What follows belongs to an exercise in optimizing a design on an open flow for small area; a production flow would make more cautious choices. The RTL was checked by simulation tests, not by an equivalence proof against the original design. Some runs may be left out. An edit can pass the tests and still lose a function that they never use.

run_1/route_heat.png
The bar under the picture is 100 um long. 31 x 31 tiles, from white (low) to dark blue (high), scaled to the fullest tile. Values are wire area over tile area, all layers added.
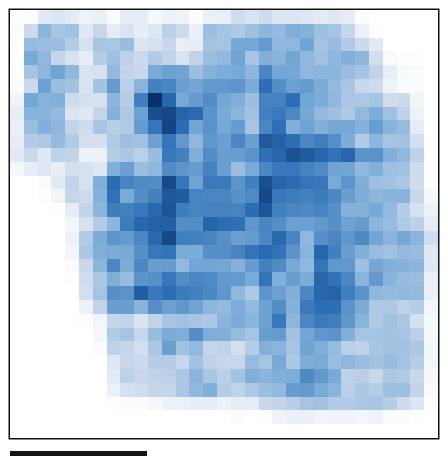
run_1/critical_path.png
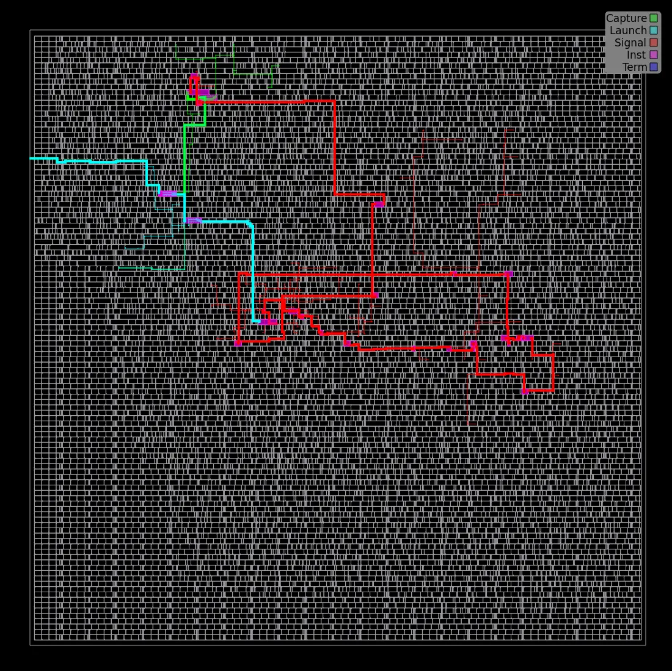
run_1/port_trees.png
The bar under the picture is 100 um long.
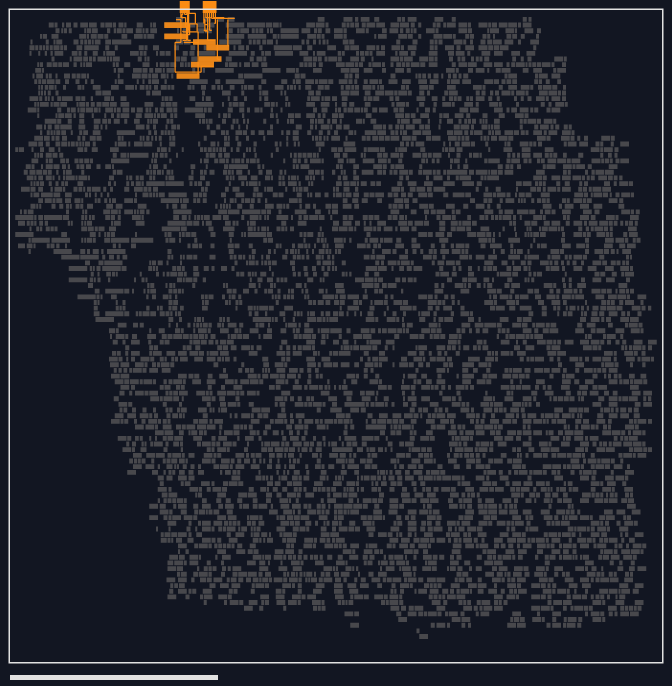
==> flow/run.sh <==
#!/bin/bash
# synth_recipe.tcl (not shown) runs the flow's synth.tcl, then flattens the netlist and writes it again
# the make line also repeats each setting of config.mk as NAME=value (left out here)
make -C /OpenROAD-flow-scripts/flow DESIGN_CONFIG=/design/flow/config.mk WORK_HOME=/design/flow/orfs CLKGATE_MAP_FILE= SYNTH_SCRIPT=/design/flow/synth_recipe.tcl finish
==> flow/config.mk <==
export PLATFORM = sky130hd
export DESIGN_NAME = topROM
export DESIGN_NICKNAME = topROM
export VERILOG_FILES = /design/flow/design.v
export SDC_FILE = /design/flow/constraint.sdc
export NUM_CORES = 4
export LEC_CHECK = 0
export CAP_MARGIN = 20
export CORE_MARGIN = 2
export CORE_UTILIZATION = 40
export SLEW_MARGIN = 20
==> flow/constraint.sdc <==
create_clock -name core_clock -period 20.0 [get_ports {CLK}]
set_input_delay 4.0000 -clock core_clock [delete_from_list [all_inputs] [get_ports {CLK}]]
set_output_delay 4.0000 -clock core_clock [all_outputs]
set_load 0.01 [all_outputs]
==> flow/design.v <==
module cntdiv_n #(TOPVALUE = 50_000_000) (clk, rst, clkout, rise);
	input logic clk, rst;
	output logic clkout;
	output logic rise;  
	localparam BITS = (TOPVALUE/2 > 1) ? $clog2(TOPVALUE/2) : 1;
	logic [BITS - 1 : 0] rCounter;
	assign rise = (rCounter == TOPVALUE/2-1) && !clkout;
	always @(posedge clk, posedge rst) begin
		if (rst) begin
			rCounter <= 0;
			clkout <= 0;
		end else begin
			rCounter <= rCounter + 1'b1;
			if (rCounter == TOPVALUE/2-1) begin
				clkout <= ~clkout;
				rCounter <= 0;
			end	
		end	
	end	
endmodule
module vga_ctrl_640x480_60Hz (rst, clk,rgb_in,HS, VS, hcount,vcount,rgb_out,blank);
	input logic rst, clk;
   input logic [11:0] rgb_in;
   output logic HS, VS;
	output logic [10:0] hcount;
	output logic [10:0] vcount;
	output logic [11:0] rgb_out;  
	output logic blank;
	localparam logic [10:0] HMAX  = 11'd800;  
	localparam logic [10:0] VMAX  = 11'd525;  
	localparam logic [10:0] HLINES = 11'd640;  
	localparam logic [10:0] HFP   = 11'd655;  
	localparam logic [10:0] HSP   = 11'd751;  
	localparam logic [10:0] VLINES = 11'd480;  
	localparam logic [10:0] VFP   = 11'd489;  
	localparam logic [10:0] VSP   = 11'd491;  
	localparam logic SPP = 1'b0;
	logic [10:0] hcounter;
	logic [10:0] vcounter;
	logic video_enable;
	logic clk_25MHz;
	logic pix_en;
	cntdiv_n #(2) cntdiv_0 (clk,rst, clk_25MHz, pix_en);
	assign hcount = hcounter;
	assign vcount = vcounter;
	always_ff @(posedge clk) begin
		 if (pix_en) blank <= ~video_enable;
	end
	always_ff @(posedge clk, posedge rst) begin
		 if (rst == 1'b1) begin
			  hcounter <= 11'b0;
		 end else if (!pix_en) begin
		 end else if (hcounter == HMAX) begin
			  hcounter <= 11'b0;
		 end else begin
			  hcounter <= hcounter + 1'b1;
		 end
	end
	always_ff @(posedge clk, posedge rst) begin
		 if (rst == 1'b1) begin
			  vcounter <= 11'b0;
		 end else if (pix_en && hcounter == HMAX) begin
			  if (vcounter == VMAX) begin
					vcounter <= 11'b0;
			  end else begin
					vcounter <= vcounter + 1'b1;
			  end
		 end
	end
	always_ff @(posedge clk) begin
		 if (!pix_en) begin
		 end else if (hcounter >= HFP && hcounter < HSP) begin
			  HS <= SPP;
		 end else begin
			  HS <= ~SPP;
		 end
	end
	always_ff @(posedge clk) begin
		 if (!pix_en) begin
		 end else if (vcounter >= VFP && vcounter < VSP) begin
			  VS <= SPP;
		 end else begin
			  VS <= ~SPP;
		 end
	end
	assign video_enable = (hcounter < HLINES && vcounter < VLINES) ? 1'b1 : 1'b0;
	always_ff @(posedge clk) begin
		 if (!pix_en) begin
		 end else if (video_enable == 1'b0) begin
			  rgb_out <= 12'b000000000000;
		 end else begin
			  rgb_out <= rgb_in;
		 end
	end
endmodule
module display #(
    parameter logic [10:0] LW = 10,
    parameter logic [10:0] DW = 50,
    parameter logic [10:0] DL = 100,
    parameter logic [10:0] POSX = 0,
    parameter logic [10:0] POSY = 0
)(
    input logic [10:0] HCOUNT,
    input logic [10:0] VCOUNT,
    input logic [3:0] VALUE,
    output logic PAINT
);
logic [7:0] segments;
localparam logic [10:0] SHX1 = POSX;
localparam logic [10:0] SHX2 = POSX + DW;
localparam logic [10:0] SHY1 = POSY;
localparam logic [10:0] SHY2 = POSY + LW;
localparam logic [10:0] SHY3 = POSY + DL / 11'd2 - LW / 11'd2;
localparam logic [10:0] SHY4 = POSY + DL / 11'd2 + LW / 11'd2;
localparam logic [10:0] SHY5 = POSY + DL - LW;
localparam logic [10:0] SHY6 = POSY + DL;
localparam logic [10:0] SVY1 = POSY;
localparam logic [10:0] SVY2 = POSY + DL / 11'd2 + LW / 11'd2;
localparam logic [10:0] SVY3 = POSY + DL / 11'd2 - LW / 11'd2;
localparam logic [10:0] SVY4 = POSY + DL;
localparam logic [10:0] SVX1 = POSX;
localparam logic [10:0] SVX2 = POSX + LW;
localparam logic [10:0] SVX3 = POSX + DW - LW;
localparam logic [10:0] SVX4 = POSX + DW;
always_comb begin
  case (VALUE)					 
		4'b0000: segments = 8'b11111100;
		4'b0001: segments = 8'b01100000;
		4'b0010: segments = 8'b11011010;
		4'b0011: segments = 8'b11110010;
		4'b0100: segments = 8'b01100110;
		4'b0101: segments = 8'b10110110;
		4'b0110: segments = 8'b10111110;
		4'b0111: segments = 8'b11100000;
		4'b1000: segments = 8'b11111110;
		4'b1001: segments = 8'b11100110;
		4'b1010: segments = 8'b11101110;
		4'b1011: segments = 8'b00111100;
		4'b1100: segments = 8'b10011100;
		4'b1101: segments = 8'b01111100;
		4'b1110: segments = 8'b10011110;
		4'b1111: segments = 8'b10001110;
		default: segments = 8'b00000000;
  endcase
end
always_comb begin
  PAINT = 1'b0;
  if (segments[7] == 1'b1 && HCOUNT >= SHX1 && HCOUNT <= SHX2 && VCOUNT >= SHY1 && VCOUNT <= SHY2)
		PAINT = 1'b1;
  else if (segments[1] == 1'b1 && HCOUNT >= SHX1 && HCOUNT <= SHX2 && VCOUNT >= SHY3 && VCOUNT <= SHY4)
		PAINT = 1'b1;
  else if (segments[4] == 1'b1 && HCOUNT >= SHX1 && HCOUNT <= SHX2 && VCOUNT >= SHY5 && VCOUNT <= SHY6)
		PAINT = 1'b1;
  else if (segments[6] == 1'b1 && HCOUNT >= SVX3 && HCOUNT <= SVX4 && VCOUNT >= SVY1 && VCOUNT <= SVY2)
		PAINT = 1'b1;
  else if (segments[5] == 1'b1 && HCOUNT >= SVX3 && HCOUNT <= SVX4 && VCOUNT >= SVY3 && VCOUNT <= SVY4)
		PAINT = 1'b1;
  else if (segments[2] == 1'b1 && HCOUNT >= SVX1 && HCOUNT <= SVX2 && VCOUNT >= SVY1 && VCOUNT <= SVY2)
		PAINT = 1'b1;
  else if (segments[3] == 1'b1 && HCOUNT >= SVX1 && HCOUNT <= SVX2 && VCOUNT >= SVY3 && VCOUNT <= SVY4)
		PAINT = 1'b1;
end
endmodule
module display34segm #(
    parameter logic [10:0] SG_WD = 5,  
    parameter logic [10:0] DL = 100    
)(
    input  logic [10:0] posx,        
    input  logic [10:0] posy,        
    input  logic [33:0] segments,    
    input  logic [10:0] HCOUNT,      
    input  logic [10:0] VCOUNT,      
    output logic PAINT               
);
localparam logic [10:0] v_bar = (DL - 11'd5 * SG_WD) / 11'd4;  
localparam logic [10:0] h_bar = v_bar + SG_WD;         
localparam logic [10:0] DIAG_SZ = v_bar;               
logic [10:0] RX1, RX2, RX3, RX4, RX5, RX6;
logic [10:0] RY1, RY2, RY3, RY4, RY5, RY6, RY7, RY8, RY9, RY10;
always_comb begin
  RX1 = posx;
  RX2 = RX1 + SG_WD;
  RX3 = RX2 + h_bar;
  RX4 = RX3 + SG_WD;
  RX5 = RX4 + h_bar;
  RX6 = RX5 + SG_WD;
  RY1 = posy;
  RY2 = RY1 + SG_WD;
  RY3 = RY2 + v_bar;
  RY4 = RY3 + SG_WD;
  RY5 = RY4 + v_bar;
  RY6 = RY5 + SG_WD;
  RY7 = RY6 + v_bar;
  RY8 = RY7 + SG_WD;
  RY9 = RY8 + v_bar;
  RY10 = RY9 + SG_WD;
end
always_comb begin
    PAINT = 1'b0;  
    if ((segments[33] && (HCOUNT >= RX2) && (HCOUNT <= RX3) && (VCOUNT > RY1) && (VCOUNT < RY2)) ||
        (segments[32] && (HCOUNT >= RX4) && (HCOUNT <= RX5) && (VCOUNT > RY1) && (VCOUNT < RY2)) ||
        (segments[31] && (HCOUNT >= RX2) && (HCOUNT <= RX3) && (VCOUNT > RY5) && (VCOUNT < RY6)) ||
        (segments[30] && (HCOUNT >= RX4) && (HCOUNT <= RX5) && (VCOUNT > RY5) && (VCOUNT < RY6)) ||
        (segments[29] && (HCOUNT >= RX2) && (HCOUNT <= RX3) && (VCOUNT > RY9) && (VCOUNT < RY10)) ||
        (segments[28] && (HCOUNT >= RX4) && (HCOUNT <= RX5) && (VCOUNT > RY9) && (VCOUNT < RY10))) begin
        PAINT = 1'b1;
    end
    else if ((segments[27] && (HCOUNT > RX1) && (HCOUNT < RX2) && (VCOUNT >= RY2) && (VCOUNT <= RY3)) ||
             (segments[26] && (HCOUNT > RX1) && (HCOUNT < RX2) && (VCOUNT >= RY4) && (VCOUNT <= RY5)) ||
             (segments[25] && (HCOUNT > RX1) && (HCOUNT < RX2) && (VCOUNT >= RY6) && (VCOUNT <= RY7)) ||
             (segments[24] && (HCOUNT > RX1) && (HCOUNT < RX2) && (VCOUNT >= RY8) && (VCOUNT <= RY9)) ||
             (segments[23] && (HCOUNT > RX3) && (HCOUNT < RX4) && (VCOUNT >= RY2) && (VCOUNT <= RY3)) ||
             (segments[22] && (HCOUNT > RX3) && (HCOUNT < RX4) && (VCOUNT >= RY4) && (VCOUNT <= RY5)) ||
             (segments[21] && (HCOUNT > RX3) && (HCOUNT < RX4) && (VCOUNT >= RY6) && (VCOUNT <= RY7)) ||
             (segments[20] && (HCOUNT > RX3) && (HCOUNT < RX4) && (VCOUNT >= RY8) && (VCOUNT <= RY9)) ||
             (segments[19] && (HCOUNT > RX5) && (HCOUNT < RX6) && (VCOUNT >= RY2) && (VCOUNT <= RY3)) ||
             (segments[18] && (HCOUNT > RX5) && (HCOUNT < RX6) && (VCOUNT >= RY4) && (VCOUNT <= RY5)) ||
             (segments[17] && (HCOUNT > RX5) && (HCOUNT < RX6) && (VCOUNT >= RY6) && (VCOUNT <= RY7)) ||
             (segments[16] && (HCOUNT > RX5) && (HCOUNT < RX6) && (VCOUNT >= RY8) && (VCOUNT <= RY9))) begin
        PAINT = 1'b1;
    end
    else if ((segments[15] && ((VCOUNT - RY2) <= (HCOUNT - RX2)) && ((VCOUNT - RY2) > ((HCOUNT - RX2) - SG_WD)) &&
              (HCOUNT > RX2) && (VCOUNT <= RY2 + DIAG_SZ) && (VCOUNT > RY2)) ||
             (segments[14] && ((VCOUNT - RY2) <= (HCOUNT - RX4)) && ((VCOUNT - RY2) > ((HCOUNT - RX4) - SG_WD)) &&
              (HCOUNT >= RX4) && (VCOUNT <= RY2 + DIAG_SZ) && (VCOUNT > RY2)) ||
             (segments[13] && ((VCOUNT - RY4) <= (HCOUNT - RX2)) && ((VCOUNT - RY4) > ((HCOUNT - RX2) - SG_WD)) &&
              (HCOUNT > RX2) && (VCOUNT < RY4 + DIAG_SZ) && (VCOUNT > RY4)) ||
             (segments[12] && ((VCOUNT - RY4) <= (HCOUNT - RX4)) && ((VCOUNT - RY4) > ((HCOUNT - RX4) - SG_WD)) &&
              (HCOUNT >= RX4) && (VCOUNT <= RY4 + DIAG_SZ) && (VCOUNT > RY4)) ||
             (segments[11] && ((VCOUNT - RY6) <= (HCOUNT - RX2)) && ((VCOUNT - RY6) > ((HCOUNT - RX2) - SG_WD)) &&
              (HCOUNT >= RX2) && (VCOUNT <= RY6 + DIAG_SZ) && (VCOUNT > RY6)) ||
             (segments[10] && ((VCOUNT - RY6) <= (HCOUNT - RX4)) && ((VCOUNT - RY6) > ((HCOUNT - RX4) - SG_WD)) &&
              (HCOUNT >= RX4) && (VCOUNT <= RY6 + DIAG_SZ) && (VCOUNT > RY6)) ||
             (segments[9] && ((VCOUNT - RY8) <= (HCOUNT - RX2)) && ((VCOUNT - RY8) > ((HCOUNT - RX2) - SG_WD)) &&
              (HCOUNT >= RX2) && (VCOUNT <= RY8 + DIAG_SZ) && (VCOUNT > RY8)) ||
             (segments[8] && ((VCOUNT - RY8) <= (HCOUNT - RX4)) && ((VCOUNT - RY8) > ((HCOUNT - RX4) - SG_WD)) &&
              (HCOUNT >= RX4) && (VCOUNT <= RY8 + DIAG_SZ) && (VCOUNT > RY8))) begin
        PAINT = 1'b1;
    end
    else if ((segments[7] && (((VCOUNT - RY2) - DIAG_SZ) >= -((HCOUNT - RX2))) &&
              (((VCOUNT - RY2) - DIAG_SZ - SG_WD) < -((HCOUNT - RX2))) && (VCOUNT > RY2) && (VCOUNT <= (RY2 + DIAG_SZ))) ||
             (segments[6] && (((VCOUNT - RY2) - DIAG_SZ) >= -((HCOUNT - RX4))) &&
              (((VCOUNT - RY2) - DIAG_SZ - SG_WD) < -((HCOUNT - RX4))) && (VCOUNT > RY2) && (VCOUNT <= (RY2 + DIAG_SZ))) ||
             (segments[5] && (((VCOUNT - RY4) - DIAG_SZ) >= -((HCOUNT - RX2))) &&
              (((VCOUNT - RY4) - DIAG_SZ - SG_WD) < -((HCOUNT - RX2))) && (VCOUNT > RY4) && (VCOUNT <= (RY4 + DIAG_SZ))) ||
             (segments[4] && (((VCOUNT - RY4) - DIAG_SZ) >= -((HCOUNT - RX4))) &&
              (((VCOUNT - RY4) - DIAG_SZ - SG_WD) < -((HCOUNT - RX4))) && (VCOUNT > RY4) && (VCOUNT <= (RY4 + DIAG_SZ))) ||
             (segments[3] && (((VCOUNT - RY6) - DIAG_SZ) >= -((HCOUNT - RX2))) &&
              (((VCOUNT - RY6) - DIAG_SZ - SG_WD) < -((HCOUNT - RX2))) && (VCOUNT > RY6) && (VCOUNT <= (RY6 + DIAG_SZ))) ||
             (segments[2] && (((VCOUNT - RY6) - DIAG_SZ) >= -((HCOUNT - RX4))) &&
              (((VCOUNT - RY6) - DIAG_SZ - SG_WD) < -((HCOUNT - RX4))) && (VCOUNT > RY6) && (VCOUNT <= (RY6 + DIAG_SZ))) ||
             (segments[1] && (((VCOUNT - RY8) - DIAG_SZ) >= -((HCOUNT - RX2))) &&
              (((VCOUNT - RY8) - DIAG_SZ - SG_WD) < -((HCOUNT - RX2))) && (VCOUNT > RY8) && (VCOUNT <= (RY8 + DIAG_SZ))) ||
             (segments[0] && (((VCOUNT - RY8) - DIAG_SZ) >= -((HCOUNT - RX4))) &&
              (((VCOUNT - RY8) - DIAG_SZ - SG_WD) < -((HCOUNT - RX4))) && (VCOUNT > RY8) && (VCOUNT <= (RY8 + DIAG_SZ)))) begin
        PAINT = 1'b1;
    end
end
endmodule
module ROM0 (
    input logic [3:0] addRom,
    output logic [31:0] dataRom
);
    logic [31:0] rom [15:0];
    initial begin
        rom[0]  = 32'b00000000000000000000000000000000;
        rom[1]  = 32'b00000000000000000000000000000000;
        rom[2]  = 32'b00000000000000000000000000000000;
        rom[3]  = 32'b00000000000111111110000000000000;
        rom[4]  = 32'b00000000001111111111000000000000;
        rom[5]  = 32'b00000000000111111110000000000000;
        rom[6]  = 32'b00000000000000000000000000000000;
        rom[7]  = 32'b00000000000000000000000000000000;
        rom[8]  = 32'b00000000000000000000000000000000;
        rom[9]  = 32'b00000000000000000000000000000000;
        rom[10] = 32'b00000000000000000000000000000000;
        rom[11] = 32'b00000000000000000000000000000000;
        rom[12] = 32'b00000000000000000000000000000000;
        rom[13] = 32'b00000000000000000000000000000000;
        rom[14] = 32'b00000000000000000000000000000000;
        rom[15] = 32'b00000000000000000000000000000000;
    end
    assign dataRom = rom[addRom];
endmodule
module ROM1 (
    input logic [3:0] addRom,
    output logic [31:0] dataRom
);
    logic [31:0] rom [15:0];
    initial begin
        rom[0]  = 32'b00000000000000000000000000000000;
        rom[1]  = 32'b00000000000000000000000000000000;
        rom[2]  = 32'b00000000000000000000000000000000;
        rom[3]  = 32'b00000000000111111110000000000000;
        rom[4]  = 32'b00000000001111111111000000000000;
        rom[5]  = 32'b00000000000111111110000000000000;
        rom[6]  = 32'b00000000000000000000000000000000;
        rom[7]  = 32'b00000000000000000000000000000000;
        rom[8]  = 32'b00000000000000000000000000000000;
        rom[9]  = 32'b00000000000000000000000000000000;
        rom[10] = 32'b00000000000000000000000000000000;
        rom[11] = 32'b00000000000000000000000000000000;
        rom[12] = 32'b00000000000000000000000000000000;
        rom[13] = 32'b00000000000000000000000000000000;
        rom[14] = 32'b00000000000000000000000000000000;
        rom[15] = 32'b00000000000000000000000000000000;
    end
    assign dataRom = rom[addRom];
endmodule
module ROM2 (
    input logic [3:0] addRom,
    output logic [31:0] dataRom
);
    logic [31:0] rom [15:0];
    initial begin
        rom[0]  = 32'b00000000000000000000000000000000;
        rom[1]  = 32'b00000000000000000000000000000000;
        rom[2]  = 32'b00000000000011111111000000000000;
        rom[3]  = 32'b00000000011111111111111000000000;
        rom[4]  = 32'b00000000111111111111111100000000;
        rom[5]  = 32'b00000000111111111111110000000000;
        rom[6]  = 32'b00000000001111111111000000000000;
        rom[7]  = 32'b01111111110011111111000000000000;
        rom[8]  = 32'b01111111111111111111000000000000;
        rom[9]  = 32'b00000111011111111110000000000000;
        rom[10] = 32'b00000000011110011110000000000000;
        rom[11] = 32'b00000000011110011110000000000000;
        rom[12] = 32'b00000000011110011110000000000000;
        rom[13] = 32'b00000000011110011110000000000000;
        rom[14] = 32'b00000011111100111111100000000000;
        rom[15] = 32'b00000000000000000000000000000000;
    end
    assign dataRom = rom[addRom];
endmodule
module ROM3 (
    input logic [3:0] addRom,
    output logic [31:0] dataRom
);
    logic [31:0] rom [15:0];
    initial begin
        rom[0]  = 32'b00000000000000000000000000000000;
        rom[1]  = 32'b00000000000000000000000000000000;
        rom[2]  = 32'b00000000000011111111000000000000;
        rom[3]  = 32'b00000000011111111111111000000000;
        rom[4]  = 32'b00000000111111111111111100000000;
        rom[5]  = 32'b00000000111111111111110000000000;
        rom[6]  = 32'b00000000001111111111000000000000;
        rom[7]  = 32'b00000000000011111111011111111100;
        rom[8]  = 32'b00000000011111111111111111111100;
        rom[9]  = 32'b00000000011111111110111100000000;
        rom[10] = 32'b00000000011110011110000000000000;
        rom[11] = 32'b00000000011110011110000000000000;
        rom[12] = 32'b00000000011110011110000000000000;
        rom[13] = 32'b00000000011110011110000000000000;
        rom[14] = 32'b00000011111100111111100000000000;
        rom[15] = 32'b00000000000000000000000000000000;
    end
    assign dataRom = rom[addRom];
endmodule
module image #(
    parameter logic [10:0] POSX = 0,
    parameter logic [10:0] POSY = 0
)(
    input logic [10:0] pix_x,
    input logic [10:0] pix_y,
    output logic paint
);
    logic [3:0] addRom_sig;  
    logic [31:0] dataRom_sig;  
    localparam int sizeColRom = 32;
    localparam int sizeRowRom = 16;
   ROM0 img0 (addRom_sig,dataRom_sig);
    always_comb begin
		  addRom_sig = 4'b0000;
		  paint = 1'b0;
        if ((pix_y >= POSY) && (pix_y < (POSY + sizeRowRom)) && 
            (pix_x >= POSX) && (pix_x < (POSX + sizeColRom))) 
        begin
            addRom_sig = 4'(pix_y - POSY);
            paint = dataRom_sig[5'(~(pix_x - POSX))];
        end
    end
endmodule
module imageROM1 #(
    parameter logic [10:0] POSX = 0,
    parameter logic [10:0] POSY = 0
)(
    input logic [10:0] pix_x,
    input logic [10:0] pix_y,
    output logic paint
);
    logic [3:0] addRom_sig;  
    logic [31:0] dataRom_sig;  
    localparam int sizeColRom = 32;
    localparam int sizeRowRom = 16;
    ROM1 img1 (addRom_sig,dataRom_sig);
    always_comb begin
		  addRom_sig = 4'b0000;
		  paint = 1'b0;
        if ((pix_y >= POSY) && (pix_y < (POSY + sizeRowRom)) && 
            (pix_x >= POSX) && (pix_x < (POSX + sizeColRom))) 
        begin
            addRom_sig = 4'(pix_y - POSY);
            paint = dataRom_sig[5'(~(pix_x - POSX))];
        end
    end
endmodule
module imageROM2 #(
    parameter logic [10:0] POSX = 0,
    parameter logic [10:0] POSY = 0
)(
    input logic [10:0] pix_x,
    input logic [10:0] pix_y,
    output logic paint
);
    logic [3:0] addRom_sig;  
    logic [31:0] dataRom_sig;  
    localparam int sizeColRom = 32;
    localparam int sizeRowRom = 16;
    ROM2 img2 (addRom_sig,dataRom_sig);
    always_comb begin
		  addRom_sig = 4'b0000;
		  paint = 1'b0;
        if ((pix_y >= POSY) && (pix_y < (POSY + sizeRowRom)) && 
            (pix_x >= POSX) && (pix_x < (POSX + sizeColRom))) 
        begin
            addRom_sig = 4'(pix_y - POSY);
            paint = dataRom_sig[5'(~(pix_x - POSX))];
        end
    end
endmodule
module imageROM3 #(
    parameter logic [10:0] POSX = 0,
    parameter logic [10:0] POSY = 0
)(
    input logic [10:0] pix_x,
    input logic [10:0] pix_y,
    output logic paint
);
    logic [3:0] addRom_sig;  
    logic [31:0] dataRom_sig;  
    localparam int sizeColRom = 32;
    localparam int sizeRowRom = 16;
    ROM3 img3 (addRom_sig,dataRom_sig);
    always_comb begin
		  addRom_sig = 4'b0000;
		  paint = 1'b0;
        if ((pix_y >= POSY) && (pix_y < (POSY + sizeRowRom)) && 
            (pix_x >= POSX) && (pix_x < (POSX + sizeColRom))) 
        begin
            addRom_sig = 4'(pix_y - POSY);
            paint = dataRom_sig[5'(~(pix_x - POSX))];
        end
    end
endmodule
module topROM #(FPGAFREQ = 2_000)(
    input logic CLK,
    input logic nRST,
    input logic nPBTON,
    output logic HS,
    output logic VS,
    output logic [11:0] RGB
);
    logic RST;
    logic PBTON;
    assign RST = ~nRST;
    assign PBTON = ~nPBTON;
    logic clkdiv0;
    logic tick0;
    logic [9:0] counter;
    logic [3:0] units, tens, hundreds;
    logic [11:0] rgb_aux;
    logic [10:0] hcount, vcount;
    logic blank;
    logic PAINTU, PAINTD, PAINTC,PAINTS, PAINT34SEG,PAINT134SEG, PAINT234SEG,PAINT334SEG,PAINT434SEG,paintImg1,paintImg2,paintImg3,paintImg4;
    cntdiv_n #(FPGAFREQ) cntDiv0(CLK, RST, clkdiv0, tick0);
    vga_ctrl_640x480_60Hz vga_ctrl_inst (
        .rst(RST),
        .clk(CLK),
        .rgb_in(rgb_aux),  
        .HS(HS),
        .VS(VS),
        .hcount(hcount),
        .vcount(vcount),
        .rgb_out(RGB),
        .blank(blank)
    );
    display #(5, 30, 40, 10, 5) displayU(hcount, vcount, units, PAINTU);
    display #(5, 30, 40, 50, 5)  displayD(hcount, vcount, tens, PAINTD);
    display #(5, 30, 40, 550, 5) displayC(hcount, vcount, hundreds, PAINTC);
	 display #(5, 30, 40, 600, 5) displayS(hcount, vcount, hundreds, PAINTS);
    display34segm #(4, 80) display134(60, 10, 34'hFFFFFFFFF, hcount, vcount, PAINT134SEG);
	 display34segm #(4, 80) display234(140, 5, 34'hFFFFFFFFF, hcount, vcount, PAINT234SEG);
	 display34segm #(4, 80) display334(400, 5, 34'hFFFFFFFFF, hcount, vcount, PAINT334SEG);
	 display34segm #(4, 80) display434(480, 5, 34'hFFFFFFFFF, hcount, vcount, PAINT434SEG);
    image #(.POSX(300), .POSY(100)) drawImg1 (
        .pix_x(hcount),
        .pix_y(vcount),
        .paint(paintImg1)
    );
	 imageROM1 #(.POSX(300), .POSY(50)) drawImg2 (
        .pix_x(hcount),
        .pix_y(vcount),
        .paint(paintImg2)
    );
	 imageROM2 #(.POSX(300), .POSY(20)) drawImg3 (
        .pix_x(hcount),
        .pix_y(vcount),
        .paint(paintImg3)
    );
	 imageROM3 #(.POSX(300), .POSY(10)) drawImg4 (
        .pix_x(hcount),
        .pix_y(vcount),
        .paint(paintImg4)
    );
    always_comb begin
        rgb_aux = 12'h020;  
        if (PAINTC)
            rgb_aux = 12'hFF0;  
        else if (PAINTD)
            rgb_aux = 12'h00F;  
		  else if (PAINTS)
            rgb_aux = 12'h00F;  
        else if (PAINTU)
            rgb_aux = 12'hF00;  
        else if (PAINT134SEG)
            rgb_aux = 12'h00F;  
		  else if (PAINT234SEG)
            rgb_aux = 12'h00F;  
		  else if (PAINT334SEG)
            rgb_aux = 12'h00F;  
		  else if (PAINT434SEG)
            rgb_aux = 12'h00F;  
        else if (paintImg1)
            rgb_aux = 12'hB4A;  
		  else if (paintImg2)
            rgb_aux = 12'hB4A;  
		  else if (paintImg3)
            rgb_aux = 12'hB4A;  
		  else if (paintImg4)
            rgb_aux = 12'hB4A;  
    end
    always_ff @(posedge CLK, posedge RST) begin
        if (RST)
            counter <= 0;
        else if (tick0 && PBTON)
            counter <= (counter == 999) ? 0 : counter + 1;
    end
    always_comb begin
        units    = 4'(counter % 10);
        tens     = 4'((counter / 10) % 10);
        hundreds = 4'(counter / 100);
    end
endmodule
==> metrics.yaml, run 1 <==
critPathTopFamily: "simple AND/OR/NAND/NOR gates"
holdBufCountCts: 0
tightestPinTransition_ns: 1.16
fp-row-count: 113
start_util: 0.403
antenna_found_initial: 3
synth_top_cell_by_area: "ha_1"
drt_iter0_markers: 4789
yosysWarnings: 29
vias_per_cell: 6.39
post-place-cells: 6361
grt.met2_usage: 0.515
synth_top_area_frac: 0.376
hold_violations: 0
clk_pin_slew_ns: 0.08
ys.flop_type: "dfrtp_1"
grt_pass1_vias: 38100
syn_nets: 6177
final_common_cell: "ha_1"
die_w_um: 313
fillers: 9608
cpMaxStageDelayCell: "a2111oi_1"
cp_max_fo: 23
grt_pass1_wl_um: 255000
grt.busiest_layer: "met2"
die_y_um: 313
first_pass_iters: 8
met1_usage: 0.456
postRouteAntennaNets: 0
vias: 40700
gp_congestion: 1.06
max_freq_ghz: 0.100
preCtsSetupSlack_ns: 10.37
routedWlPerCell_um: 27.2
cp_num_buf_inv: 2
final_cell_mix: "ha_1, a21oi_1, o21ai_0"
synthTopCellsByCount: "ha_1, a21oi_1, o21ai_0"
holdWs_ns: 0.497
path_common_cell: "nor2_1"
status: "complete, no violations"
routed_wl_um: 174000
cts-htree-levels: 2
syn_inst: 5026
synth_seq_cells: 53
clk_path_buf_depth: 2
synth.most_common_cell: "ha_1"
ys_types: 93
root_buffer: "clkbuf_16"
drv_slew: 0
design_area_um2: 41400
synth_edf_count: 9
crit_path_end_kind: "register"
cts_setup_buffers: 0
cts_sinks: 53
pin_count: 17
ys_async_sr_fraction: 0.830
drive_above_1_share: 0.0553
place_area_um2: 41300
cts_tree: "yes"
skew_ns: 0.0103
critPathLaunchType: "register"
met3_usage: 0.0607
layout.nets: 6254
finalSetupViolations: 0
cts_resized: 0
synthToLayoutAreaGrowth_pct: 8.32
grt_use_total: 0.342
netlist_area_um2: 38200
drc: 0
drv_cap: 0
min_period_over_period: 0.498
fp.coreArea_um2: 94900
rrSetupSlack_ns: 10.03
max_slew_margin: 0.215
worstPathCellList: "clkinv_1 > ha_1 > a21oi_1 > nor2_1 > xnor2_1 > inv_1 > or3_1 > nor3_1 > xor2_1 > xor2_1 > ha_1 > o21ai_0 > nand2b_1 > a221oi_1 > nor2_1 > o41a_1 > a21oi_1 > a2111oi_1 > nand4_1 > nor4_2 > and3_1 > nor2_1 > o31a_1"
insertion_delay_ns: 0.31
min_path_type: "register to register"
path_class: "register to register"
grt_max_degree: 45
fin_cells: 6372
die-area_um2: 98100
critPathRequiredTime_ns: 20.06
syn_area_per_cell_um2: 7.61
About route_heat.png:
fullest tile: 0.88
tiles over half the peak: 30%
emptiest ninth of the die: bottom left
nearly empty tiles: 18%
densest ninth of the die: middle
mean over tiles: 0.31

About critical_path.png:
post-route minimum period: 9.97 ns
final core utilization: 0.437
final worst slack: 10.03 ns
setup_tns: 0 ns

About port_trees.png:
legend:
  orange:
    port: RGB
    bits: 12
    direction: output
    end_cells: 7
    buffers: 12
    wire: 276 um

## run 1: final cells by class
cell class / count / area [um2] / area share
multi-input cells: 4679 / 36200 / 0.873
clock buffers: 6 / 139 / 0.00335
flip-flops and latches: 53 / 1370 / 0.0331
clock inverters: 2 / 17.5 / 0.000423
diodes: 3 / 7.51 / 0.000181
repair buffers: 195 / 1500 / 0.0361
well taps: 1265 / 1580 / 0.0382
inverters: 169 / 634 / 0.0153
## run 1: path summary, 6_finish.rpt
check	cells past startpoint	start	endpoint
worst max register to register	23	vga_ctrl_inst.vcounter[1]$_DFFE_PN0P_	vga_ctrl_inst.rgb_out[1]$_SDFFCE_PP0N_
max in group asynchronous	2	nRST	vga_ctrl_inst.hcounter[2]$_DFFE_PN0N_
min in group asynchronous	2	nRST	counter[8]$_DFFE_PN0P_
worst max-delay path	23	vga_ctrl_inst.vcounter[1]$_DFFE_PN0P_	vga_ctrl_inst.rgb_out[1]$_SDFFCE_PP0N_
worst min-delay path	1	cntDiv0.rCounter[0]$_DFF_PN0_	cntDiv0.rCounter[0]$_DFF_PN0_
worst min register to register	1	cntDiv0.rCounter[0]$_DFF_PN0_	cntDiv0.rCounter[0]$_DFF_PN0_
## run 1: layer usage
metal / wire [um] / vias to the layer above
li1: - / 19000
met1: 72600 / 19000
met2: 71200 / 2226
met3: 17600 / 571
met4: 12100 / 2
met5: 13 / -
## run 1: state kept, by name (all words and copies together) (netlist names)
register and cells:
vga_ctrl_inst.vcounter 11, vga_ctrl_inst.rgb_out 7, vga_ctrl_inst.HS 1, vga_ctrl_inst.VS 1, cntDiv0.rCounter 10, counter 10
cntDiv0.clkout 1, vga_ctrl_inst.cntdiv_0.clkout 1, vga_ctrl_inst.hcounter 11
## run 1: kinds of logic after synthesis
family / count (synthesis) / synth area share
simple gates: 1723 / 0.237
compound gates: 1419 / 0.232
fa+ha+maj: 1152 / 0.377
xor+xnor: 368 / 0.0843
buf+inv: 294 / 0.0297
flops: 53 / 0.0359
mux: 17 / 0.00455
==> run 2: a larger rewrite; changed files in full <==
==> flow/design.v <==
module topROM #(parameter FPGAFREQ = 2_000)(
    input logic CLK,
    input logic nRST,
    input logic nPBTON,
    output logic HS,
    output logic VS,
    output logic [11:0] RGB
);
    logic [10:0] c;
    logic [9:0] v;
    logic [9:0] p;
    logic cwrap, vwrap;
    assign p = c[10:1];
    assign cwrap = c[10] & c[9] & c[6] & c[0];    
    assign vwrap = v[9] & v[3] & v[2] & v[0];     
    always_ff @(posedge CLK, negedge nRST) begin
        if (!nRST)
            c <= 11'd1601;
        else if (cwrap)
            c <= 11'd0;
        else
            c <= c + 11'd1;
    end
    always_ff @(posedge CLK, negedge nRST) begin
        if (!nRST)
            v <= 10'd525;
        else if (cwrap)
            v <= vwrap ? 10'd0 : v + 10'd1;
    end
    logic btn;       
    logic inc;       
    always_ff @(posedge CLK)
        btn <= ~nPBTON;
    generate
        if (FPGAFREQ == 2000) begin : g_lfsr
            logic [10:0] s;
            logic det;
            assign det = (s[9:0] == 10'b1111111100);
            always_ff @(posedge CLK, negedge nRST) begin
                if (!nRST)
                    s <= 11'd40;
                else
                    s <= {s[9:0], s[10] ^ s[1] ^ det};
            end
            assign inc = det & btn;
        end else begin : g_cnt
            localparam int HALF = FPGAFREQ / 2;
            localparam int PER = (HALF > 0) ? 2 * HALF : 2;
            logic [$clog2(PER+1)-1:0] k;
            logic pend;
            logic tick;
            assign tick = (k == PER'(HALF - 1));
            always_ff @(posedge CLK, negedge nRST) begin
                if (!nRST) begin
                    k <= '0;
                    pend <= 1'b0;
                end else begin
                    k <= (k == PER - 1) ? '0 : k + 1'b1;
                    if (tick)
                        pend <= ~nPBTON;
                    else if (c[0])
                        pend <= 1'b0;
                end
            end
            assign inc = pend & c[0] & ~tick;
        end
    endgenerate
    logic [3:0] d0, d1, d2;
    logic w0, w1, w2;
    assign w0 = d0[3] & d0[0];
    assign w1 = d1[3] & d1[0];
    assign w2 = d2[3] & d2[0];
    always_ff @(posedge CLK, negedge nRST) begin
        if (!nRST) begin
            d0 <= 4'd0;
            d1 <= 4'd0;
            d2 <= 4'd0;
        end else if (inc) begin
            d0 <= w0 ? 4'd0 : d0 + 4'd1;
            if (w0) begin
                d1 <= w1 ? 4'd0 : d1 + 4'd1;
                if (w1)
                    d2 <= w2 ? 4'd0 : d2 + 4'd1;
            end
        end
    end
    logic [3:0] dg;
    logic sa, sb, sc, sd, se, sf, sg;
    logic xf, xl, xr;
    logic ya, yg, yd, yu, yl;
    logic paint7;
    always_comb begin
        if (p < 10'd48)
            dg = d0;
        else if (p < 10'd96)
            dg = d1;
        else
            dg = d2;
    end
    assign sa = dg[3] | dg[1] | (dg[2] ~^ dg[0]);
    assign sb = ~dg[2] | (dg[1] ~^ dg[0]);
    assign sc = dg[2] | ~dg[1] | dg[0];
    assign sd = (~dg[2] & ~dg[0]) | (dg[1] & ~dg[0]) | (~dg[2] & dg[1]) | (dg[2] & ~dg[1] & dg[0]);
    assign se = ~dg[0] & (~dg[2] | dg[1]);
    assign sf = dg[3] | (~dg[1] & ~dg[0]) | (dg[2] & ~dg[1]) | (dg[2] & ~dg[0]);
    assign sg = dg[3] | (dg[2] ^ dg[1]) | (dg[1] & ~dg[0]);
    function automatic logic inr(input logic [9:0] x, input int lo, input int hi);
        logic ge, le;
        logic [9:0] kl, kh;
        kl = 10'(lo);
        kh = 10'(hi);
        ge = 1'b1;
        le = 1'b1;
        for (int i = 0; i < 10; i++) begin
            ge = kl[i] ? (x[i] & ge) : (x[i] | ge);
            le = kh[i] ? (~x[i] | le) : (~x[i] & le);
        end
        inr = ge & le;
    endfunction
    assign xf = inr(p, 10, 40) | inr(p, 50, 80) | inr(p, 550, 580) | inr(p, 600, 630);
    assign xl = inr(p, 10, 15) | inr(p, 50, 55) | inr(p, 550, 555) | inr(p, 600, 605);
    assign xr = inr(p, 35, 40) | inr(p, 75, 80) | inr(p, 575, 580) | inr(p, 625, 630);
    assign ya = inr(v, 5, 10);
    assign yg = inr(v, 23, 27);
    assign yd = inr(v, 40, 45);
    assign yu = inr(v, 5, 27);
    assign yl = inr(v, 23, 45);
    assign paint7 = (xf & ((sa & ya) | (sg & yg) | (sd & yd))) |
                    (xr & ((sb & yu) | (sc & yl))) |
                    (xl & ((sf & yu) | (se & yl)));
    logic b1, b2, b3, b4, band, yok;
    logic [5:0] lx;
    logic [6:0] ly;
    logic s34;
    assign b1 = inr(p, 60, 110);
    assign b2 = inr(p, 140, 190);
    assign b3 = inr(p, 400, 450);
    assign b4 = inr(p, 480, 530);
    assign band = b1 | b2 | b3 | b4;
    always_comb begin
        if (b1)
            lx = p[5:0] - 6'd60;
        else if (b2)
            lx = p[5:0] - 6'd12;
        else if (b3)
            lx = p[5:0] - 6'd16;
        else
            lx = p[5:0] - 6'd32;
    end
    assign ly = b1 ? v[6:0] - 7'd10 : v[6:0] - 7'd5;
    assign yok = b1 ? inr(v, 10, 90) : inr(v, 5, 85);
    always_comb begin
        logic hb, vb, dd;
        logic [4:0] a;
        logic [3:0] b;
        logic ca, cb, r0, r1, r2, r3;
        hb = ((lx >= 4 && lx <= 23) || (lx >= 27 && lx <= 46)) &&
             ((ly >= 1 && ly <= 3) || (ly >= 39 && ly <= 41) || (ly >= 77 && ly <= 79));
        vb = ((lx >= 1 && lx <= 3) || (lx >= 24 && lx <= 26) || (lx >= 47 && lx <= 49)) &&
             ((ly >= 4 && ly <= 19) || (ly >= 23 && ly <= 38) || (ly >= 42 && ly <= 57) || (ly >= 61 && ly <= 76));
        ca = lx >= 4 && lx <= 23;
        cb = lx >= 27 && lx <= 46;
        a = ca ? 5'(lx - 6'd4) : 5'(lx - 6'd27);
        r0 = ly >= 5 && ly <= 19;
        r1 = ly >= 24 && ly <= 38;
        r2 = ly >= 43 && ly <= 57;
        r3 = ly >= 62 && ly <= 76;
        b = r0 ? 4'(ly - 7'd4) : r1 ? 4'(ly - 7'd23) : r2 ? 4'(ly - 7'd42) : 4'(ly - 7'd61);
        dd = (ca | cb) && (r0 | r1 | r2 | r3) &&
             (((b <= a) && (a <= b + 5'd3) && (a >= 4) && !(ca && r1 && b == 15)) ||
              ((a + b >= 15) && (a + b <= 18) && (b <= 14)));
        s34 = band && yok && (hb || vb || dd);
    end
    logic [4:0] ix;
    logic img;
    assign ix = 5'(p - 10'd300);
    function automatic logic [31:0] row01(input logic [3:0] r);
        case (r)
            4'd3: row01 = 32'b00000000000111111110000000000000;
            4'd4: row01 = 32'b00000000001111111111000000000000;
            4'd5: row01 = 32'b00000000000111111110000000000000;
            default: row01 = 32'b0;
        endcase
    endfunction
    function automatic logic [31:0] row2(input logic [3:0] r);
        case (r)
            4'd2:  row2 = 32'b00000000000011111111000000000000;
            4'd3:  row2 = 32'b00000000011111111111111000000000;
            4'd4:  row2 = 32'b00000000111111111111111100000000;
            4'd5:  row2 = 32'b00000000111111111111110000000000;
            4'd6:  row2 = 32'b00000000001111111111000000000000;
            4'd7:  row2 = 32'b01111111110011111111000000000000;
            4'd8:  row2 = 32'b01111111111111111111000000000000;
            4'd9:  row2 = 32'b00000111011111111110000000000000;
            4'd10: row2 = 32'b00000000011110011110000000000000;
            4'd11: row2 = 32'b00000000011110011110000000000000;
            4'd12: row2 = 32'b00000000011110011110000000000000;
            4'd13: row2 = 32'b00000000011110011110000000000000;
            4'd14: row2 = 32'b00000011111100111111100000000000;
            default: row2 = 32'b0;
        endcase
    endfunction
    function automatic logic [31:0] row3(input logic [3:0] r);
        case (r)
            4'd2:  row3 = 32'b00000000000011111111000000000000;
            4'd3:  row3 = 32'b00000000011111111111111000000000;
            4'd4:  row3 = 32'b00000000111111111111111100000000;
            4'd5:  row3 = 32'b00000000111111111111110000000000;
            4'd6:  row3 = 32'b00000000001111111111000000000000;
            4'd7:  row3 = 32'b00000000000011111111011111111100;
            4'd8:  row3 = 32'b00000000011111111111111111111100;
            4'd9:  row3 = 32'b00000000011111111110111100000000;
            4'd10: row3 = 32'b00000000011110011110000000000000;
            4'd11: row3 = 32'b00000000011110011110000000000000;
            4'd12: row3 = 32'b00000000011110011110000000000000;
            4'd13: row3 = 32'b00000000011110011110000000000000;
            4'd14: row3 = 32'b00000011111100111111100000000000;
            default: row3 = 32'b0;
        endcase
    endfunction
    always_comb begin
        logic [31:0] w;
        w = 32'b0;
        if (inr(v, 100, 115))
            w = w | row01(4'(v - 10'd100));
        if (inr(v, 50, 65))
            w = w | row01(4'(v - 10'd50));
        if (inr(v, 20, 35))
            w = w | row2(4'(v - 10'd20));
        if (inr(v, 10, 25))
            w = w | row3(4'(v - 10'd10));
        img = inr(p, 300, 331) && w[~ix];
    end
    logic vis, red, yel, blue, bg;
    assign vis = (p < 10'd640) && (v < 10'd480);
    assign red = paint7 & (p < 10'd48);
    assign yel = paint7 & (p >= 10'd512) & (p < 10'd592);
    assign blue = s34 | (paint7 & ~(p < 10'd48) & ~((p >= 10'd512) & (p < 10'd592)));
    assign bg = ~(red | yel | blue | img);
    assign RGB[11] = vis & (red | yel | img);
    assign RGB[10] = vis & (red | yel);
    assign RGB[9]  = vis & (red | yel | img);
    assign RGB[8]  = vis & (red | yel | img);
    assign RGB[7]  = vis & yel;
    assign RGB[6]  = vis & (yel | img);
    assign RGB[5]  = vis & (yel | bg);
    assign RGB[4]  = vis & yel;
    assign RGB[3]  = vis & (blue | img);
    assign RGB[2]  = vis & blue;
    assign RGB[1]  = vis & (blue | img);
    assign RGB[0]  = vis & blue;
    assign HS = ~((p >= 10'd655) && (p <= 10'd750));
    assign VS = ~((v >= 10'd489) && (v <= 10'd490));
endmodule
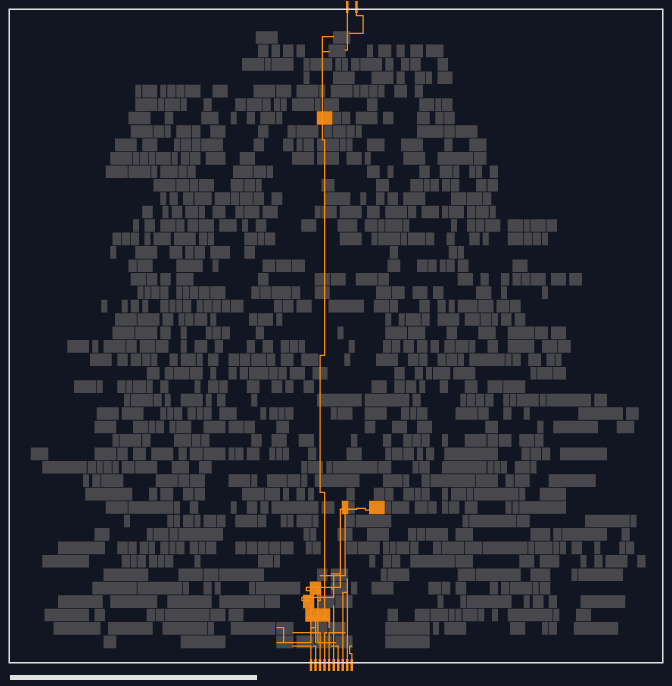
run_2/port_trees.png
The bar under the picture is 50 um long.
legend:
  orange:
    port: RGB
    bits: 12
    direction: output
    end_cells: 7
    buffers: 12
    wire: 340 um
PortBufs: 16
Ports: 17

==> metrics.yaml, run 2 <==
final_cell_mix: "nand2_1, ha_1, nor2_1"
finalSetupViolations: 0
drive_above_1_share: 0.0636
cts_resized: 0
routed_wl_um: 19300
hold_violations: 0
crit_path_end_kind: "output pin"
synth_edf_count: 0
skew_ns: 0.00730
gp_congestion: 0.991
diodes: 0
path_class: "register to output pin"
cts_tree: "yes"
grt_use_total: 0.216
grt_pass1_vias: 5938
antenna_found_initial: 0
clk_pin_slew_ns: 0.07
max_freq_ghz: 0.0810
wl_met1_um: 9300
fillers: 1582
period_minus_slack_ns: 12.34
yosysWarnings: 1
ys_async_sr_fraction: 0.978
status: "complete, no violations"
root_buffer: "clkbuf_16"
grt_pass1_wl_um: 31800
cp_max_fo: 23
clk_path_buf_depth: 2
synthMuxAreaShare: 0.0301
wl_met2_um: 8140
reg_top3: "c (11), g_lfsr.s (11), v (10)"
max_slew_margin: 0.283
fp-row-count: 46
min_path_type: "register to register"
postRouteAntennaNets: 0
fin_tns_setup_ns: 0
routed.top_layer: "met4"
min_period_over_period: 0.617
synth_compound_area_frac: 0.290
cts-htree-levels: 2
syn_nets: 955
critPathTopFamily: "compound AO/OA/AOI/OAI gates"
postLayoutSetupSlackWorst_ns: 7.66
vias: 6721
ys.flop_type: "dfrtp_1"
netlist_area_um2: 6560
path_common_cell: "ha_1"
drv_slew: 0
synth_xor_area_frac: 0.0414
preCtsSetupSlack_ns: 8.13
cpMaxStageDelayCell: "dfrtp_1"
cts_sinks: 45
vias_per_cell: 6.31
synth.most_common_cell: "nand2_1"
drt_iter0_markers: 964
cp_num_buf_inv: 4
synthAdderAreaFrac: 0.145
final_common_cell: "nand2_1"
fp.coreArea_um2: 15900
synthTopCellsByCount: "nand2_1, ha_1, nor2_1"
critPathRequiredTime_ns: 16.00
drv_cap: 0
layout.nets: 927
yosys.area_share.simple: 0.254
synthToLayoutAreaGrowth_pct: 5.93
start_util: 0.411
grt_max_degree: 45
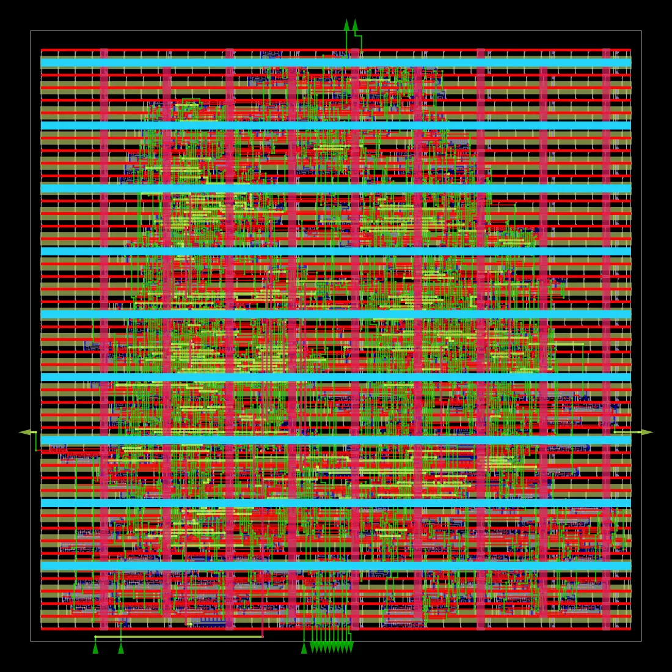
run_2/top_view.png
chip height: 132 um
final core utilization: 0.436
Die W: 132 um
post-route cell area: 6950 um2

-- run 2: cell types whose count changed after synthesis, sizes merged, moves of 115 or more --
cell	before	now
xnor2	244	22
a21o	251	5
nand4	159	20
nor2	293	65
nor3	168	29
nand2	305	91
xor2	124	9
ha	1148	76
nand2b	210	14
o21ai	379	63
a21oi	432	54
nor2b	247	10
-- run 2: kinds of logic after synthesis --
| logic type | count (synthesis) |
|---|---|
| fa+ha+maj | 76 |
| mux | 18 |
| compound gates | 272 |
| flops | 45 |
| buf+inv | 105 |
| simple gates | 329 |
| xor+xnor | 31 |
-- run 2: final cells by class --
class                           count  area, um2  share of cell area
Clock inverter                      2       37.5             0.00540
Timing Repair Buffer               21        195              0.0281
Sequential cell                    45       1130               0.163
Inverter                           49        184              0.0265
Multi-Input combinational cell    726       4990               0.718
Clock buffer                        6        139              0.0200
Tap cell                          216        270              0.0389
-- run 2: through the flow --
stage,hold WS (ns),area [um2],instances
2_1_floorplan,0.354,6560,876
3_3_place_gp,0.360,6770,1057
3_5_place_dp,0.363,6770,1057
4_1_cts,0.378,6940,1065
5_1_grt,0.389,6950,1065
6_report,0.374,6950,1065
-- run 2: path summary, 6_finish.rpt --
| kind | cells after the start | from | slack [ns] | end |
|---|---|---|---|---|
| setup / recovery | 28 | c[1]$_DFF_PN0_ | 7.66 | RGB[1] |
| hold / removal | 0 | g_lfsr.s[7]$_DFF_PN0_ | 0.37 | g_lfsr.s[8]$_DFF_PN0_ |
| setup reg to reg | 5 | c[6]$_DFF_PN1_ | 17.37 | v[7]$_DFFE_PN0P_ |
| hold reg to reg | 0 | g_lfsr.s[7]$_DFF_PN0_ | 0.37 | g_lfsr.s[8]$_DFF_PN0_ |
| max in group asynchronous | 1 | nRST | 15.90 | c[10]$_DFF_PN1_ |
| min in group asynchronous | 1 | nRST | 3.70 | v[8]$_DFFE_PN0P_ |
-- run 2: routing by layer --
metal | vias up | global-route usage
li1 | 3202 | -
met1 | 3137 | 0.325
met2 | 343 | 0.323
met3 | 39 | 0.0304
met4 | 0 | 0.0531
met5 | - | 0
--- run 3 (changed files replaced; the others as in run 2) ---
removed: flow/run.sh
==> flow/design.v <==
module topROM #(parameter FPGAFREQ = 2_000)(
    input logic CLK,
    input logic nRST,
    input logic nPBTON,
    output logic HS,
    output logic VS,
    output logic [11:0] RGB
);
    logic [10:0] c;
    logic [9:0] v;
    logic [9:0] p;
    logic cwrap, vwrap;
    assign p = c[10:1];
    assign cwrap = c[10] & c[9] & c[6] & c[0];    
    assign vwrap = v[9] & v[3] & v[2] & v[0];     
    always_ff @(posedge CLK, negedge nRST) begin
        if (!nRST)
            c <= 11'd1601;
        else if (cwrap)
            c <= 11'd0;
        else
            c <= c + 11'd1;
    end
    always_ff @(posedge CLK, negedge nRST) begin
        if (!nRST)
            v <= 10'd525;
        else if (cwrap)
            v <= vwrap ? 10'd0 : v + 10'd1;
    end
    logic btn;       
    logic inc;       
    always_ff @(posedge CLK)
        btn <= ~nPBTON;
    generate
        if (FPGAFREQ == 2000) begin : g_lfsr
            logic [10:0] s;
            logic det;
            assign det = (s[9:0] == 10'b1111111100);
            always_ff @(posedge CLK, negedge nRST) begin
                if (!nRST)
                    s <= 11'd40;
                else
                    s <= {s[9:0], s[10] ^ s[1] ^ det};
            end
            assign inc = det & btn;
        end else begin : g_cnt
            localparam int HALF = FPGAFREQ / 2;
            localparam int PER = (HALF > 0) ? 2 * HALF : 2;
            logic [$clog2(PER+1)-1:0] k;
            logic pend;
            logic tick;
            assign tick = (k == PER'(HALF - 1));
            always_ff @(posedge CLK, negedge nRST) begin
                if (!nRST) begin
                    k <= '0;
                    pend <= 1'b0;
                end else begin
                    k <= (k == PER - 1) ? '0 : k + 1'b1;
                    if (tick)
                        pend <= ~nPBTON;
                    else if (c[0])
                        pend <= 1'b0;
                end
            end
            assign inc = pend & c[0] & ~tick;
        end
    endgenerate
    logic [3:0] d0, d1, d2;
    logic w0, w1, w2;
    assign w0 = d0[3] & d0[0];
    assign w1 = d1[3] & d1[0];
    assign w2 = d2[3] & d2[0];
    always_ff @(posedge CLK, negedge nRST) begin
        if (!nRST) begin
            d0 <= 4'd0;
            d1 <= 4'd0;
            d2 <= 4'd0;
        end else if (inc) begin
            d0 <= w0 ? 4'd0 : d0 + 4'd1;
            if (w0) begin
                d1 <= w1 ? 4'd0 : d1 + 4'd1;
                if (w1)
                    d2 <= w2 ? 4'd0 : d2 + 4'd1;
            end
        end
    end
    function automatic logic inr(input logic [9:0] x, input int lo, input int hi);
        logic ge, le;
        logic [9:0] kl, kh;
        kl = 10'(lo);
        kh = 10'(hi);
        ge = 1'b1;
        le = 1'b1;
        for (int i = 0; i < 10; i++) begin
            ge = kl[i] ? (x[i] & ge) : (x[i] | ge);
            le = kh[i] ? (~x[i] | le) : (~x[i] & le);
        end
        inr = ge & le;
    endfunction
    function automatic logic inr5(input logic [4:0] x, input int lo, input int hi);
        logic ge, le;
        logic [4:0] kl, kh;
        kl = 5'(lo);
        kh = 5'(hi);
        ge = 1'b1;
        le = 1'b1;
        for (int i = 0; i < 5; i++) begin
            ge = kl[i] ? (x[i] & ge) : (x[i] | ge);
            le = kh[i] ? (~x[i] | le) : (~x[i] & le);
        end
        inr5 = ge & le;
    endfunction
    logic [4:0] k, a;
    logic i1;            
    always_comb begin
        i1 = 1'b0;
        if (p < 10'd48)
            k = 5'd10;               
        else if (p < 10'd86)
            k = 5'd0;                
        else if (p < 10'd128) begin
            k = 5'd23;               
            i1 = 1'b1;
        end else if (p < 10'd164)
            k = 5'd16;               
        else if (p < 10'd256) begin
            k = 5'd7;                
            i1 = 1'b1;
        end else if (p < 10'd384)
            k = 5'd12;               
        else if (p < 10'd424)
            k = 5'd20;               
        else if (p < 10'd464) begin
            k = 5'd11;               
            i1 = 1'b1;
        end else if (p < 10'd504)
            k = 5'd4;                
        else if (p < 10'd544) begin
            k = 5'd27;               
            i1 = 1'b1;
        end else if (p < 10'd592)
            k = 5'd6;                
        else
            k = 5'd24;               
        a = p[4:0] - k;
    end
    logic [3:0] dg;
    logic sa, sb, sc, sd, se, sf, sg;
    logic xf, xl, xr, b7;
    logic ya, yg, yd, yu, yl;
    logic paint7;
    always_comb begin
        if (p < 10'd48)
            dg = d0;
        else if (p < 10'd96)
            dg = d1;
        else
            dg = d2;
    end
    assign sa = dg[3] | dg[1] | (dg[2] ~^ dg[0]);
    assign sb = ~dg[2] | (dg[1] ~^ dg[0]);
    assign sc = dg[2] | ~dg[1] | dg[0];
    assign sd = (~dg[2] & ~dg[0]) | (dg[1] & ~dg[0]) | (~dg[2] & dg[1]) | (dg[2] & ~dg[1] & dg[0]);
    assign se = ~dg[0] & (~dg[2] | dg[1]);
    assign sf = dg[3] | (~dg[1] & ~dg[0]) | (dg[2] & ~dg[1]) | (dg[2] & ~dg[0]);
    assign sg = dg[3] | (dg[2] ^ dg[1]) | (dg[1] & ~dg[0]);
    assign b7 = inr(p, 9, 41) | inr(p, 549, 581) | inr(p, 599, 631);
    assign xf = (b7 & (a != 5'd31)) | inr(p, 50, 80);
    assign xl = (b7 & (a <= 5'd5)) | inr(p, 50, 55);
    assign xr = (b7 & inr5(a, 25, 30)) | inr(p, 75, 80);
    assign ya = inr(v, 5, 10);
    assign yg = inr(v, 23, 27);
    assign yd = inr(v, 40, 45);
    assign yu = inr(v, 5, 27);
    assign yl = inr(v, 23, 45);
    assign paint7 = (xf & ((sa & ya) | (sg & yg) | (sd & yd))) |
                    (xr & ((sb & yu) | (sc & yl))) |
                    (xl & ((sf & yu) | (se & yl)));
    logic band, yok, y10;
    logic [6:0] vy;
    logic j0, j1, j3;
    logic [4:0] ky, b, e, f;
    logic cellcol, vbarcol, hrow, vrow, cellrow, dg1, dg2, s34;
    assign band = inr(p, 56, 111) | inr(p, 136, 191) | inr(p, 400, 455) | inr(p, 480, 535);
    assign y10 = p < 10'd128;                    
    assign yok = v < 10'd96;
    assign vy = y10 ? v[6:0] - 7'd5 : v[6:0];    
    always_comb begin
        j0 = 1'b0;
        j1 = 1'b0;
        j3 = 1'b0;
        if (vy < 7'd28) begin
            ky = 5'd9;           
            j0 = 1'b1;
        end else if (vy < 7'd47) begin
            ky = 5'd28;          
            j1 = 1'b1;
        end else if (vy < 7'd64)
            ky = 5'd15;          
        else begin
            ky = 5'd2;           
            j3 = 1'b1;
        end
        b = vy[4:0] - ky;
    end
    assign cellcol = a < 5'd20;
    assign vbarcol = inr5(a, 20, 22) | (a >= 5'd29);
    assign hrow = (j0 & (b >= 5'd29)) | ((j1 | j3) & inr5(b, 16, 18));
    assign vrow = ~b[4];
    assign cellrow = ~b[4] & (b[3:0] != 4'd0);
    assign e = a - b;
    assign f = a + b;
    assign dg1 = (e < 5'd4) & (a >= 5'd4) & ~(~i1 & j1 & (b == 5'd15));
    assign dg2 = inr5(f, 15, 18) & (b[3:0] != 4'd15);
    assign s34 = band & yok & ((cellcol & hrow) | (vbarcol & vrow) | (cellrow & (dg1 | dg2)));
    logic img;
    logic [4:0] ix;
    assign ix = a;
    assign img = inr(p, 300, 331) & (
            (((v == 10'd12)) & (inr5(ix, 12, 19))) |
            (((v == 10'd13) | (v == 10'd23)) & (inr5(ix, 9, 22))) |
            (((v == 10'd14)) & (inr5(ix, 8, 23))) |
            (((v == 10'd15) | (v == 10'd25)) & (inr5(ix, 8, 21))) |
            (((v == 10'd16) | (v == 10'd26) | (v == 10'd54) | (v == 10'd104)) & (inr5(ix, 10, 19))) |
            (((v == 10'd17)) & (inr5(ix, 12, 19) | inr5(ix, 21, 29))) |
            (((v == 10'd18)) & (inr5(ix, 9, 29))) |
            (((v == 10'd19)) & (inr5(ix, 9, 18) | inr5(ix, 20, 23))) |
            (((v == 10'd20) | (v == 10'd21) | (v == 10'd30) | (v == 10'd31) | (v == 10'd32) | (v == 10'd33)) & (inr5(ix, 9, 12) | inr5(ix, 15, 18))) |
            (((v == 10'd22)) & (inr5(ix, 9, 19))) |
            (((v == 10'd24)) & (inr5(ix, 6, 23))) |
            (((v == 10'd27)) & (inr5(ix, 1, 9) | inr5(ix, 12, 19))) |
            (((v == 10'd28)) & (inr5(ix, 1, 19))) |
            (((v == 10'd29)) & (inr5(ix, 5, 7) | inr5(ix, 9, 18))) |
            (((v == 10'd34)) & (inr5(ix, 6, 11) | inr5(ix, 14, 20))) |
            (((v == 10'd53) | (v == 10'd55) | (v == 10'd103) | (v == 10'd105)) & (inr5(ix, 11, 18))));
    logic vis, red, yel, blue, bg;
    assign vis = (p < 10'd640) && (v < 10'd480);
    assign red = paint7 & (p < 10'd48);
    assign yel = paint7 & (p >= 10'd512) & (p < 10'd592);
    assign blue = s34 | (paint7 & ~(p < 10'd48) & ~((p >= 10'd512) & (p < 10'd592)));
    assign bg = ~(red | yel | blue | img);
    assign RGB[11] = vis & (red | yel | img);
    assign RGB[10] = vis & (red | yel);
    assign RGB[9]  = vis & (red | yel | img);
    assign RGB[8]  = vis & (red | yel | img);
    assign RGB[7]  = vis & yel;
    assign RGB[6]  = vis & (yel | img);
    assign RGB[5]  = vis & (yel | bg);
    assign RGB[4]  = vis & yel;
    assign RGB[3]  = vis & (blue | img);
    assign RGB[2]  = vis & blue;
    assign RGB[1]  = vis & (blue | img);
    assign RGB[0]  = vis & blue;
    assign HS = ~((p >= 10'd655) && (p <= 10'd750));
    assign VS = ~((v >= 10'd489) && (v <= 10'd490));
endmodule
==> flow/flow/run.sh <==
#!/bin/bash
# Standard ORFS layout, with the combinational logic of the standard
# synthesis re-mapped by ABC for area. Registers (names, count, cell types)
# are left exactly as the standard synthesis made them.
set -euo pipefail
W=$(pwd)
F=$W/flow
LIB=$FLOW_HOME/platforms/$FLOW_PLATFORM/lib/sky130_fd_sc_hd__tt_025C_1v80.lib
R=$W/orfs/results/$FLOW_PLATFORM/topROM/base
YOSYS=$(command -v yosys || echo $FLOW_HOME/../tools/install/yosys/bin/yosys)

# 1. the standard synthesis, unchanged
bash standard.sh synth > $W/log_std_synth.txt 2>&1

# 2. re-map the combinational cells: each library cell is replaced by its
#    logic function, then ABC maps the logic again with an area script
python3 $F/gen_combmap.py $LIB $W/comb_map.v > $W/log_combmap.txt 2>&1
cp $R/1_2_yosys.v $W/std_1_2_yosys.v
$YOSYS -l $W/log_remap.txt -p "read_liberty -lib $LIB; read_verilog $W/std_1_2_yosys.v; hierarchy -top $FLOW_TOP; techmap -map $W/comb_map.v; techmap; opt -purge; abc -liberty $LIB $(cat $F/dontuse.txt) -script $F/remap.abc; opt_clean -purge; hilomap -singleton -hicell sky130_fd_sc_hd__conb_1 HI -locell sky130_fd_sc_hd__conb_1 LO; insbuf -buf sky130_fd_sc_hd__buf_4 A X; check -assert -mapped; tee -o $W/remap_stat.txt stat -liberty $LIB; write_verilog -noattr -nohex -nodec $W/remap_1_2_yosys.v" > /dev/null
cp $W/remap_1_2_yosys.v $R/1_2_yosys.v
rm -f $R/1_synth.odb

# 3. the rest of the standard layout from the re-mapped netlist
bash standard.sh finish > $W/log_std_finish.txt 2>&1
==> flow/flow/dontuse.txt <==
-dont_use sky130_fd_sc_hd__lpflow_bleeder_1 -dont_use sky130_fd_sc_hd__lpflow_clkbufkapwr_1 -dont_use sky130_fd_sc_hd__lpflow_clkbufkapwr_16 -dont_use sky130_fd_sc_hd__lpflow_clkbufkapwr_2 -dont_use sky130_fd_sc_hd__lpflow_clkbufkapwr_4 -dont_use sky130_fd_sc_hd__lpflow_clkbufkapwr_8 -dont_use sky130_fd_sc_hd__lpflow_clkinvkapwr_1 -dont_use sky130_fd_sc_hd__lpflow_clkinvkapwr_16 -dont_use sky130_fd_sc_hd__lpflow_clkinvkapwr_2 -dont_use sky130_fd_sc_hd__lpflow_clkinvkapwr_4 -dont_use sky130_fd_sc_hd__lpflow_clkinvkapwr_8 -dont_use sky130_fd_sc_hd__lpflow_decapkapwr_12 -dont_use sky130_fd_sc_hd__lpflow_decapkapwr_3 -dont_use sky130_fd_sc_hd__lpflow_decapkapwr_4 -dont_use sky130_fd_sc_hd__lpflow_decapkapwr_6 -dont_use sky130_fd_sc_hd__lpflow_decapkapwr_8 -dont_use sky130_fd_sc_hd__lpflow_inputiso0n_1 -dont_use sky130_fd_sc_hd__lpflow_inputiso0p_1 -dont_use sky130_fd_sc_hd__lpflow_inputiso1n_1 -dont_use sky130_fd_sc_hd__lpflow_inputiso1p_1 -dont_use sky130_fd_sc_hd__lpflow_inputisolatch_1 -dont_use sky130_fd_sc_hd__lpflow_isobufsrc_1 -dont_use sky130_fd_sc_hd__lpflow_isobufsrc_16 -dont_use sky130_fd_sc_hd__lpflow_isobufsrc_2 -dont_use sky130_fd_sc_hd__lpflow_isobufsrc_4 -dont_use sky130_fd_sc_hd__lpflow_isobufsrc_8 -dont_use sky130_fd_sc_hd__lpflow_isobufsrckapwr_16 -dont_use sky130_fd_sc_hd__lpflow_lsbuf_lh_hl_isowell_tap_1 -dont_use sky130_fd_sc_hd__lpflow_lsbuf_lh_hl_isowell_tap_2 -dont_use sky130_fd_sc_hd__lpflow_lsbuf_lh_hl_isowell_tap_4 -dont_use sky130_fd_sc_hd__lpflow_lsbuf_lh_isowell_4 -dont_use sky130_fd_sc_hd__lpflow_lsbuf_lh_isowell_tap_1 -dont_use sky130_fd_sc_hd__lpflow_lsbuf_lh_isowell_tap_2 -dont_use sky130_fd_sc_hd__lpflow_lsbuf_lh_isowell_tap_4 -dont_use sky130_fd_sc_hd__probe_p_8 -dont_use sky130_fd_sc_hd__probec_p_8 
==> flow/flow/gen_combmap.py <==
import re, sys
lib = open(sys.argv[1]).read()
out = []
# split into cells
for m in re.finditer(r'\n\s*cell\s*\(\s*"?([A-Za-z0-9_]+)"?\s*\)\s*\{', lib):
    name = m.group(1)
    start = m.end()
    depth = 1; i = start
    while depth:
        c = lib[i]
        if c == '{': depth += 1
        elif c == '}': depth -= 1
        i += 1
    body = lib[start:i]
    if re.search(r'\b(ff|latch|statetable|ff_bank)\s*\(', body): continue
    pins = []
    for pm in re.finditer(r'\n\s*pin\s*\(\s*"?([A-Za-z0-9_]+)"?\s*\)\s*\{', body):
        pn = pm.group(1); s = pm.end(); d = 1; j = s
        while d:
            c = body[j]
            if c == '{': d += 1
            elif c == '}': d -= 1
            j += 1
        pb = body[s:j]
        dm = re.search(r'direction\s*:\s*"?(\w+)"?', pb)
        fm = re.search(r'\bfunction\s*:\s*"([^"]*)"', pb)
        pins.append((pn, dm.group(1) if dm else None, fm.group(1) if fm else None))
    outs = [p for p in pins if p[1] == 'output']
    ins = [p for p in pins if p[1] == 'input']
    if not outs or any(p[2] is None for p in outs): continue
    if any(p[1] not in ('input','output') for p in pins): continue
    def conv(f):
        f = f.replace('!', '~').replace('+', '|').replace('*', '&')
        # juxtaposition AND: identifiers/parens separated by spaces without operator
        f = re.sub(r'([A-Za-z0-9_\)])\s+(?=[A-Za-z0-9_\(~])', r'\1 & ', f)
        return f
    ports = [p[0] for p in ins] + [p[0] for p in outs]
    s = 'module %s(%s);\n' % (name, ', '.join(ports))
    for p in ins: s += '  input %s;\n' % p[0]
    for p in outs: s += '  output %s;\n  assign %s = %s;\n' % (p[0], p[0], conv(p[2]))
    s += 'endmodule\n'
    out.append(s)
open(sys.argv[2], 'w').write(''.join(out))
print(len(out), 'cells')
==> flow/flow/remap.abc <==
strash
dc2
balance
rewrite
refactor
balance
rewrite
rewrite -z
balance
refactor -z
rewrite -z
balance
&get -n
&deepsyn -T 10
&put
dch -f
amap
topo
==> flow/standard.sh <==
#!/bin/bash
# synth_recipe.tcl (not shown) runs the flow's synth.tcl, then flattens the netlist and writes it again
# the make line also repeats each setting of config.mk as NAME=value (left out here)
make -C /OpenROAD-flow-scripts/flow DESIGN_CONFIG=/design/flow/config.mk WORK_HOME=/design/flow/orfs CLKGATE_MAP_FILE= SYNTH_SCRIPT=/design/flow/synth_recipe.tcl "${@:-finish}"
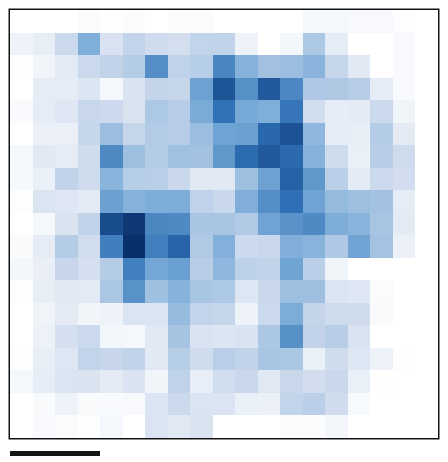
run_3/route_heat.png
The bar under the picture is 20 um long. 19 x 19 tiles, from white (low) to dark blue (high), scaled to the fullest tile. Values are wire area over tile area, all layers added.
fullest tile: 0.76
mean over tiles: 0.18
densest ninth of the die: middle
nearly empty tiles: 18%

==> metrics.yaml, run 3 <==
path_common_cell: "o21ai_0"
min-delay-start: "g_lfsr.s[0]$_DFF_PN0_"
grt_pass1_wl_um: 16300
skew_ns: 0.00502
drv_slew: 0
drive_above_1_share: 0.0392
critPathArrivalTime_ns: 7.52
fin_tns_setup_ns: 0
vias_per_cell: 5.87
cts_tree: "yes"
hold_violations: 0
die_w_um: 95.4
grt_use_total: 0.228
critPathMaxStageDelay_ns: 0.83
post-place-cells: 607
fp.coreArea_um2: 8180
status: "complete, no violations"
cts-htree-levels: 2
max_slew_margin: 0.283
syn_area_per_cell_um2: 6.82
setup.worst_path.start: "c[6]$_DFF_PN1_"
grt_max_degree: 45
holdWs_ns: 0.378
cts_sinks: 45
max_freq_ghz: 0.0868
routedWlPerCell_um: 15.8
drv_cap: 0
cp_num_buf_inv: 3
layout.nets: 512
critPathRequiredTime_ns: 16.00
hpwlAfterDp_um: 7770
syn_nets: 493
vias: 3613
drc: 0
place_area_um2: 3600
overflow: 0
insertion_delay_ns: 0.30
r2r-start: "c[10]$_DFF_PN1_"
cpMaxStageDelayCell: "a2111oi_0"
postRouteAntennaNets: 0
final_cell_mix: "nor2_1, clkinv_1, nand2_1"
finalSetupViolations: 0
yosysWarnings: 1
design_area_um2: 3720
start_util: 0.409
routed_wl_um: 9700
rsz0062_at_grt: "no"
fin_cells: 615
cp_max_fo: 10
diodes: 0
netlist_area_um2: 3340
cts_buffers: 5
grt_pass1_vias: 3369
critPathTopFamily: "compound AO/OA/AOI/OAI gates"
period_minus_slack_ns: 11.52
holdBufCountCts: 0
die_y_um: 95.4
seqCellArea_um2: 1130
reg_top3: "c (11), g_lfsr.s (11), v (10)"
tightestPinTransition_ns: 1.05
worstPathCellList: "clkinv_1 > nor2_1 > o21ai_0 > or3_1 > a31oi_1 > a31oi_1 > nor3_1 > nand2_1 > o21ai_0 > o21ai_0 > o21ai_0 > clkinv_1 > nor2_1 > o2111ai_1 > or4_1 > o2111ai_1 > o41a_1 > nor3_1 > nand2_1 > a21oi_1 > a2111oi_0 > nor4b_1 > or2_0 > clkdlybuf4s50_1"
multiInputGateArea_um2: 1930
min_period_over_period: 0.576
min_path_type: "register to register"
first_pass_iters: 6
drt_iter0_markers: 282
clk_pin_slew_ns: 0.09
fillers: 856
cts_setup_buffers: 0
gp_congestion: 0.985
port_buffers: 16
clk_path_buf_depth: 2
root_buffer: "clkbuf_8"
crit_path_end_kind: "output pin"
fp-row-count: 33
critPathLaunchType: "register"
pin_count: 17
antenna_found_initial: 0
cts_resized: 0
path_class: "register to output pin"
die-area_um2: 9100
syn_inst: 490
synthToLayoutAreaGrowth_pct: 11.3
final_common_cell: "nor2_1"
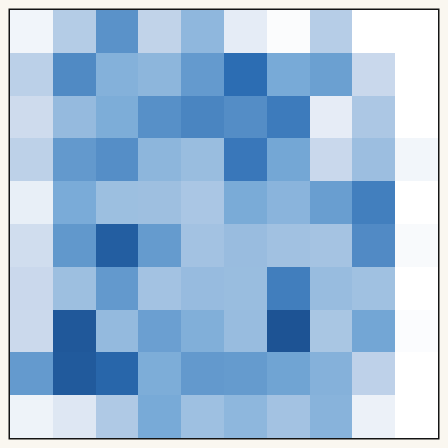
run_3/util_map.png
10 x 10 tiles, from white (low) to dark blue (high), 0 to 100% covered.
mean over tiles: 39%
emptiest ninth of the die: top right
fullest tile: 86%
tiles over 75% full: 6.0%
nearly empty tiles: 9.0%

-- run 3: per-layer routing --
metal | track usage | vias to the layer above | wire [um]
met2 | 0.332 | 142 | 4080
met1 | 0.331 | 1666 | 4600
met3 | 0.0340 | 39 | 548
met4 | 0.107 | 0 | 465
li1 | - | 1766 | -
met5 | 0 | - | 0
-- run 3: worst reg2reg max path, cell delays in order (launching register included) --
cell,delay (ns)
dfstp_2,0.62
clkinv_1,0.22
nor4_1,0.28
buf_4,0.22
clkinv_1,0.12
nor2_1,0.15
clkinv_1,0.12
nor2_1,0.23
nand2_1,0.16
nor2_1,0.17
nand2_1,0.13
nor3_1,0.26
nor2_1,0.06
nor2_1,0.11
-- run 3: final timing paths --
kind                                         endpoint  slack (ns)  cells past startpoint
max in group asynchronous            v[2]$_DFFE_PN1P_       15.94                      1
worst min register to register  g_lfsr.s[1]$_DFF_PN0_        0.38                      0
worst max-delay path                           RGB[5]        8.48                     24
worst min-delay path            g_lfsr.s[1]$_DFF_PN0_        0.38                      0
worst max register to register       v[9]$_DFFE_PN1P_       17.08                     13
min in group asynchronous       g_lfsr.s[4]$_DFF_PN0_        3.68                      1
-- run 3: stage by stage --
stage	util	setup WS (ns)
finish	0.455	8.48
global route	0.455	7.92
CTS	0.455	8.52
detailed placement	0.440	8.87
global placement	0.440	8.67
floorplan	-	10.91
-- run 3: cell type report --
cell class / instances / share of cell area
Timing Repair Buffer: 17 / 0.0444
Inverter: 63 / 0.0636
Multi-Input combinational cell: 377 / 0.520
Clock inverter: 3 / 0.0131
Tap cell: 105 / 0.0353
Clock buffer: 5 / 0.0185
Sequential cell: 45 / 0.305
==> inputs of run 4 (changes only) <==
--- a/flow/design.v
+++ b/flow/design.v
@@ -14,5 +14,5 @@
     assign cwrap = c[10] & c[9] & c[6] & c[0];    
     assign vwrap = v[9] & v[3] & v[2] & v[0];     
-    always_ff @(posedge CLK, negedge nRST) begin
+    always_ff @(posedge CLK) begin
         if (!nRST)
             c <= 11'd1601;
@@ -22,5 +22,5 @@
             c <= c + 11'd1;
     end
-    always_ff @(posedge CLK, negedge nRST) begin
+    always_ff @(posedge CLK) begin
         if (!nRST)
             v <= 10'd525;
@@ -37,5 +37,5 @@
             logic det;
             assign det = (s[9:0] == 10'b1111111100);
-            always_ff @(posedge CLK, negedge nRST) begin
+            always_ff @(posedge CLK) begin
                 if (!nRST)
                     s <= 11'd40;
@@ -51,5 +51,5 @@
             logic tick;
             assign tick = (k == PER'(HALF - 1));
-            always_ff @(posedge CLK, negedge nRST) begin
+            always_ff @(posedge CLK) begin
                 if (!nRST) begin
                     k <= '0;
@@ -71,5 +71,5 @@
     assign w1 = d1[3] & d1[0];
     assign w2 = d2[3] & d2[0];
-    always_ff @(posedge CLK, negedge nRST) begin
+    always_ff @(posedge CLK) begin
         if (!nRST) begin
             d0 <= 4'd0;
==> flow/flow/run.sh (replaced) <==
#!/bin/bash
# Standard ORFS layout, with the combinational logic of the standard
# synthesis re-mapped by ABC for area. Registers (names, count, cell types)
# are left exactly as the standard synthesis made them.
set -euo pipefail
W=$(pwd)
F=$W/flow
LIB=$FLOW_HOME/platforms/$FLOW_PLATFORM/lib/sky130_fd_sc_hd__tt_025C_1v80.lib
R=$W/orfs/results/$FLOW_PLATFORM/topROM/base
YOSYS=$(command -v yosys || echo $FLOW_HOME/../tools/install/yosys/bin/yosys)

# 1. the standard synthesis, unchanged
bash standard.sh synth > $W/log_std_synth.txt 2>&1

# 2. re-map the combinational cells: each library cell is replaced by its
#    logic function, then ABC maps the logic again with an area script;
#    four runs with different seeds, keeping the smallest netlist
python3 $F/gen_combmap.py $LIB $W/comb_map.v > $W/log_combmap.txt 2>&1
cp $R/1_2_yosys.v $W/std_1_2_yosys.v
for s in 1 2 3 4; do
  sed "s/SEED/$s/" $F/remap.abc > $W/remap_$s.abc
  $YOSYS -l $W/log_remap_$s.txt -p "read_liberty -lib $LIB; read_verilog $W/std_1_2_yosys.v; hierarchy -top $FLOW_TOP; techmap -map $W/comb_map.v; techmap; opt -purge; abc -liberty $LIB $(cat $F/dontuse.txt) -script $W/remap_$s.abc; opt_clean -purge; hilomap -singleton -hicell sky130_fd_sc_hd__conb_1 HI -locell sky130_fd_sc_hd__conb_1 LO; insbuf -buf sky130_fd_sc_hd__buf_4 A X; check -assert -mapped; tee -o $W/remap_stat_$s.txt stat -liberty $LIB; write_verilog -noattr -nohex -nodec $W/remap_$s.v" > /dev/null 2>&1 &
done
wait
best=$(for s in 1 2 3 4; do [ -s $W/remap_$s.v ] && echo "$(grep 'Chip area' $W/remap_stat_$s.txt | awk '{print $NF}') $s"; done | sort -g | head -1 | awk '{print $2}')
echo "best seed $best" > $W/log_remap_best.txt
cp $W/remap_$best.v $R/1_2_yosys.v
rm -f $R/1_synth.odb

# 3. the rest of the standard layout from the re-mapped netlist, with the
#    smallest buffer on each port and no dummy loads in the clock tree
export BUFFER_PORTS_ARGS="-buffer_cell sky130_fd_sc_hd__buf_1"
export CTS_ARGS="-sink_clustering_enable -repair_clock_nets -dont_use_dummy_load -sink_clustering_size 50 -sink_clustering_max_diameter 500 -buf_list sky130_fd_sc_hd__clkbuf_8"
bash standard.sh finish > $W/log_std_finish.txt 2>&1
--- a/flow/flow/remap.abc
+++ b/flow/flow/remap.abc
@@ -12,5 +12,5 @@
 balance
 &get -n
-&deepsyn -T 10
+&deepsyn -T 60 -S SEED
 &put
 dch -f
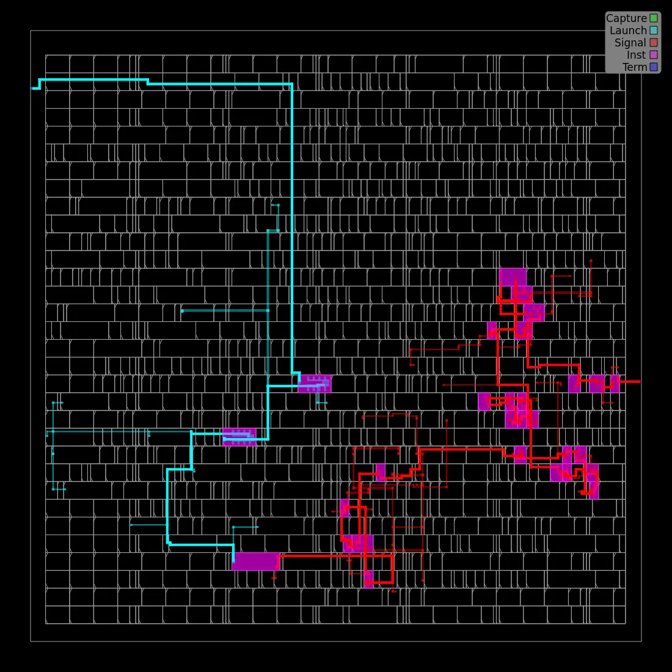
run_4/critical_path.png
post-route minimum period: 10.19 ns
Finished Layout Cells: 630

==> metrics.yaml, run 4 <==
min_path_type: "register to register"
r2r-start: "c[6]$_SDFF_PN1_"
status: "complete, no violations"
max_slew_margin: 0.396
endpoint: "RGB[3]"
cts_sinks: 45
syn_nets: 514
max_freq_ghz: 0.0981
setup.worst_path.start: "c[6]$_SDFF_PN1_"
syn_inst: 511
rsz0062_at_grt: "no"
clk_pin_slew_ns: 0.09
skew_ns: 0.0163
first_pass_iters: 5
insertion_delay_ns: 0.30
drive_above_1_share: 0.0114
root_buffer: "clkbuf_8"
fp.coreArea_um2: 7730
grt_pass1_vias: 3324
pin_count: 17
synthToLayoutAreaGrowth_pct: 7.06
postRouteAntennaNets: 0
syn_area_per_cell_um2: 6.27
drv_cap: 0
critPathLaunchType: "register"
grt_pass1_wl_um: 15500
fin_tns_setup_ns: 0
ff2ff_path_depth: 14
finalSetupViolations: 0
tightestPinTransition_ns: 0.897
hpwlAfterDp_um: 7080
grt_max_degree: 17
cts_tree: "yes"
cts_resized: 0
netlist_area_um2: 3210
cts-htree-levels: 2
port_buffers: 16
reg_top3: "c (11), g_lfsr.s (11), v (10)"
die-area_um2: 8750
drv_slew: 0
gp_congestion: 0.976
die_y_um: 93.5
antenna_found_initial: 0
vias_per_cell: 5.86
layout.nets: 533
final_cell_mix: "nor2_1, clkinv_1, nand2_1"
rrSetupSlack_ns: 17.02
cp_max_fo: 10
vias: 3689
timing.rr.end: "v[8]$_SDFFE_PN0P_"
drc: 0
start_util: 0.415
fillers: 811
clk_path_buf_depth: 2
critPathRequiredTime_ns: 16.00
cts_setup_buffers: 0
critPathArrivalTime_ns: 6.19
diodes: 0
cts_buffers: 5
min_period_over_period: 0.510
drt_iter0_markers: 383
path_class: "register to output pin"
fp-row-count: 32
hold_violations: 0
holdBufCountCts: 0
overflow: 0
yosysWarnings: 1
final_common_cell: "nor2_1"
die_w_um: 93.5
min-delay-start: "g_lfsr.s[0]$_SDFF_PN0_"
holdWs_ns: 0.426
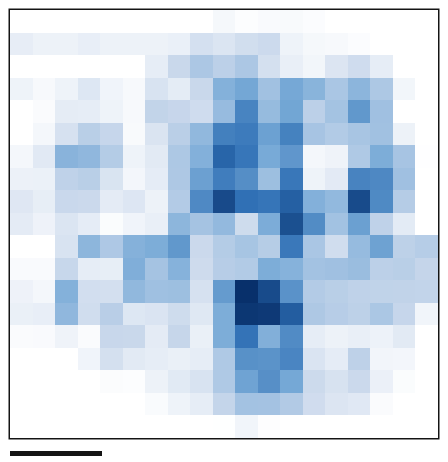
run_4/route_heat.png
The bar under the picture is 20 um long. 19 x 19 tiles, from white (low) to dark blue (high), scaled to the fullest tile. Values are wire area over tile area, all layers added.
densest ninth of the die: middle
nearly empty tiles: 21%
tiles over half the peak: 13%
mean over tiles: 0.17
fullest tile: 0.74
final WL: 9090 um
WL/cell: 14.4 um
Total GRT Usage: 0.216

## run 4: area by class of cell
type                       count  area (um2)  area share
multi-input combinational    393        2010       0.586
sequential                    45         901       0.262
inverter                      68         255      0.0744
tap                          102         128      0.0372
clock buffer                   5        68.8      0.0201
timing repair buffer          17        67.6      0.0197
## run 4: layer usage
| metal | wire length, um | share of wire | GRT usage | vias up |
|---|---|---|---|---|
| met5 | 0 | 0 | 0 | - |
| met4 | 267 | 0.029 | 0.0907 | 0 |
| met3 | 652 | 0.072 | 0.0363 | 24 |
| met2 | 3990 | 0.44 | 0.341 | 180 |
| met1 | 4180 | 0.46 | 0.291 | 1633 |
| li1 | - | - | - | 1852 |
## run 4: worst min path at each step
stage	depth (start not counted)	end	slack, ns
finish	2	g_lfsr.s[1]$_SDFF_PN0_	0.43
global route	1	c[0]$_SDFF_PN1_	0.44
CTS	1	c[0]$_SDFF_PN1_	0.43
detailed placement	1	c[0]$_SDFF_PN1_	0.41
global placement	2	g_lfsr.s[1]$_SDFF_PN0_	0.41
floorplan	1	c[0]$_SDFF_PN1_	0.38
## run 4: stage by stage
step / std cells / utilization / cell area [um2] / worst slack (ns)
after CTS: 630 / 0.444 / 3430 / 10.01
after floorplan: 511 / - / 3210 / 11.26
after global routing: 630 / 0.444 / 3430 / 9.23
after global placement: 625 / 0.435 / 3360 / 10.28
final: 630 / 0.444 / 3430 / 9.81
after detailed placement: 625 / 0.435 / 3360 / 10.35
## run 4: critical path: stages, from the launching register on
cell	delay (ns)
dfxtp_1	0.49
clkinv_1	0.35
nor2_1	0.28
nor2_1	0.07
a2111oi_0	0.67
nor2_1	0.19
a21oi_1	0.37
nor2_1	0.07
a21oi_1	0.16
nand2_1	0.08
o21ai_0	0.10
nand2_1	0.09
o21ai_0	0.11
nand2_1	0.10
o21ai_0	0.10
nand2_1	0.07
o21ai_0	0.11
nor2_1	0.06
a21oi_1	0.41
clkinv_1	0.31
a2111o_1	0.47
o221ai_1	0.21
a311oi_1	0.12
or4_1	0.44
o21ai_0	0.14
or2_0	0.17
buf_1	0.16
==> inputs of run 5 (changes only) <==
--- a/flow/flow/run.sh
+++ b/flow/flow/run.sh
@@ -31,4 +31,4 @@
 #    smallest buffer on each port and no dummy loads in the clock tree
 export BUFFER_PORTS_ARGS="-buffer_cell sky130_fd_sc_hd__buf_1"
-export CTS_ARGS="-sink_clustering_enable -repair_clock_nets -dont_use_dummy_load -sink_clustering_size 50 -sink_clustering_max_diameter 500 -buf_list sky130_fd_sc_hd__clkbuf_8"
+export CTS_ARGS="-sink_clustering_enable -repair_clock_nets -dont_use_dummy_load"
 bash standard.sh finish > $W/log_std_finish.txt 2>&1
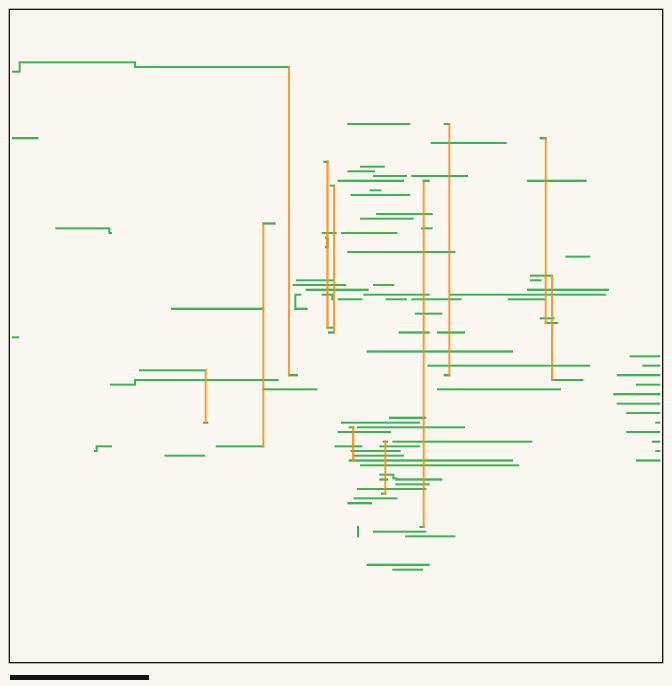
run_5/layers.png
The bar under the picture is 20 um long. Only two layers are drawn.
legend:
  green:
    layer: M3
    wire_length: 652 um
  orange:
    layer: M4
    wire_length: 268 um
Via Count: 3,689

==> metrics.yaml, run 5 <==
hold_violations: 0
r2r-start: "c[6]$_SDFF_PN1_"
cp_max_fo: 10
die-area_um2: 8750
overflow: 0
max_freq_ghz: 0.0981
critPathMaxStageDelay_ns: 0.67
reg_top3: "c (11), g_lfsr.s (11), v (10)"
drive_above_1_share: 0.0114
routedWlPerCell_um: 14.4
vias_per_cell: 5.86
worst_hold_path.endpoint: "g_lfsr.s[1]$_SDFF_PN0_"
min_path_type: "register to register"
cts_sinks: 45
die_w_um: 93.5
fp.coreArea_um2: 7730
layout.nets: 533
diodes: 0
postRouteAntennaNets: 0
cts_setup_buffers: 0
cts_tree: "yes"
syn_nets: 514
grt_max_degree: 17
cts-htree-levels: 2
port_buffers: 16
insertion_delay_ns: 0.30
cts_buffers: 5
drv_slew: 0
grt_use_total: 0.216
critPathArrivalTime_ns: 6.19
start_util: 0.415
hpwlAfterDp_um: 7080
antenna_found_initial: 0
drc: 0
cpMaxStageDelayCell: "a2111oi_0"
crit_path_end_kind: "output pin"
skew_ns: 0.0163
syn_inst: 511
whs_path_depth: 2
min-delay-start: "g_lfsr.s[0]$_SDFF_PN0_"
tightestPinTransition_ns: 0.897
netlist_area_um2: 3210
first_pass_iters: 5
grt_pass1_wl_um: 15500
final_common_cell: "nor2_1"
rrSetupSlack_ns: 17.02
fin_tns_setup_ns: 0
critPathRequiredTime_ns: 16.00
gp_congestion: 0.976
holdWs_ns: 0.426
yosysWarnings: 1
max_slew_margin: 0.396
status: "complete, no violations"
die_y_um: 93.5
finalSetupViolations: 0
pin_count: 17
critPathLaunchType: "register"
synthToLayoutAreaGrowth_pct: 7.06
syn_area_per_cell_um2: 6.27
drv_cap: 0
fp-row-count: 32
drt_iter0_markers: 383
clk_pin_slew_ns: 0.09
rsz0062_at_grt: "no"
path_class: "register to output pin"
period_minus_slack_ns: 10.19
cts_resized: 0
root_buffer: "clkbuf_8"
ff2ff_path_depth: 14
min_period_over_period: 0.510
final_cell_mix: "nor2_1, clkinv_1, nand2_1"
routed_wl_um: 9090
clk_path_buf_depth: 2
holdBufCountCts: 0
grt_pass1_vias: 3324
timing.rr.end: "v[8]$_SDFFE_PN0P_"
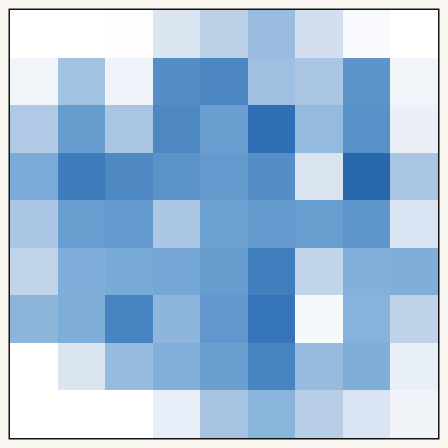
run_5/util_map.png
9 x 9 tiles, from white (low) to dark blue (high), 0 to 100% covered.
nearly empty tiles: 9.9%
fullest tile: 78%
tiles over 75% full: 1.2%

run 5: cell counts in the layout (fill, tap and decap cells not counted):
Identical to the previous run, type by type.
run 5: metrics by stage:
step                       util  std cells  cell area (um2)  setup WS (ns)
after floorplan               -        511             3210          11.26
after global placement    0.435        625             3360          10.28
after detailed placement  0.435        625             3360          10.35
after CTS                 0.444        630             3430          10.01
after global routing      0.444        630             3430           9.23
final                     0.444        630             3430           9.81
run 5: worst max path at each step:
| stage | startpoint | endpoint | cells past startpoint |
|---|---|---|---|
| after floorplan | c[6]$_SDFF_PN1_ | RGB[3] | 26 |
| after global placement | c[6]$_SDFF_PN1_ | RGB[3] | 26 |
| after detailed placement | c[6]$_SDFF_PN1_ | RGB[3] | 26 |
| after CTS | c[6]$_SDFF_PN1_ | RGB[3] | 26 |
| after global routing | c[6]$_SDFF_PN1_ | RGB[1] | 27 |
| final | c[6]$_SDFF_PN1_ | RGB[3] | 26 |
run 5: final cells by class:
class / instances / area (um2)
clock buffer: 5 / 68.8
fill: 811 / 4300
inverter: 68 / 255
multi-input combinational: 393 / 2010
sequential: 45 / 901
tap: 102 / 128
timing repair buffer: 17 / 67.6
run 5: critical path: cells and delay by family, from the launching register on:
family | cells | cell delay, ns
AND/OR/NAND/NOR | 11 | 1.62
buffers and inverters | 3 | 0.82
AO/OA/AOI/OAI | 12 | 2.97
flip-flops | 1 | 0.49
run 5: layer usage:
layer | share of wire | GRT usage | vias to the layer above
li1 | - | - | 1852
met1 | 0.46 | 0.291 | 1633
met2 | 0.44 | 0.341 | 180
met3 | 0.072 | 0.0363 | 24
met4 | 0.029 | 0.0907 | 0
met5 | 0 | 0 | -
==> inputs of run 6 (changes only) <==
--- a/flow/flow/run.sh
+++ b/flow/flow/run.sh
@@ -31,4 +31,4 @@
 #    smallest buffer on each port and no dummy loads in the clock tree
 export BUFFER_PORTS_ARGS="-buffer_cell sky130_fd_sc_hd__buf_1"
-export CTS_ARGS="-sink_clustering_enable -repair_clock_nets -dont_use_dummy_load"
+export CTS_ARGS="-sink_clustering_enable -repair_clock_nets -dont_use_dummy_load -sink_clustering_size 50 -sink_clustering_max_diameter 500 -buf_list sky130_fd_sc_hd__clkbuf_16"
 bash standard.sh finish > $W/log_std_finish.txt 2>&1
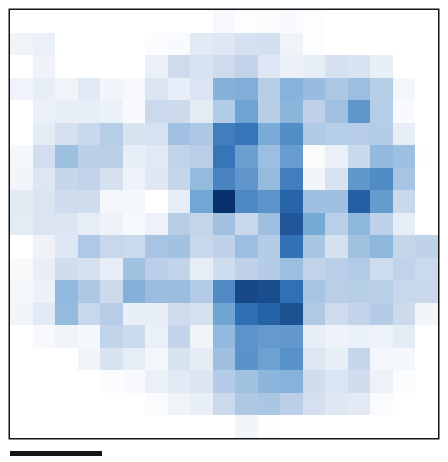
run_6/route_heat.png
The bar under the picture is 20 um long. 19 x 19 tiles, from white (low) to dark blue (high), scaled to the fullest tile. Values are wire area over tile area, all layers added.
fullest tile: 0.82
nearly empty tiles: 23%
tiles over half the peak: 10%
mean over tiles: 0.17
densest ninth of the die: middle
Via Count: 3,669
Total GRT Usage: 0.218

==> metrics.yaml, run 6 <==
drt_iter0_markers: 478
clk_path_buf_depth: 2
first_pass_iters: 7
design_area_um2: 3490
antenna_found_initial: 0
grt_pass1_vias: 3331
die_w_um: 93.5
finalSetupViolations: 0
reg_top3: "c (11), g_lfsr.s (11), v (10)"
cp_num_buf_inv: 3
routedWlPerCell_um: 14.4
holdWs_ns: 0.422
vias_per_cell: 5.82
critPathLaunchType: "register"
layout.nets: 533
routed_wl_um: 9090
die_y_um: 93.5
die-area_um2: 8750
cts_sinks: 45
max_slew_margin: 0.407
port_buffers: 16
grt_max_degree: 17
final_common_cell: "nor2_1"
rsz0062_at_grt: "no"
fp-row-count: 32
syn_nets: 514
whs_path_depth: 2
critPathArrivalTime_ns: 6.06
synthToLayoutAreaGrowth_pct: 8.82
fillers: 803
cts_resized: 0
ff2ff_path_depth: 14
gp_congestion: 0.976
r2r-start: "c[6]$_SDFF_PN1_"
cts-htree-levels: 2
postRouteAntennaNets: 0
root_buffer: "clkbuf_16"
fp.coreArea_um2: 7730
pin_count: 17
min-delay-start: "g_lfsr.s[0]$_SDFF_PN0_"
min_period_over_period: 0.503
syn_inst: 511
path_class: "register to output pin"
netlist_area_um2: 3210
drc: 0
min_path_type: "register to register"
cts_tree: "yes"
grt_pass1_wl_um: 15500
insertion_delay_ns: 0.28
cpMaxStageDelayCell: "a2111oi_0"
cts_setup_buffers: 0
status: "complete, no violations"
start_util: 0.415
critPathRequiredTime_ns: 16.00
final_cell_mix: "nor2_1, clkinv_1, nand2_1"
rrSetupSlack_ns: 17.05
timing.rr.end: "v[8]$_SDFFE_PN0P_"
syn_area_per_cell_um2: 6.27
critPathMaxStageDelay_ns: 0.63
tightestPinTransition_ns: 0.880
setup.worst_path.start: "c[6]$_SDFF_PN1_"
skew_ns: 0.00930
diodes: 0
hold_violations: 0
worst_hold_path.endpoint: "g_lfsr.s[1]$_SDFF_PN0_"
holdBufCountCts: 0
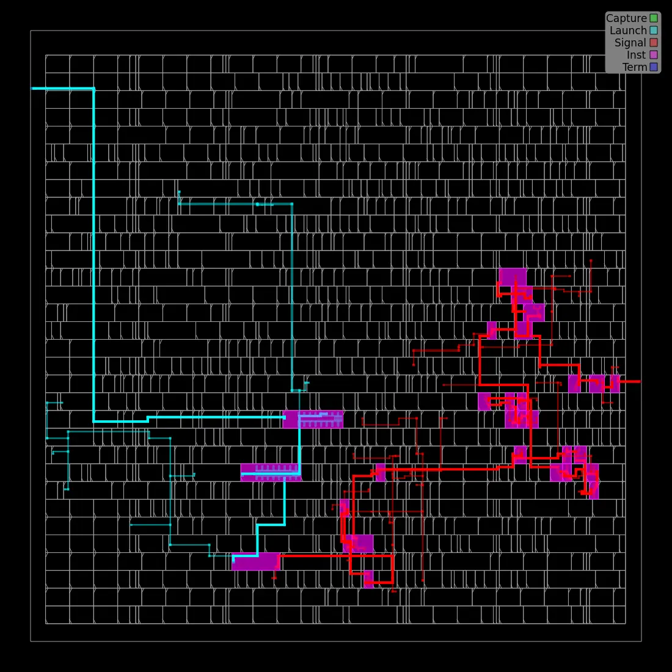
run_6/critical_path.png
final core utilization: 0.451
final worst slack: 9.94 ns
post-route minimum period: 10.06 ns

-- run 6: how the worst max path moves through the flow --
stage          endpoint  slack, ns  depth (start not counted)
5_1_grt          RGB[1]       9.24                         27
3_5_place_dp     RGB[3]      10.35                         26
6_report         RGB[3]       9.94                         26
2_1_floorplan    RGB[3]      11.26                         26
3_3_place_gp     RGB[3]      10.28                         26
4_1_cts          RGB[3]      10.03                         26
-- run 6: metal layers --
metal | wire (um) | track usage
met1 | 4230 | 0.292
met2 | 3980 | 0.342
met3 | 595 | 0.0387
met4 | 282 | 0.0980
met5 | 0 | 0
-- run 6: area by class of cell --
class	count	area, um2	area share
tap	102	128	0.0366
multi-input combinational	393	2010	0.577
timing repair buffer	17	67.6	0.0194
inverter	68	255	0.0732
clock buffer	5	125	0.0359
sequential	45	901	0.258
-- run 6: through the flow --
| stage | setup slack, ns | utilization | cells |
|---|---|---|---|
| detailed placement | 10.35 | 0.435 | 625 |
| finish | 9.94 | 0.451 | 630 |
| CTS | 10.03 | 0.451 | 630 |
| floorplan | 11.26 | - | 511 |
| global route | 9.24 | 0.451 | 630 |
| global placement | 10.28 | 0.435 | 625 |
-- run 6: worst reg2reg max path, stage by stage, from the launching register on --
cell	delay (ns)
dfxtp_1	0.47
clkinv_1	0.33
nor2_1	0.28
nand3_1	0.25
nor2_1	0.21
clkinv_1	0.13
nor2_1	0.18
clkinv_1	0.11
nor2_1	0.15
nand2_1	0.14
nor2_1	0.18
clkinv_1	0.10
nor2_1	0.13
nor2_1	0.05
nor3_1	0.17
==> inputs of run 7 (changes only) <==
--- a/flow/design.v
+++ b/flow/design.v
@@ -178,29 +178,27 @@
                     (xl & ((sf & yu) | (se & yl)));
     logic band, yok, y10;
-    logic [6:0] vy;
     logic j0, j1, j3;
-    logic [4:0] ky, b, e, f;
+    logic [4:0] ky, b;
     logic cellcol, vbarcol, hrow, vrow, cellrow, dg1, dg2, s34;
     assign band = inr(p, 56, 111) | inr(p, 136, 191) | inr(p, 400, 455) | inr(p, 480, 535);
     assign y10 = p < 10'd128;                    
     assign yok = v < 10'd96;
-    assign vy = y10 ? v[6:0] - 7'd5 : v[6:0];    
     always_comb begin
         j0 = 1'b0;
         j1 = 1'b0;
         j3 = 1'b0;
-        if (vy < 7'd28) begin
-            ky = 5'd9;           
+        if (y10 ? (v < 10'd32) : (v < 10'd28)) begin
+            ky = y10 ? 5'd14 : 5'd9;         
             j0 = 1'b1;
-        end else if (vy < 7'd47) begin
-            ky = 5'd28;          
+        end else if (y10 ? (v < 10'd52) : (v < 10'd47)) begin
+            ky = y10 ? 5'd1 : 5'd28;         
             j1 = 1'b1;
-        end else if (vy < 7'd64)
-            ky = 5'd15;          
+        end else if (y10 ? (v < 10'd68) : (v < 10'd64))
+            ky = y10 ? 5'd20 : 5'd15;        
         else begin
-            ky = 5'd2;           
+            ky = y10 ? 5'd7 : 5'd2;          
             j3 = 1'b1;
         end
-        b = vy[4:0] - ky;
+        b = v[4:0] - ky;
     end
     assign cellcol = a < 5'd20;
@@ -209,8 +207,7 @@
     assign vrow = ~b[4];
     assign cellrow = ~b[4] & (b[3:0] != 4'd0);
-    assign e = a - b;
-    assign f = a + b;
-    assign dg1 = (e < 5'd4) & (a >= 5'd4) & ~(~i1 & j1 & (b == 5'd15));
-    assign dg2 = inr5(f, 15, 18) & (b[3:0] != 4'd15);
+    localparam logic [1023:0] DIAG = 1024'h40026006700e781e3c3c1e780ff007e003c007e00ff01e783c3c781e700060004000000000000000000000000000000000000000000000000000000000008000c002e006f00e781e3c3c1e780ff007e003c007e00ff01e783c3c781e7000600040000000;
+    assign dg1 = DIAG[{~i1 & j1, a, b[3:0]}];
+    assign dg2 = 1'b0;
     assign s34 = band & yok & ((cellcol & hrow) | (vbarcol & vrow) | (cellrow & (dg1 | dg2)));
     logic img;
--- a/flow/flow/run.sh
+++ b/flow/flow/run.sh
@@ -15,13 +15,15 @@
 # 2. re-map the combinational cells: each library cell is replaced by its
 #    logic function, then ABC maps the logic again with an area script;
-#    four runs with different seeds, keeping the smallest netlist
+#    eight runs with different seeds, four at a time, keeping the smallest
+#    netlist
 python3 $F/gen_combmap.py $LIB $W/comb_map.v > $W/log_combmap.txt 2>&1
 cp $R/1_2_yosys.v $W/std_1_2_yosys.v
-for s in 1 2 3 4; do
+for s in 1 2 3 4 5 6 7 8; do
   sed "s/SEED/$s/" $F/remap.abc > $W/remap_$s.abc
   $YOSYS -l $W/log_remap_$s.txt -p "read_liberty -lib $LIB; read_verilog $W/std_1_2_yosys.v; hierarchy -top $FLOW_TOP; techmap -map $W/comb_map.v; techmap; opt -purge; abc -liberty $LIB $(cat $F/dontuse.txt) -script $W/remap_$s.abc; opt_clean -purge; hilomap -singleton -hicell sky130_fd_sc_hd__conb_1 HI -locell sky130_fd_sc_hd__conb_1 LO; insbuf -buf sky130_fd_sc_hd__buf_4 A X; check -assert -mapped; tee -o $W/remap_stat_$s.txt stat -liberty $LIB; write_verilog -noattr -nohex -nodec $W/remap_$s.v" > /dev/null 2>&1 &
+  if [ $s = 4 ]; then wait; fi
 done
 wait
-best=$(for s in 1 2 3 4; do [ -s $W/remap_$s.v ] && echo "$(grep 'Chip area' $W/remap_stat_$s.txt | awk '{print $NF}') $s"; done | sort -g | head -1 | awk '{print $2}')
+best=$(for s in 1 2 3 4 5 6 7 8; do [ -s $W/remap_$s.v ] && echo "$(grep 'Chip area' $W/remap_stat_$s.txt | awk '{print $NF}') $s"; done | sort -g | head -1 | awk '{print $2}')
 echo "best seed $best" > $W/log_remap_best.txt
 cp $W/remap_$best.v $R/1_2_yosys.v
@@ -31,4 +33,4 @@
 #    smallest buffer on each port and no dummy loads in the clock tree
 export BUFFER_PORTS_ARGS="-buffer_cell sky130_fd_sc_hd__buf_1"
-export CTS_ARGS="-sink_clustering_enable -repair_clock_nets -dont_use_dummy_load -sink_clustering_size 50 -sink_clustering_max_diameter 500 -buf_list sky130_fd_sc_hd__clkbuf_16"
+export CTS_ARGS="-sink_clustering_enable -repair_clock_nets -dont_use_dummy_load -buf_list {sky130_fd_sc_hd__clkbuf_4 sky130_fd_sc_hd__clkbuf_8}"
 bash standard.sh finish > $W/log_std_finish.txt 2>&1
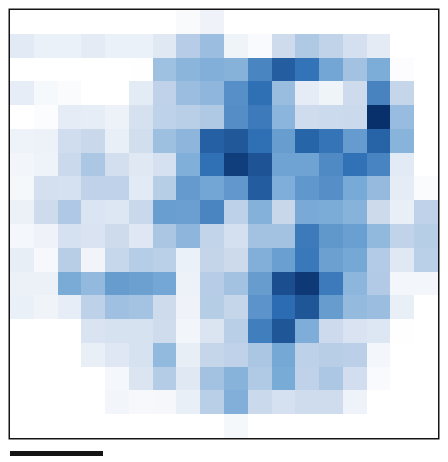
run_7/route_heat.png
The bar under the picture is 20 um long. 18 x 18 tiles, from white (low) to dark blue (high), scaled to the fullest tile. Values are wire area over tile area, all layers added.
mean over tiles: 0.17
fullest tile: 0.65
tiles over half the peak: 18%
Total GRT Usage: 0.211
WL/cell: 14.4 um

==> metrics.yaml, run 7 <==
cts-htree-levels: 2
max_slew_margin: 0.481
critPathRequiredTime_ns: 16.00
min_path_type: "register to register"
met3_usage: 0.0269
cts_setup_buffers: 0
yosysWarnings: 1
critPathLaunchType: "register"
min_period_over_period: 0.461
reg_top3: "c (11), g_lfsr.s (11), v (10)"
gp_congestion: 0.957
antenna_found_initial: 0
drv_slew: 0
hpwlAfterDp_um: 6890
skew_ns: 0.0189
timing.rr.end: "v[8]$_SDFFE_PN0P_"
whs_path_depth: 1
finalSetupViolations: 0
rsz0062_at_grt: "no"
path_class: "register to output pin"
clk_path_buf_depth: 2
syn_inst: 491
drv_cap: 0
max_freq_ghz: 0.108
fin_tns_setup_ns: 0
fin_cells: 610
grt.met2_usage: 0.355
preCtsSetupSlack_ns: 11.25
hold_violations: 0
fp-row-count: 32
syn_nets: 494
final_cell_mix: "nor2_1, clkinv_1, nand2_1"
post-place-cells: 605
final_common_cell: "nor2_1"
die_w_um: 92.4
insertion_delay_ns: 0.29
met1_usage: 0.281
syn_area_per_cell_um2: 6.36
first_pass_iters: 7
fp.coreArea_um2: 7650
layout.nets: 513
cts_tree: "yes"
postRouteAntennaNets: 0
drive_above_1_share: 0.0118
die-area_um2: 8530
crit_path_end_kind: "output pin"
place_area_um2: 3280
pin_count: 17
routed_wl_um: 8760
rrSetupSlack_ns: 16.95
setup.worst_path.start: "v[3]$_SDFFE_PN1P_"
endpoint: "RGB[5]"
vias: 3582
root_buffer: "clkbuf_8"
grt.busiest_layer: "met2"
start_util: 0.408
fillers: 823
port_buffers: 16
cts_sinks: 45
grt_max_degree: 16
tightestPinTransition_ns: 0.770
holdBufCountCts: 0
vias_per_cell: 5.87
r2r-start: "c[10]$_SDFF_PN1_"
diodes: 0
grt_pass1_vias: 3195
drt_iter0_markers: 326
clk_pin_slew_ns: 0.08
critPathArrivalTime_ns: 5.22
design_area_um2: 3350
status: "complete, no violations"
grt_pass1_wl_um: 14900
cts_buffers: 5
cts_resized: 0
synthToLayoutAreaGrowth_pct: 7.25
drc: 0
netlist_area_um2: 3120
ff2ff_path_depth: 10
die_y_um: 92.4
overflow: 0
cp_max_fo: 11
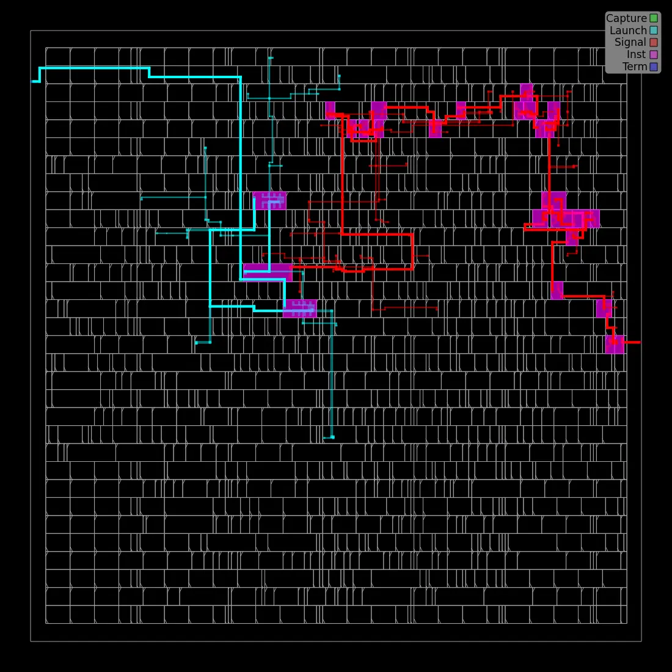
run_7/critical_path.png
final worst slack: 10.78 ns
post-route minimum period: 9.22 ns

[run 7: layout make-up]
cell class	instances	area [um2]	share of cell area
Tap cell	102	128	0.0381
Timing Repair Buffer	17	67.6	0.0202
Sequential cell	45	901	0.269
Clock buffer	5	68.8	0.0205
Multi-Input combinational cell	378	1950	0.582
Inverter	63	236	0.0706
[run 7: worst max-delay path: stages, from the launching register on]
cell,delay (ns)
dfxtp_1,0.58
clkinv_1,0.43
nor2_1,0.42
clkinv_1,0.14
nand2_1,0.09
a31oi_1,0.13
nor3_1,0.30
nor2_1,0.12
o21ai_0,0.41
nor2_1,0.09
a21oi_1,0.16
nand2_1,0.08
o21ai_0,0.11
nand2_1,0.12
a31oi_1,0.26
nor2_1,0.07
o21a_1,0.18
o32a_1,0.28
o221ai_1,0.18
a21oi_1,0.09
o21ai_0,0.28
or2_0,0.20
nor2_1,0.06
buf_1,0.12
[run 7: worst min-delay path by stage]
stage	from	to	slack, ns
global route	c[0]$_SDFF_PN1_	c[0]$_SDFF_PN1_	0.43
finish	c[0]$_SDFF_PN1_	c[0]$_SDFF_PN1_	0.39
detailed placement	c[0]$_SDFF_PN1_	c[0]$_SDFF_PN1_	0.38
global placement	c[0]$_SDFF_PN1_	c[0]$_SDFF_PN1_	0.37
floorplan	c[0]$_SDFF_PN1_	c[0]$_SDFF_PN1_	0.36
CTS	c[0]$_SDFF_PN1_	c[0]$_SDFF_PN1_	0.40
[run 7: metrics by stage]
stage,util,hold WS [ns]
after floorplan,-,0.362
after global placement,0.429,0.371
after detailed placement,0.429,0.377
after CTS,0.438,0.398
after global routing,0.438,0.428
final,0.438,0.395
[run 7: per-layer routing]
metal  vias up  wire length [um]
met5         -                 0
met4         0               206
met3        21               528
met2       148              3970
met1      1628              4060
li1       1785                 -
==> inputs of run 8 (changes only) <==
--- a/flow/flow/run.sh
+++ b/flow/flow/run.sh
@@ -25,5 +25,5 @@
 done
 wait
-best=$(for s in 1 2 3 4 5 6 7 8; do [ -s $W/remap_$s.v ] && echo "$(grep 'Chip area' $W/remap_stat_$s.txt | awk '{print $NF}') $s"; done | sort -g | head -1 | awk '{print $2}')
+best=$(for s in 1 2 3 4 5 6 7 8; do if [ -s $W/remap_$s.v ]; then echo "$(grep 'Chip area' $W/remap_stat_$s.txt | awk '{print $NF}') $s"; fi; done | sort -g | awk 'NR==1{print $2}')
 echo "best seed $best" > $W/log_remap_best.txt
 cp $W/remap_$best.v $R/1_2_yosys.v
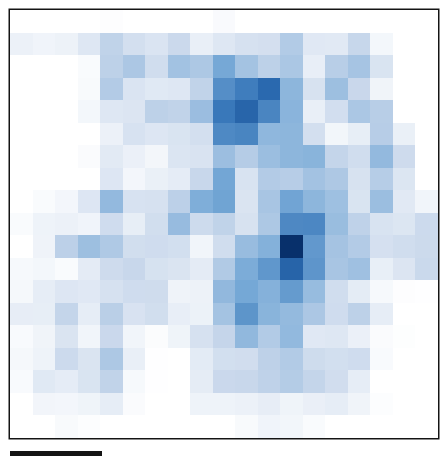
run_8/route_heat.png
The bar under the picture is 20 um long. 19 x 19 tiles, from white (low) to dark blue (high), scaled to the fullest tile. Values are wire area over tile area, all layers added.
emptiest ninth of the die: top left
nearly empty tiles: 24%
fullest tile: 0.93
tiles over half the peak: 6.1%
mean over tiles: 0.17
Total GRT Usage: 0.214
Via Count: 3,590

==> metrics.yaml, run 8 <==
cts_setup_buffers: 0
routedWlPerCell_um: 14.2
fillers: 848
die-area_um2: 8570
hold_violations: 0
syn_area_per_cell_um2: 6.28
drc: 0
die_y_um: 92.6
drv_slew: 0
cp_max_fo: 10
grt_max_degree: 18
crit_path_end_kind: "output pin"
diodes: 0
reg_top3: "c (11), g_lfsr.s (11), v (10)"
drv_cap: 0
finalSetupViolations: 0
period_minus_slack_ns: 10.13
critPathLaunchType: "register"
seqCellArea_um2: 901
grt_pass1_vias: 3301
synthToLayoutAreaGrowth_pct: 7.22
critPathRequiredTime_ns: 16.00
postRouteAntennaNets: 0
drt_iter0_markers: 347
holdWs_ns: 0.393
yosysWarnings: 1
min_period_over_period: 0.507
netlist_area_um2: 3140
final_common_cell: "nor2_1"
syn_nets: 503
path_class: "register to output pin"
routed_wl_um: 8800
multiInputGateArea_um2: 1940
rsz0062_at_grt: "no"
port_buffers: 16
min_path_type: "register to register"
syn_inst: 500
critPathMaxStageDelay_ns: 0.55
cts_resized: 0
first_pass_iters: 5
cts_sinks: 45
die_w_um: 92.6
fp-row-count: 32
ff2ff_path_depth: 10
tightestPinTransition_ns: 0.746
design_area_um2: 3360
status: "complete, no violations"
max_slew_margin: 0.503
gp_congestion: 0.925
cts_buffers: 5
whs_path_depth: 1
hpwlAfterDp_um: 7010
path_common_cell: "a21oi_1"
cts_tree: "yes"
cpMaxStageDelayCell: "dfxtp_1"
root_buffer: "clkbuf_8"
place_area_um2: 3300
antenna_found_initial: 0
insertion_delay_ns: 0.30
skew_ns: 0.0340
pin_count: 17
holdBufCountCts: 0
critPathArrivalTime_ns: 6.13
final_cell_mix: "nor2_1, clkinv_1, nand2_1"
clk_pin_slew_ns: 0.09
fin_tns_setup_ns: 0
clk_path_buf_depth: 2
vias_per_cell: 5.80
grt_pass1_wl_um: 15100
overflow: 0
drive_above_1_share: 0.0116
max_freq_ghz: 0.0987
cts-htree-levels: 2
layout.nets: 522
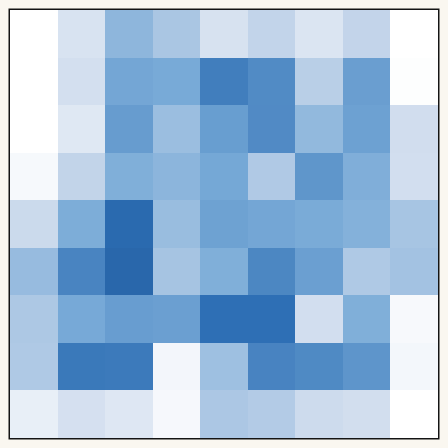
run_8/util_map.png
9 x 9 tiles, from white (low) to dark blue (high), 0 to 100% covered.
emptiest ninth of the die: top left
mean over tiles: 38%
nearly empty tiles: 7.4%
Core Area: 7650 um2
Initial Util: 0.410
final core utilization: 0.440

## run 8: worst max-delay path, delay by kind of cell (launching register included)
family	cells	cell delay (ns)
DFF	1	0.55
AOI/OAI and AO/OA	15	2.96
and+or+nand+nor	10	1.47
buffers and inverters	4	0.88
## run 8: layout make-up
class / instances / share of cell area
clock buffers: 5 / 0.0205
inverters: 68 / 0.0759
multi-input cells: 382 / 0.578
flip-flops and latches: 45 / 0.268
well taps: 102 / 0.0379
repair buffers: 17 / 0.0201
## run 8: final timing paths
path	slack, ns	endpoint	start
worst min register to register	0.39	c[0]$_SDFF_PN1_	c[0]$_SDFF_PN1_
worst max-delay path	9.87	RGB[5]	v[3]$_SDFFE_PN1P_
worst max register to register	16.47	v[9]$_SDFFE_PN1P_	c[10]$_SDFF_PN1_
worst min-delay path	0.39	c[0]$_SDFF_PN1_	c[0]$_SDFF_PN1_
## run 8: routing by layer
| metal | global-route usage | vias to the layer above | routed length [um] |
|---|---|---|---|
| li1 | - | 1823 | - |
| met1 | 0.288 | 1607 | 4080 |
| met2 | 0.336 | 131 | 3910 |
| met3 | 0.0301 | 29 | 536 |
| met4 | 0.108 | 0 | 273 |
| met5 | 0 | - | 0 |
## run 8: through the flow
stage | worst slack [ns] | cells
global placement | 10.42 | 614
floorplan | 11.28 | 500
finish | 9.87 | 619
detailed placement | 10.33 | 614
global route | 9.17 | 619
CTS | 9.99 | 619

==> screenshots <==
Placement density heat map.
picture 1
13 x 13 tiles, from white (low) to dark blue (high), 0 to 100% covered.
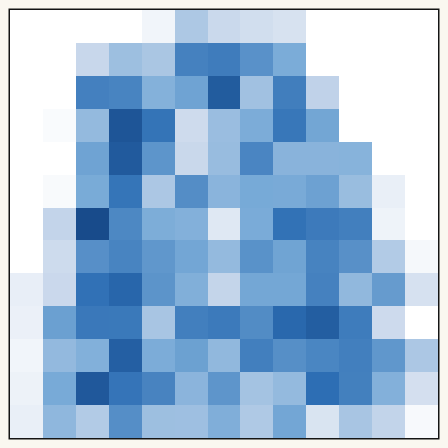
picture 2
9 x 9 tiles, from white (low) to dark blue (high), 0 to 100% covered.
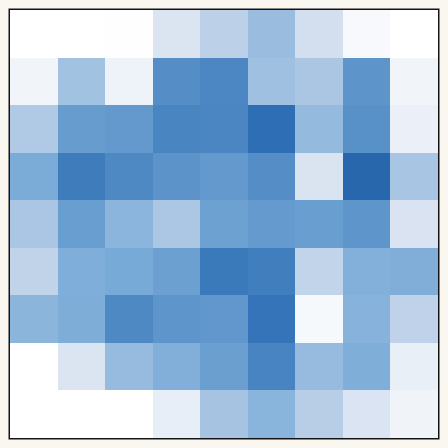
picture 3
9 x 9 tiles, from white (low) to dark blue (high), 0 to 100% covered.
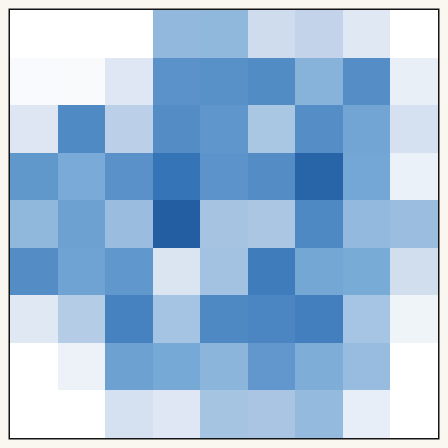
picture 4
31 x 31 tiles, from white (low) to dark blue (high), 0 to 100% covered.
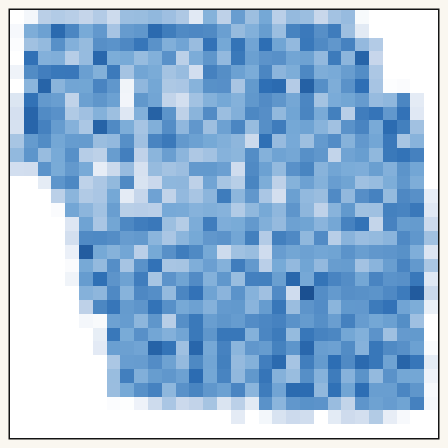
- picture 2 = run 6
- picture 4 = run 1
- picture 3 = run 7
- picture 1 = run 2

Key to picture 2:
densest ninth of the die: middle
nearly empty tiles: 9.9%
tiles over 75% full: 1.2%
fullest tile: 78%


==> layout pictures side by side <==
Top view of the die.
(a)
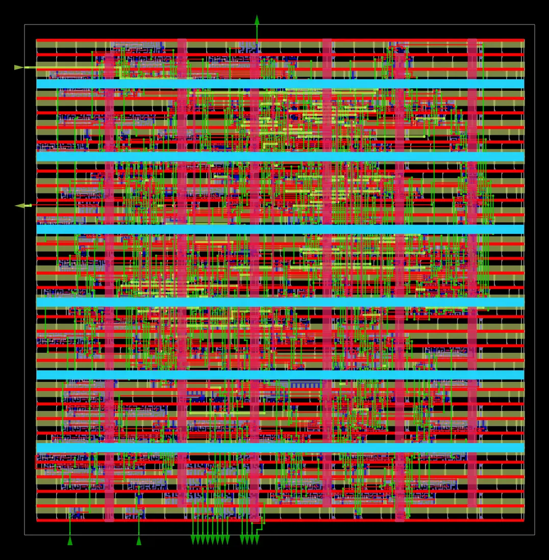
(b)
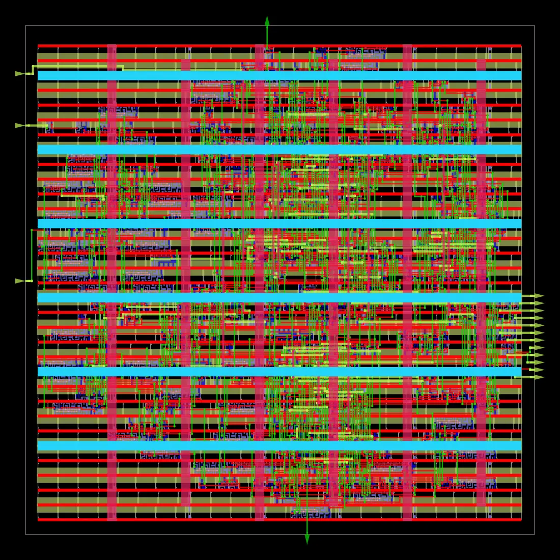
(c)
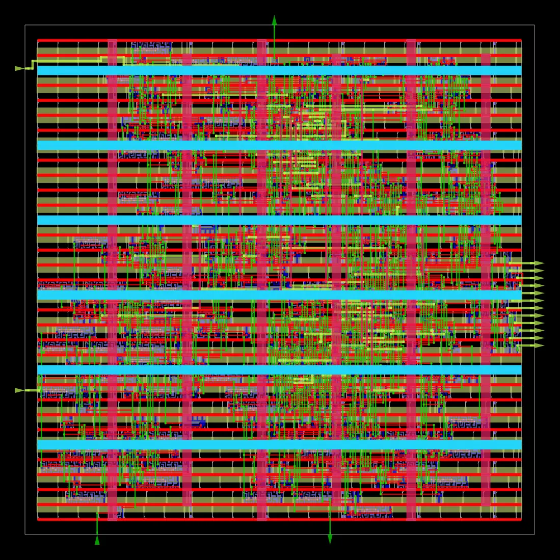
(d)
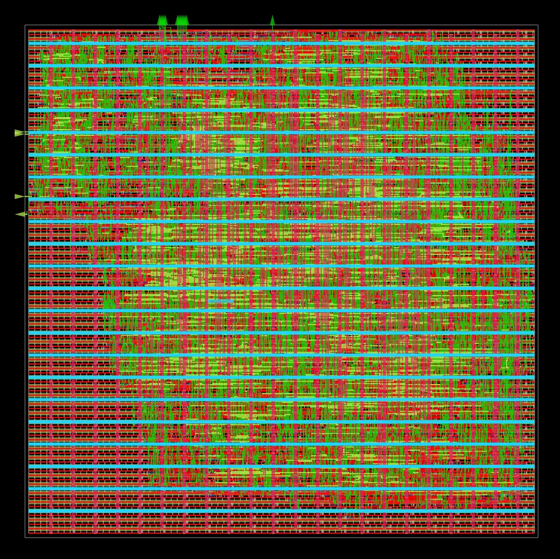
(d): run 1
(c): run 8
(a): run 3
(b): run 5

[what the ideal ports hide]
How much do the figures lean on ideal ports? The routed layouts below were timed once more, with nothing changed but the port constraints.
Step 1: set_driving_cell puts a clkbuf_16 on CLK and a buf_2 on each other input, an assumption about the parent block.
Step 2 moves the port delays by t, midway between the first and last clock arrival at a register: inputs arrive t later, outputs are due t later. That takes back most of the time a late clock gives input paths.
Three values: ideal ports, drivers, drivers and shift; two values: the first two.
run	t, ns	setup WS [ns]	hold WS [ns]	latest minus earliest clock arrival (ns)
run 1	0.346	10.034 / 10.034 / 10.034	0.497 / 0.497 / 0.497	0.010 / 0.010
run 2	0.323	7.661 / 7.627 / 7.950	0.374 / 0.374 / 0.374	0.008 / 0.008
run 3	0.333	8.484 / 8.453 / 8.785	0.378 / 0.378 / 0.378	0.009 / 0.009
run 4	0.319	9.808 / 9.777 / 10.096	0.426 / 0.426 / 0.426	0.017 / 0.016
run 5	0.319	9.808 / 9.777 / 10.096	0.426 / 0.426 / 0.426	0.017 / 0.016
run 6	0.312	9.941 / 9.905 / 10.217	0.422 / 0.422 / 0.422	0.011 / 0.011
run 7	0.315	10.781 / 10.752 / 11.067	0.395 / 0.395 / 0.395	0.021 / 0.020
run 8	0.308	9.869 / 9.839 / 10.147	0.393 / 0.393 / 0.393	0.034 / 0.034
After both steps setup and hold are still met in every run listed.
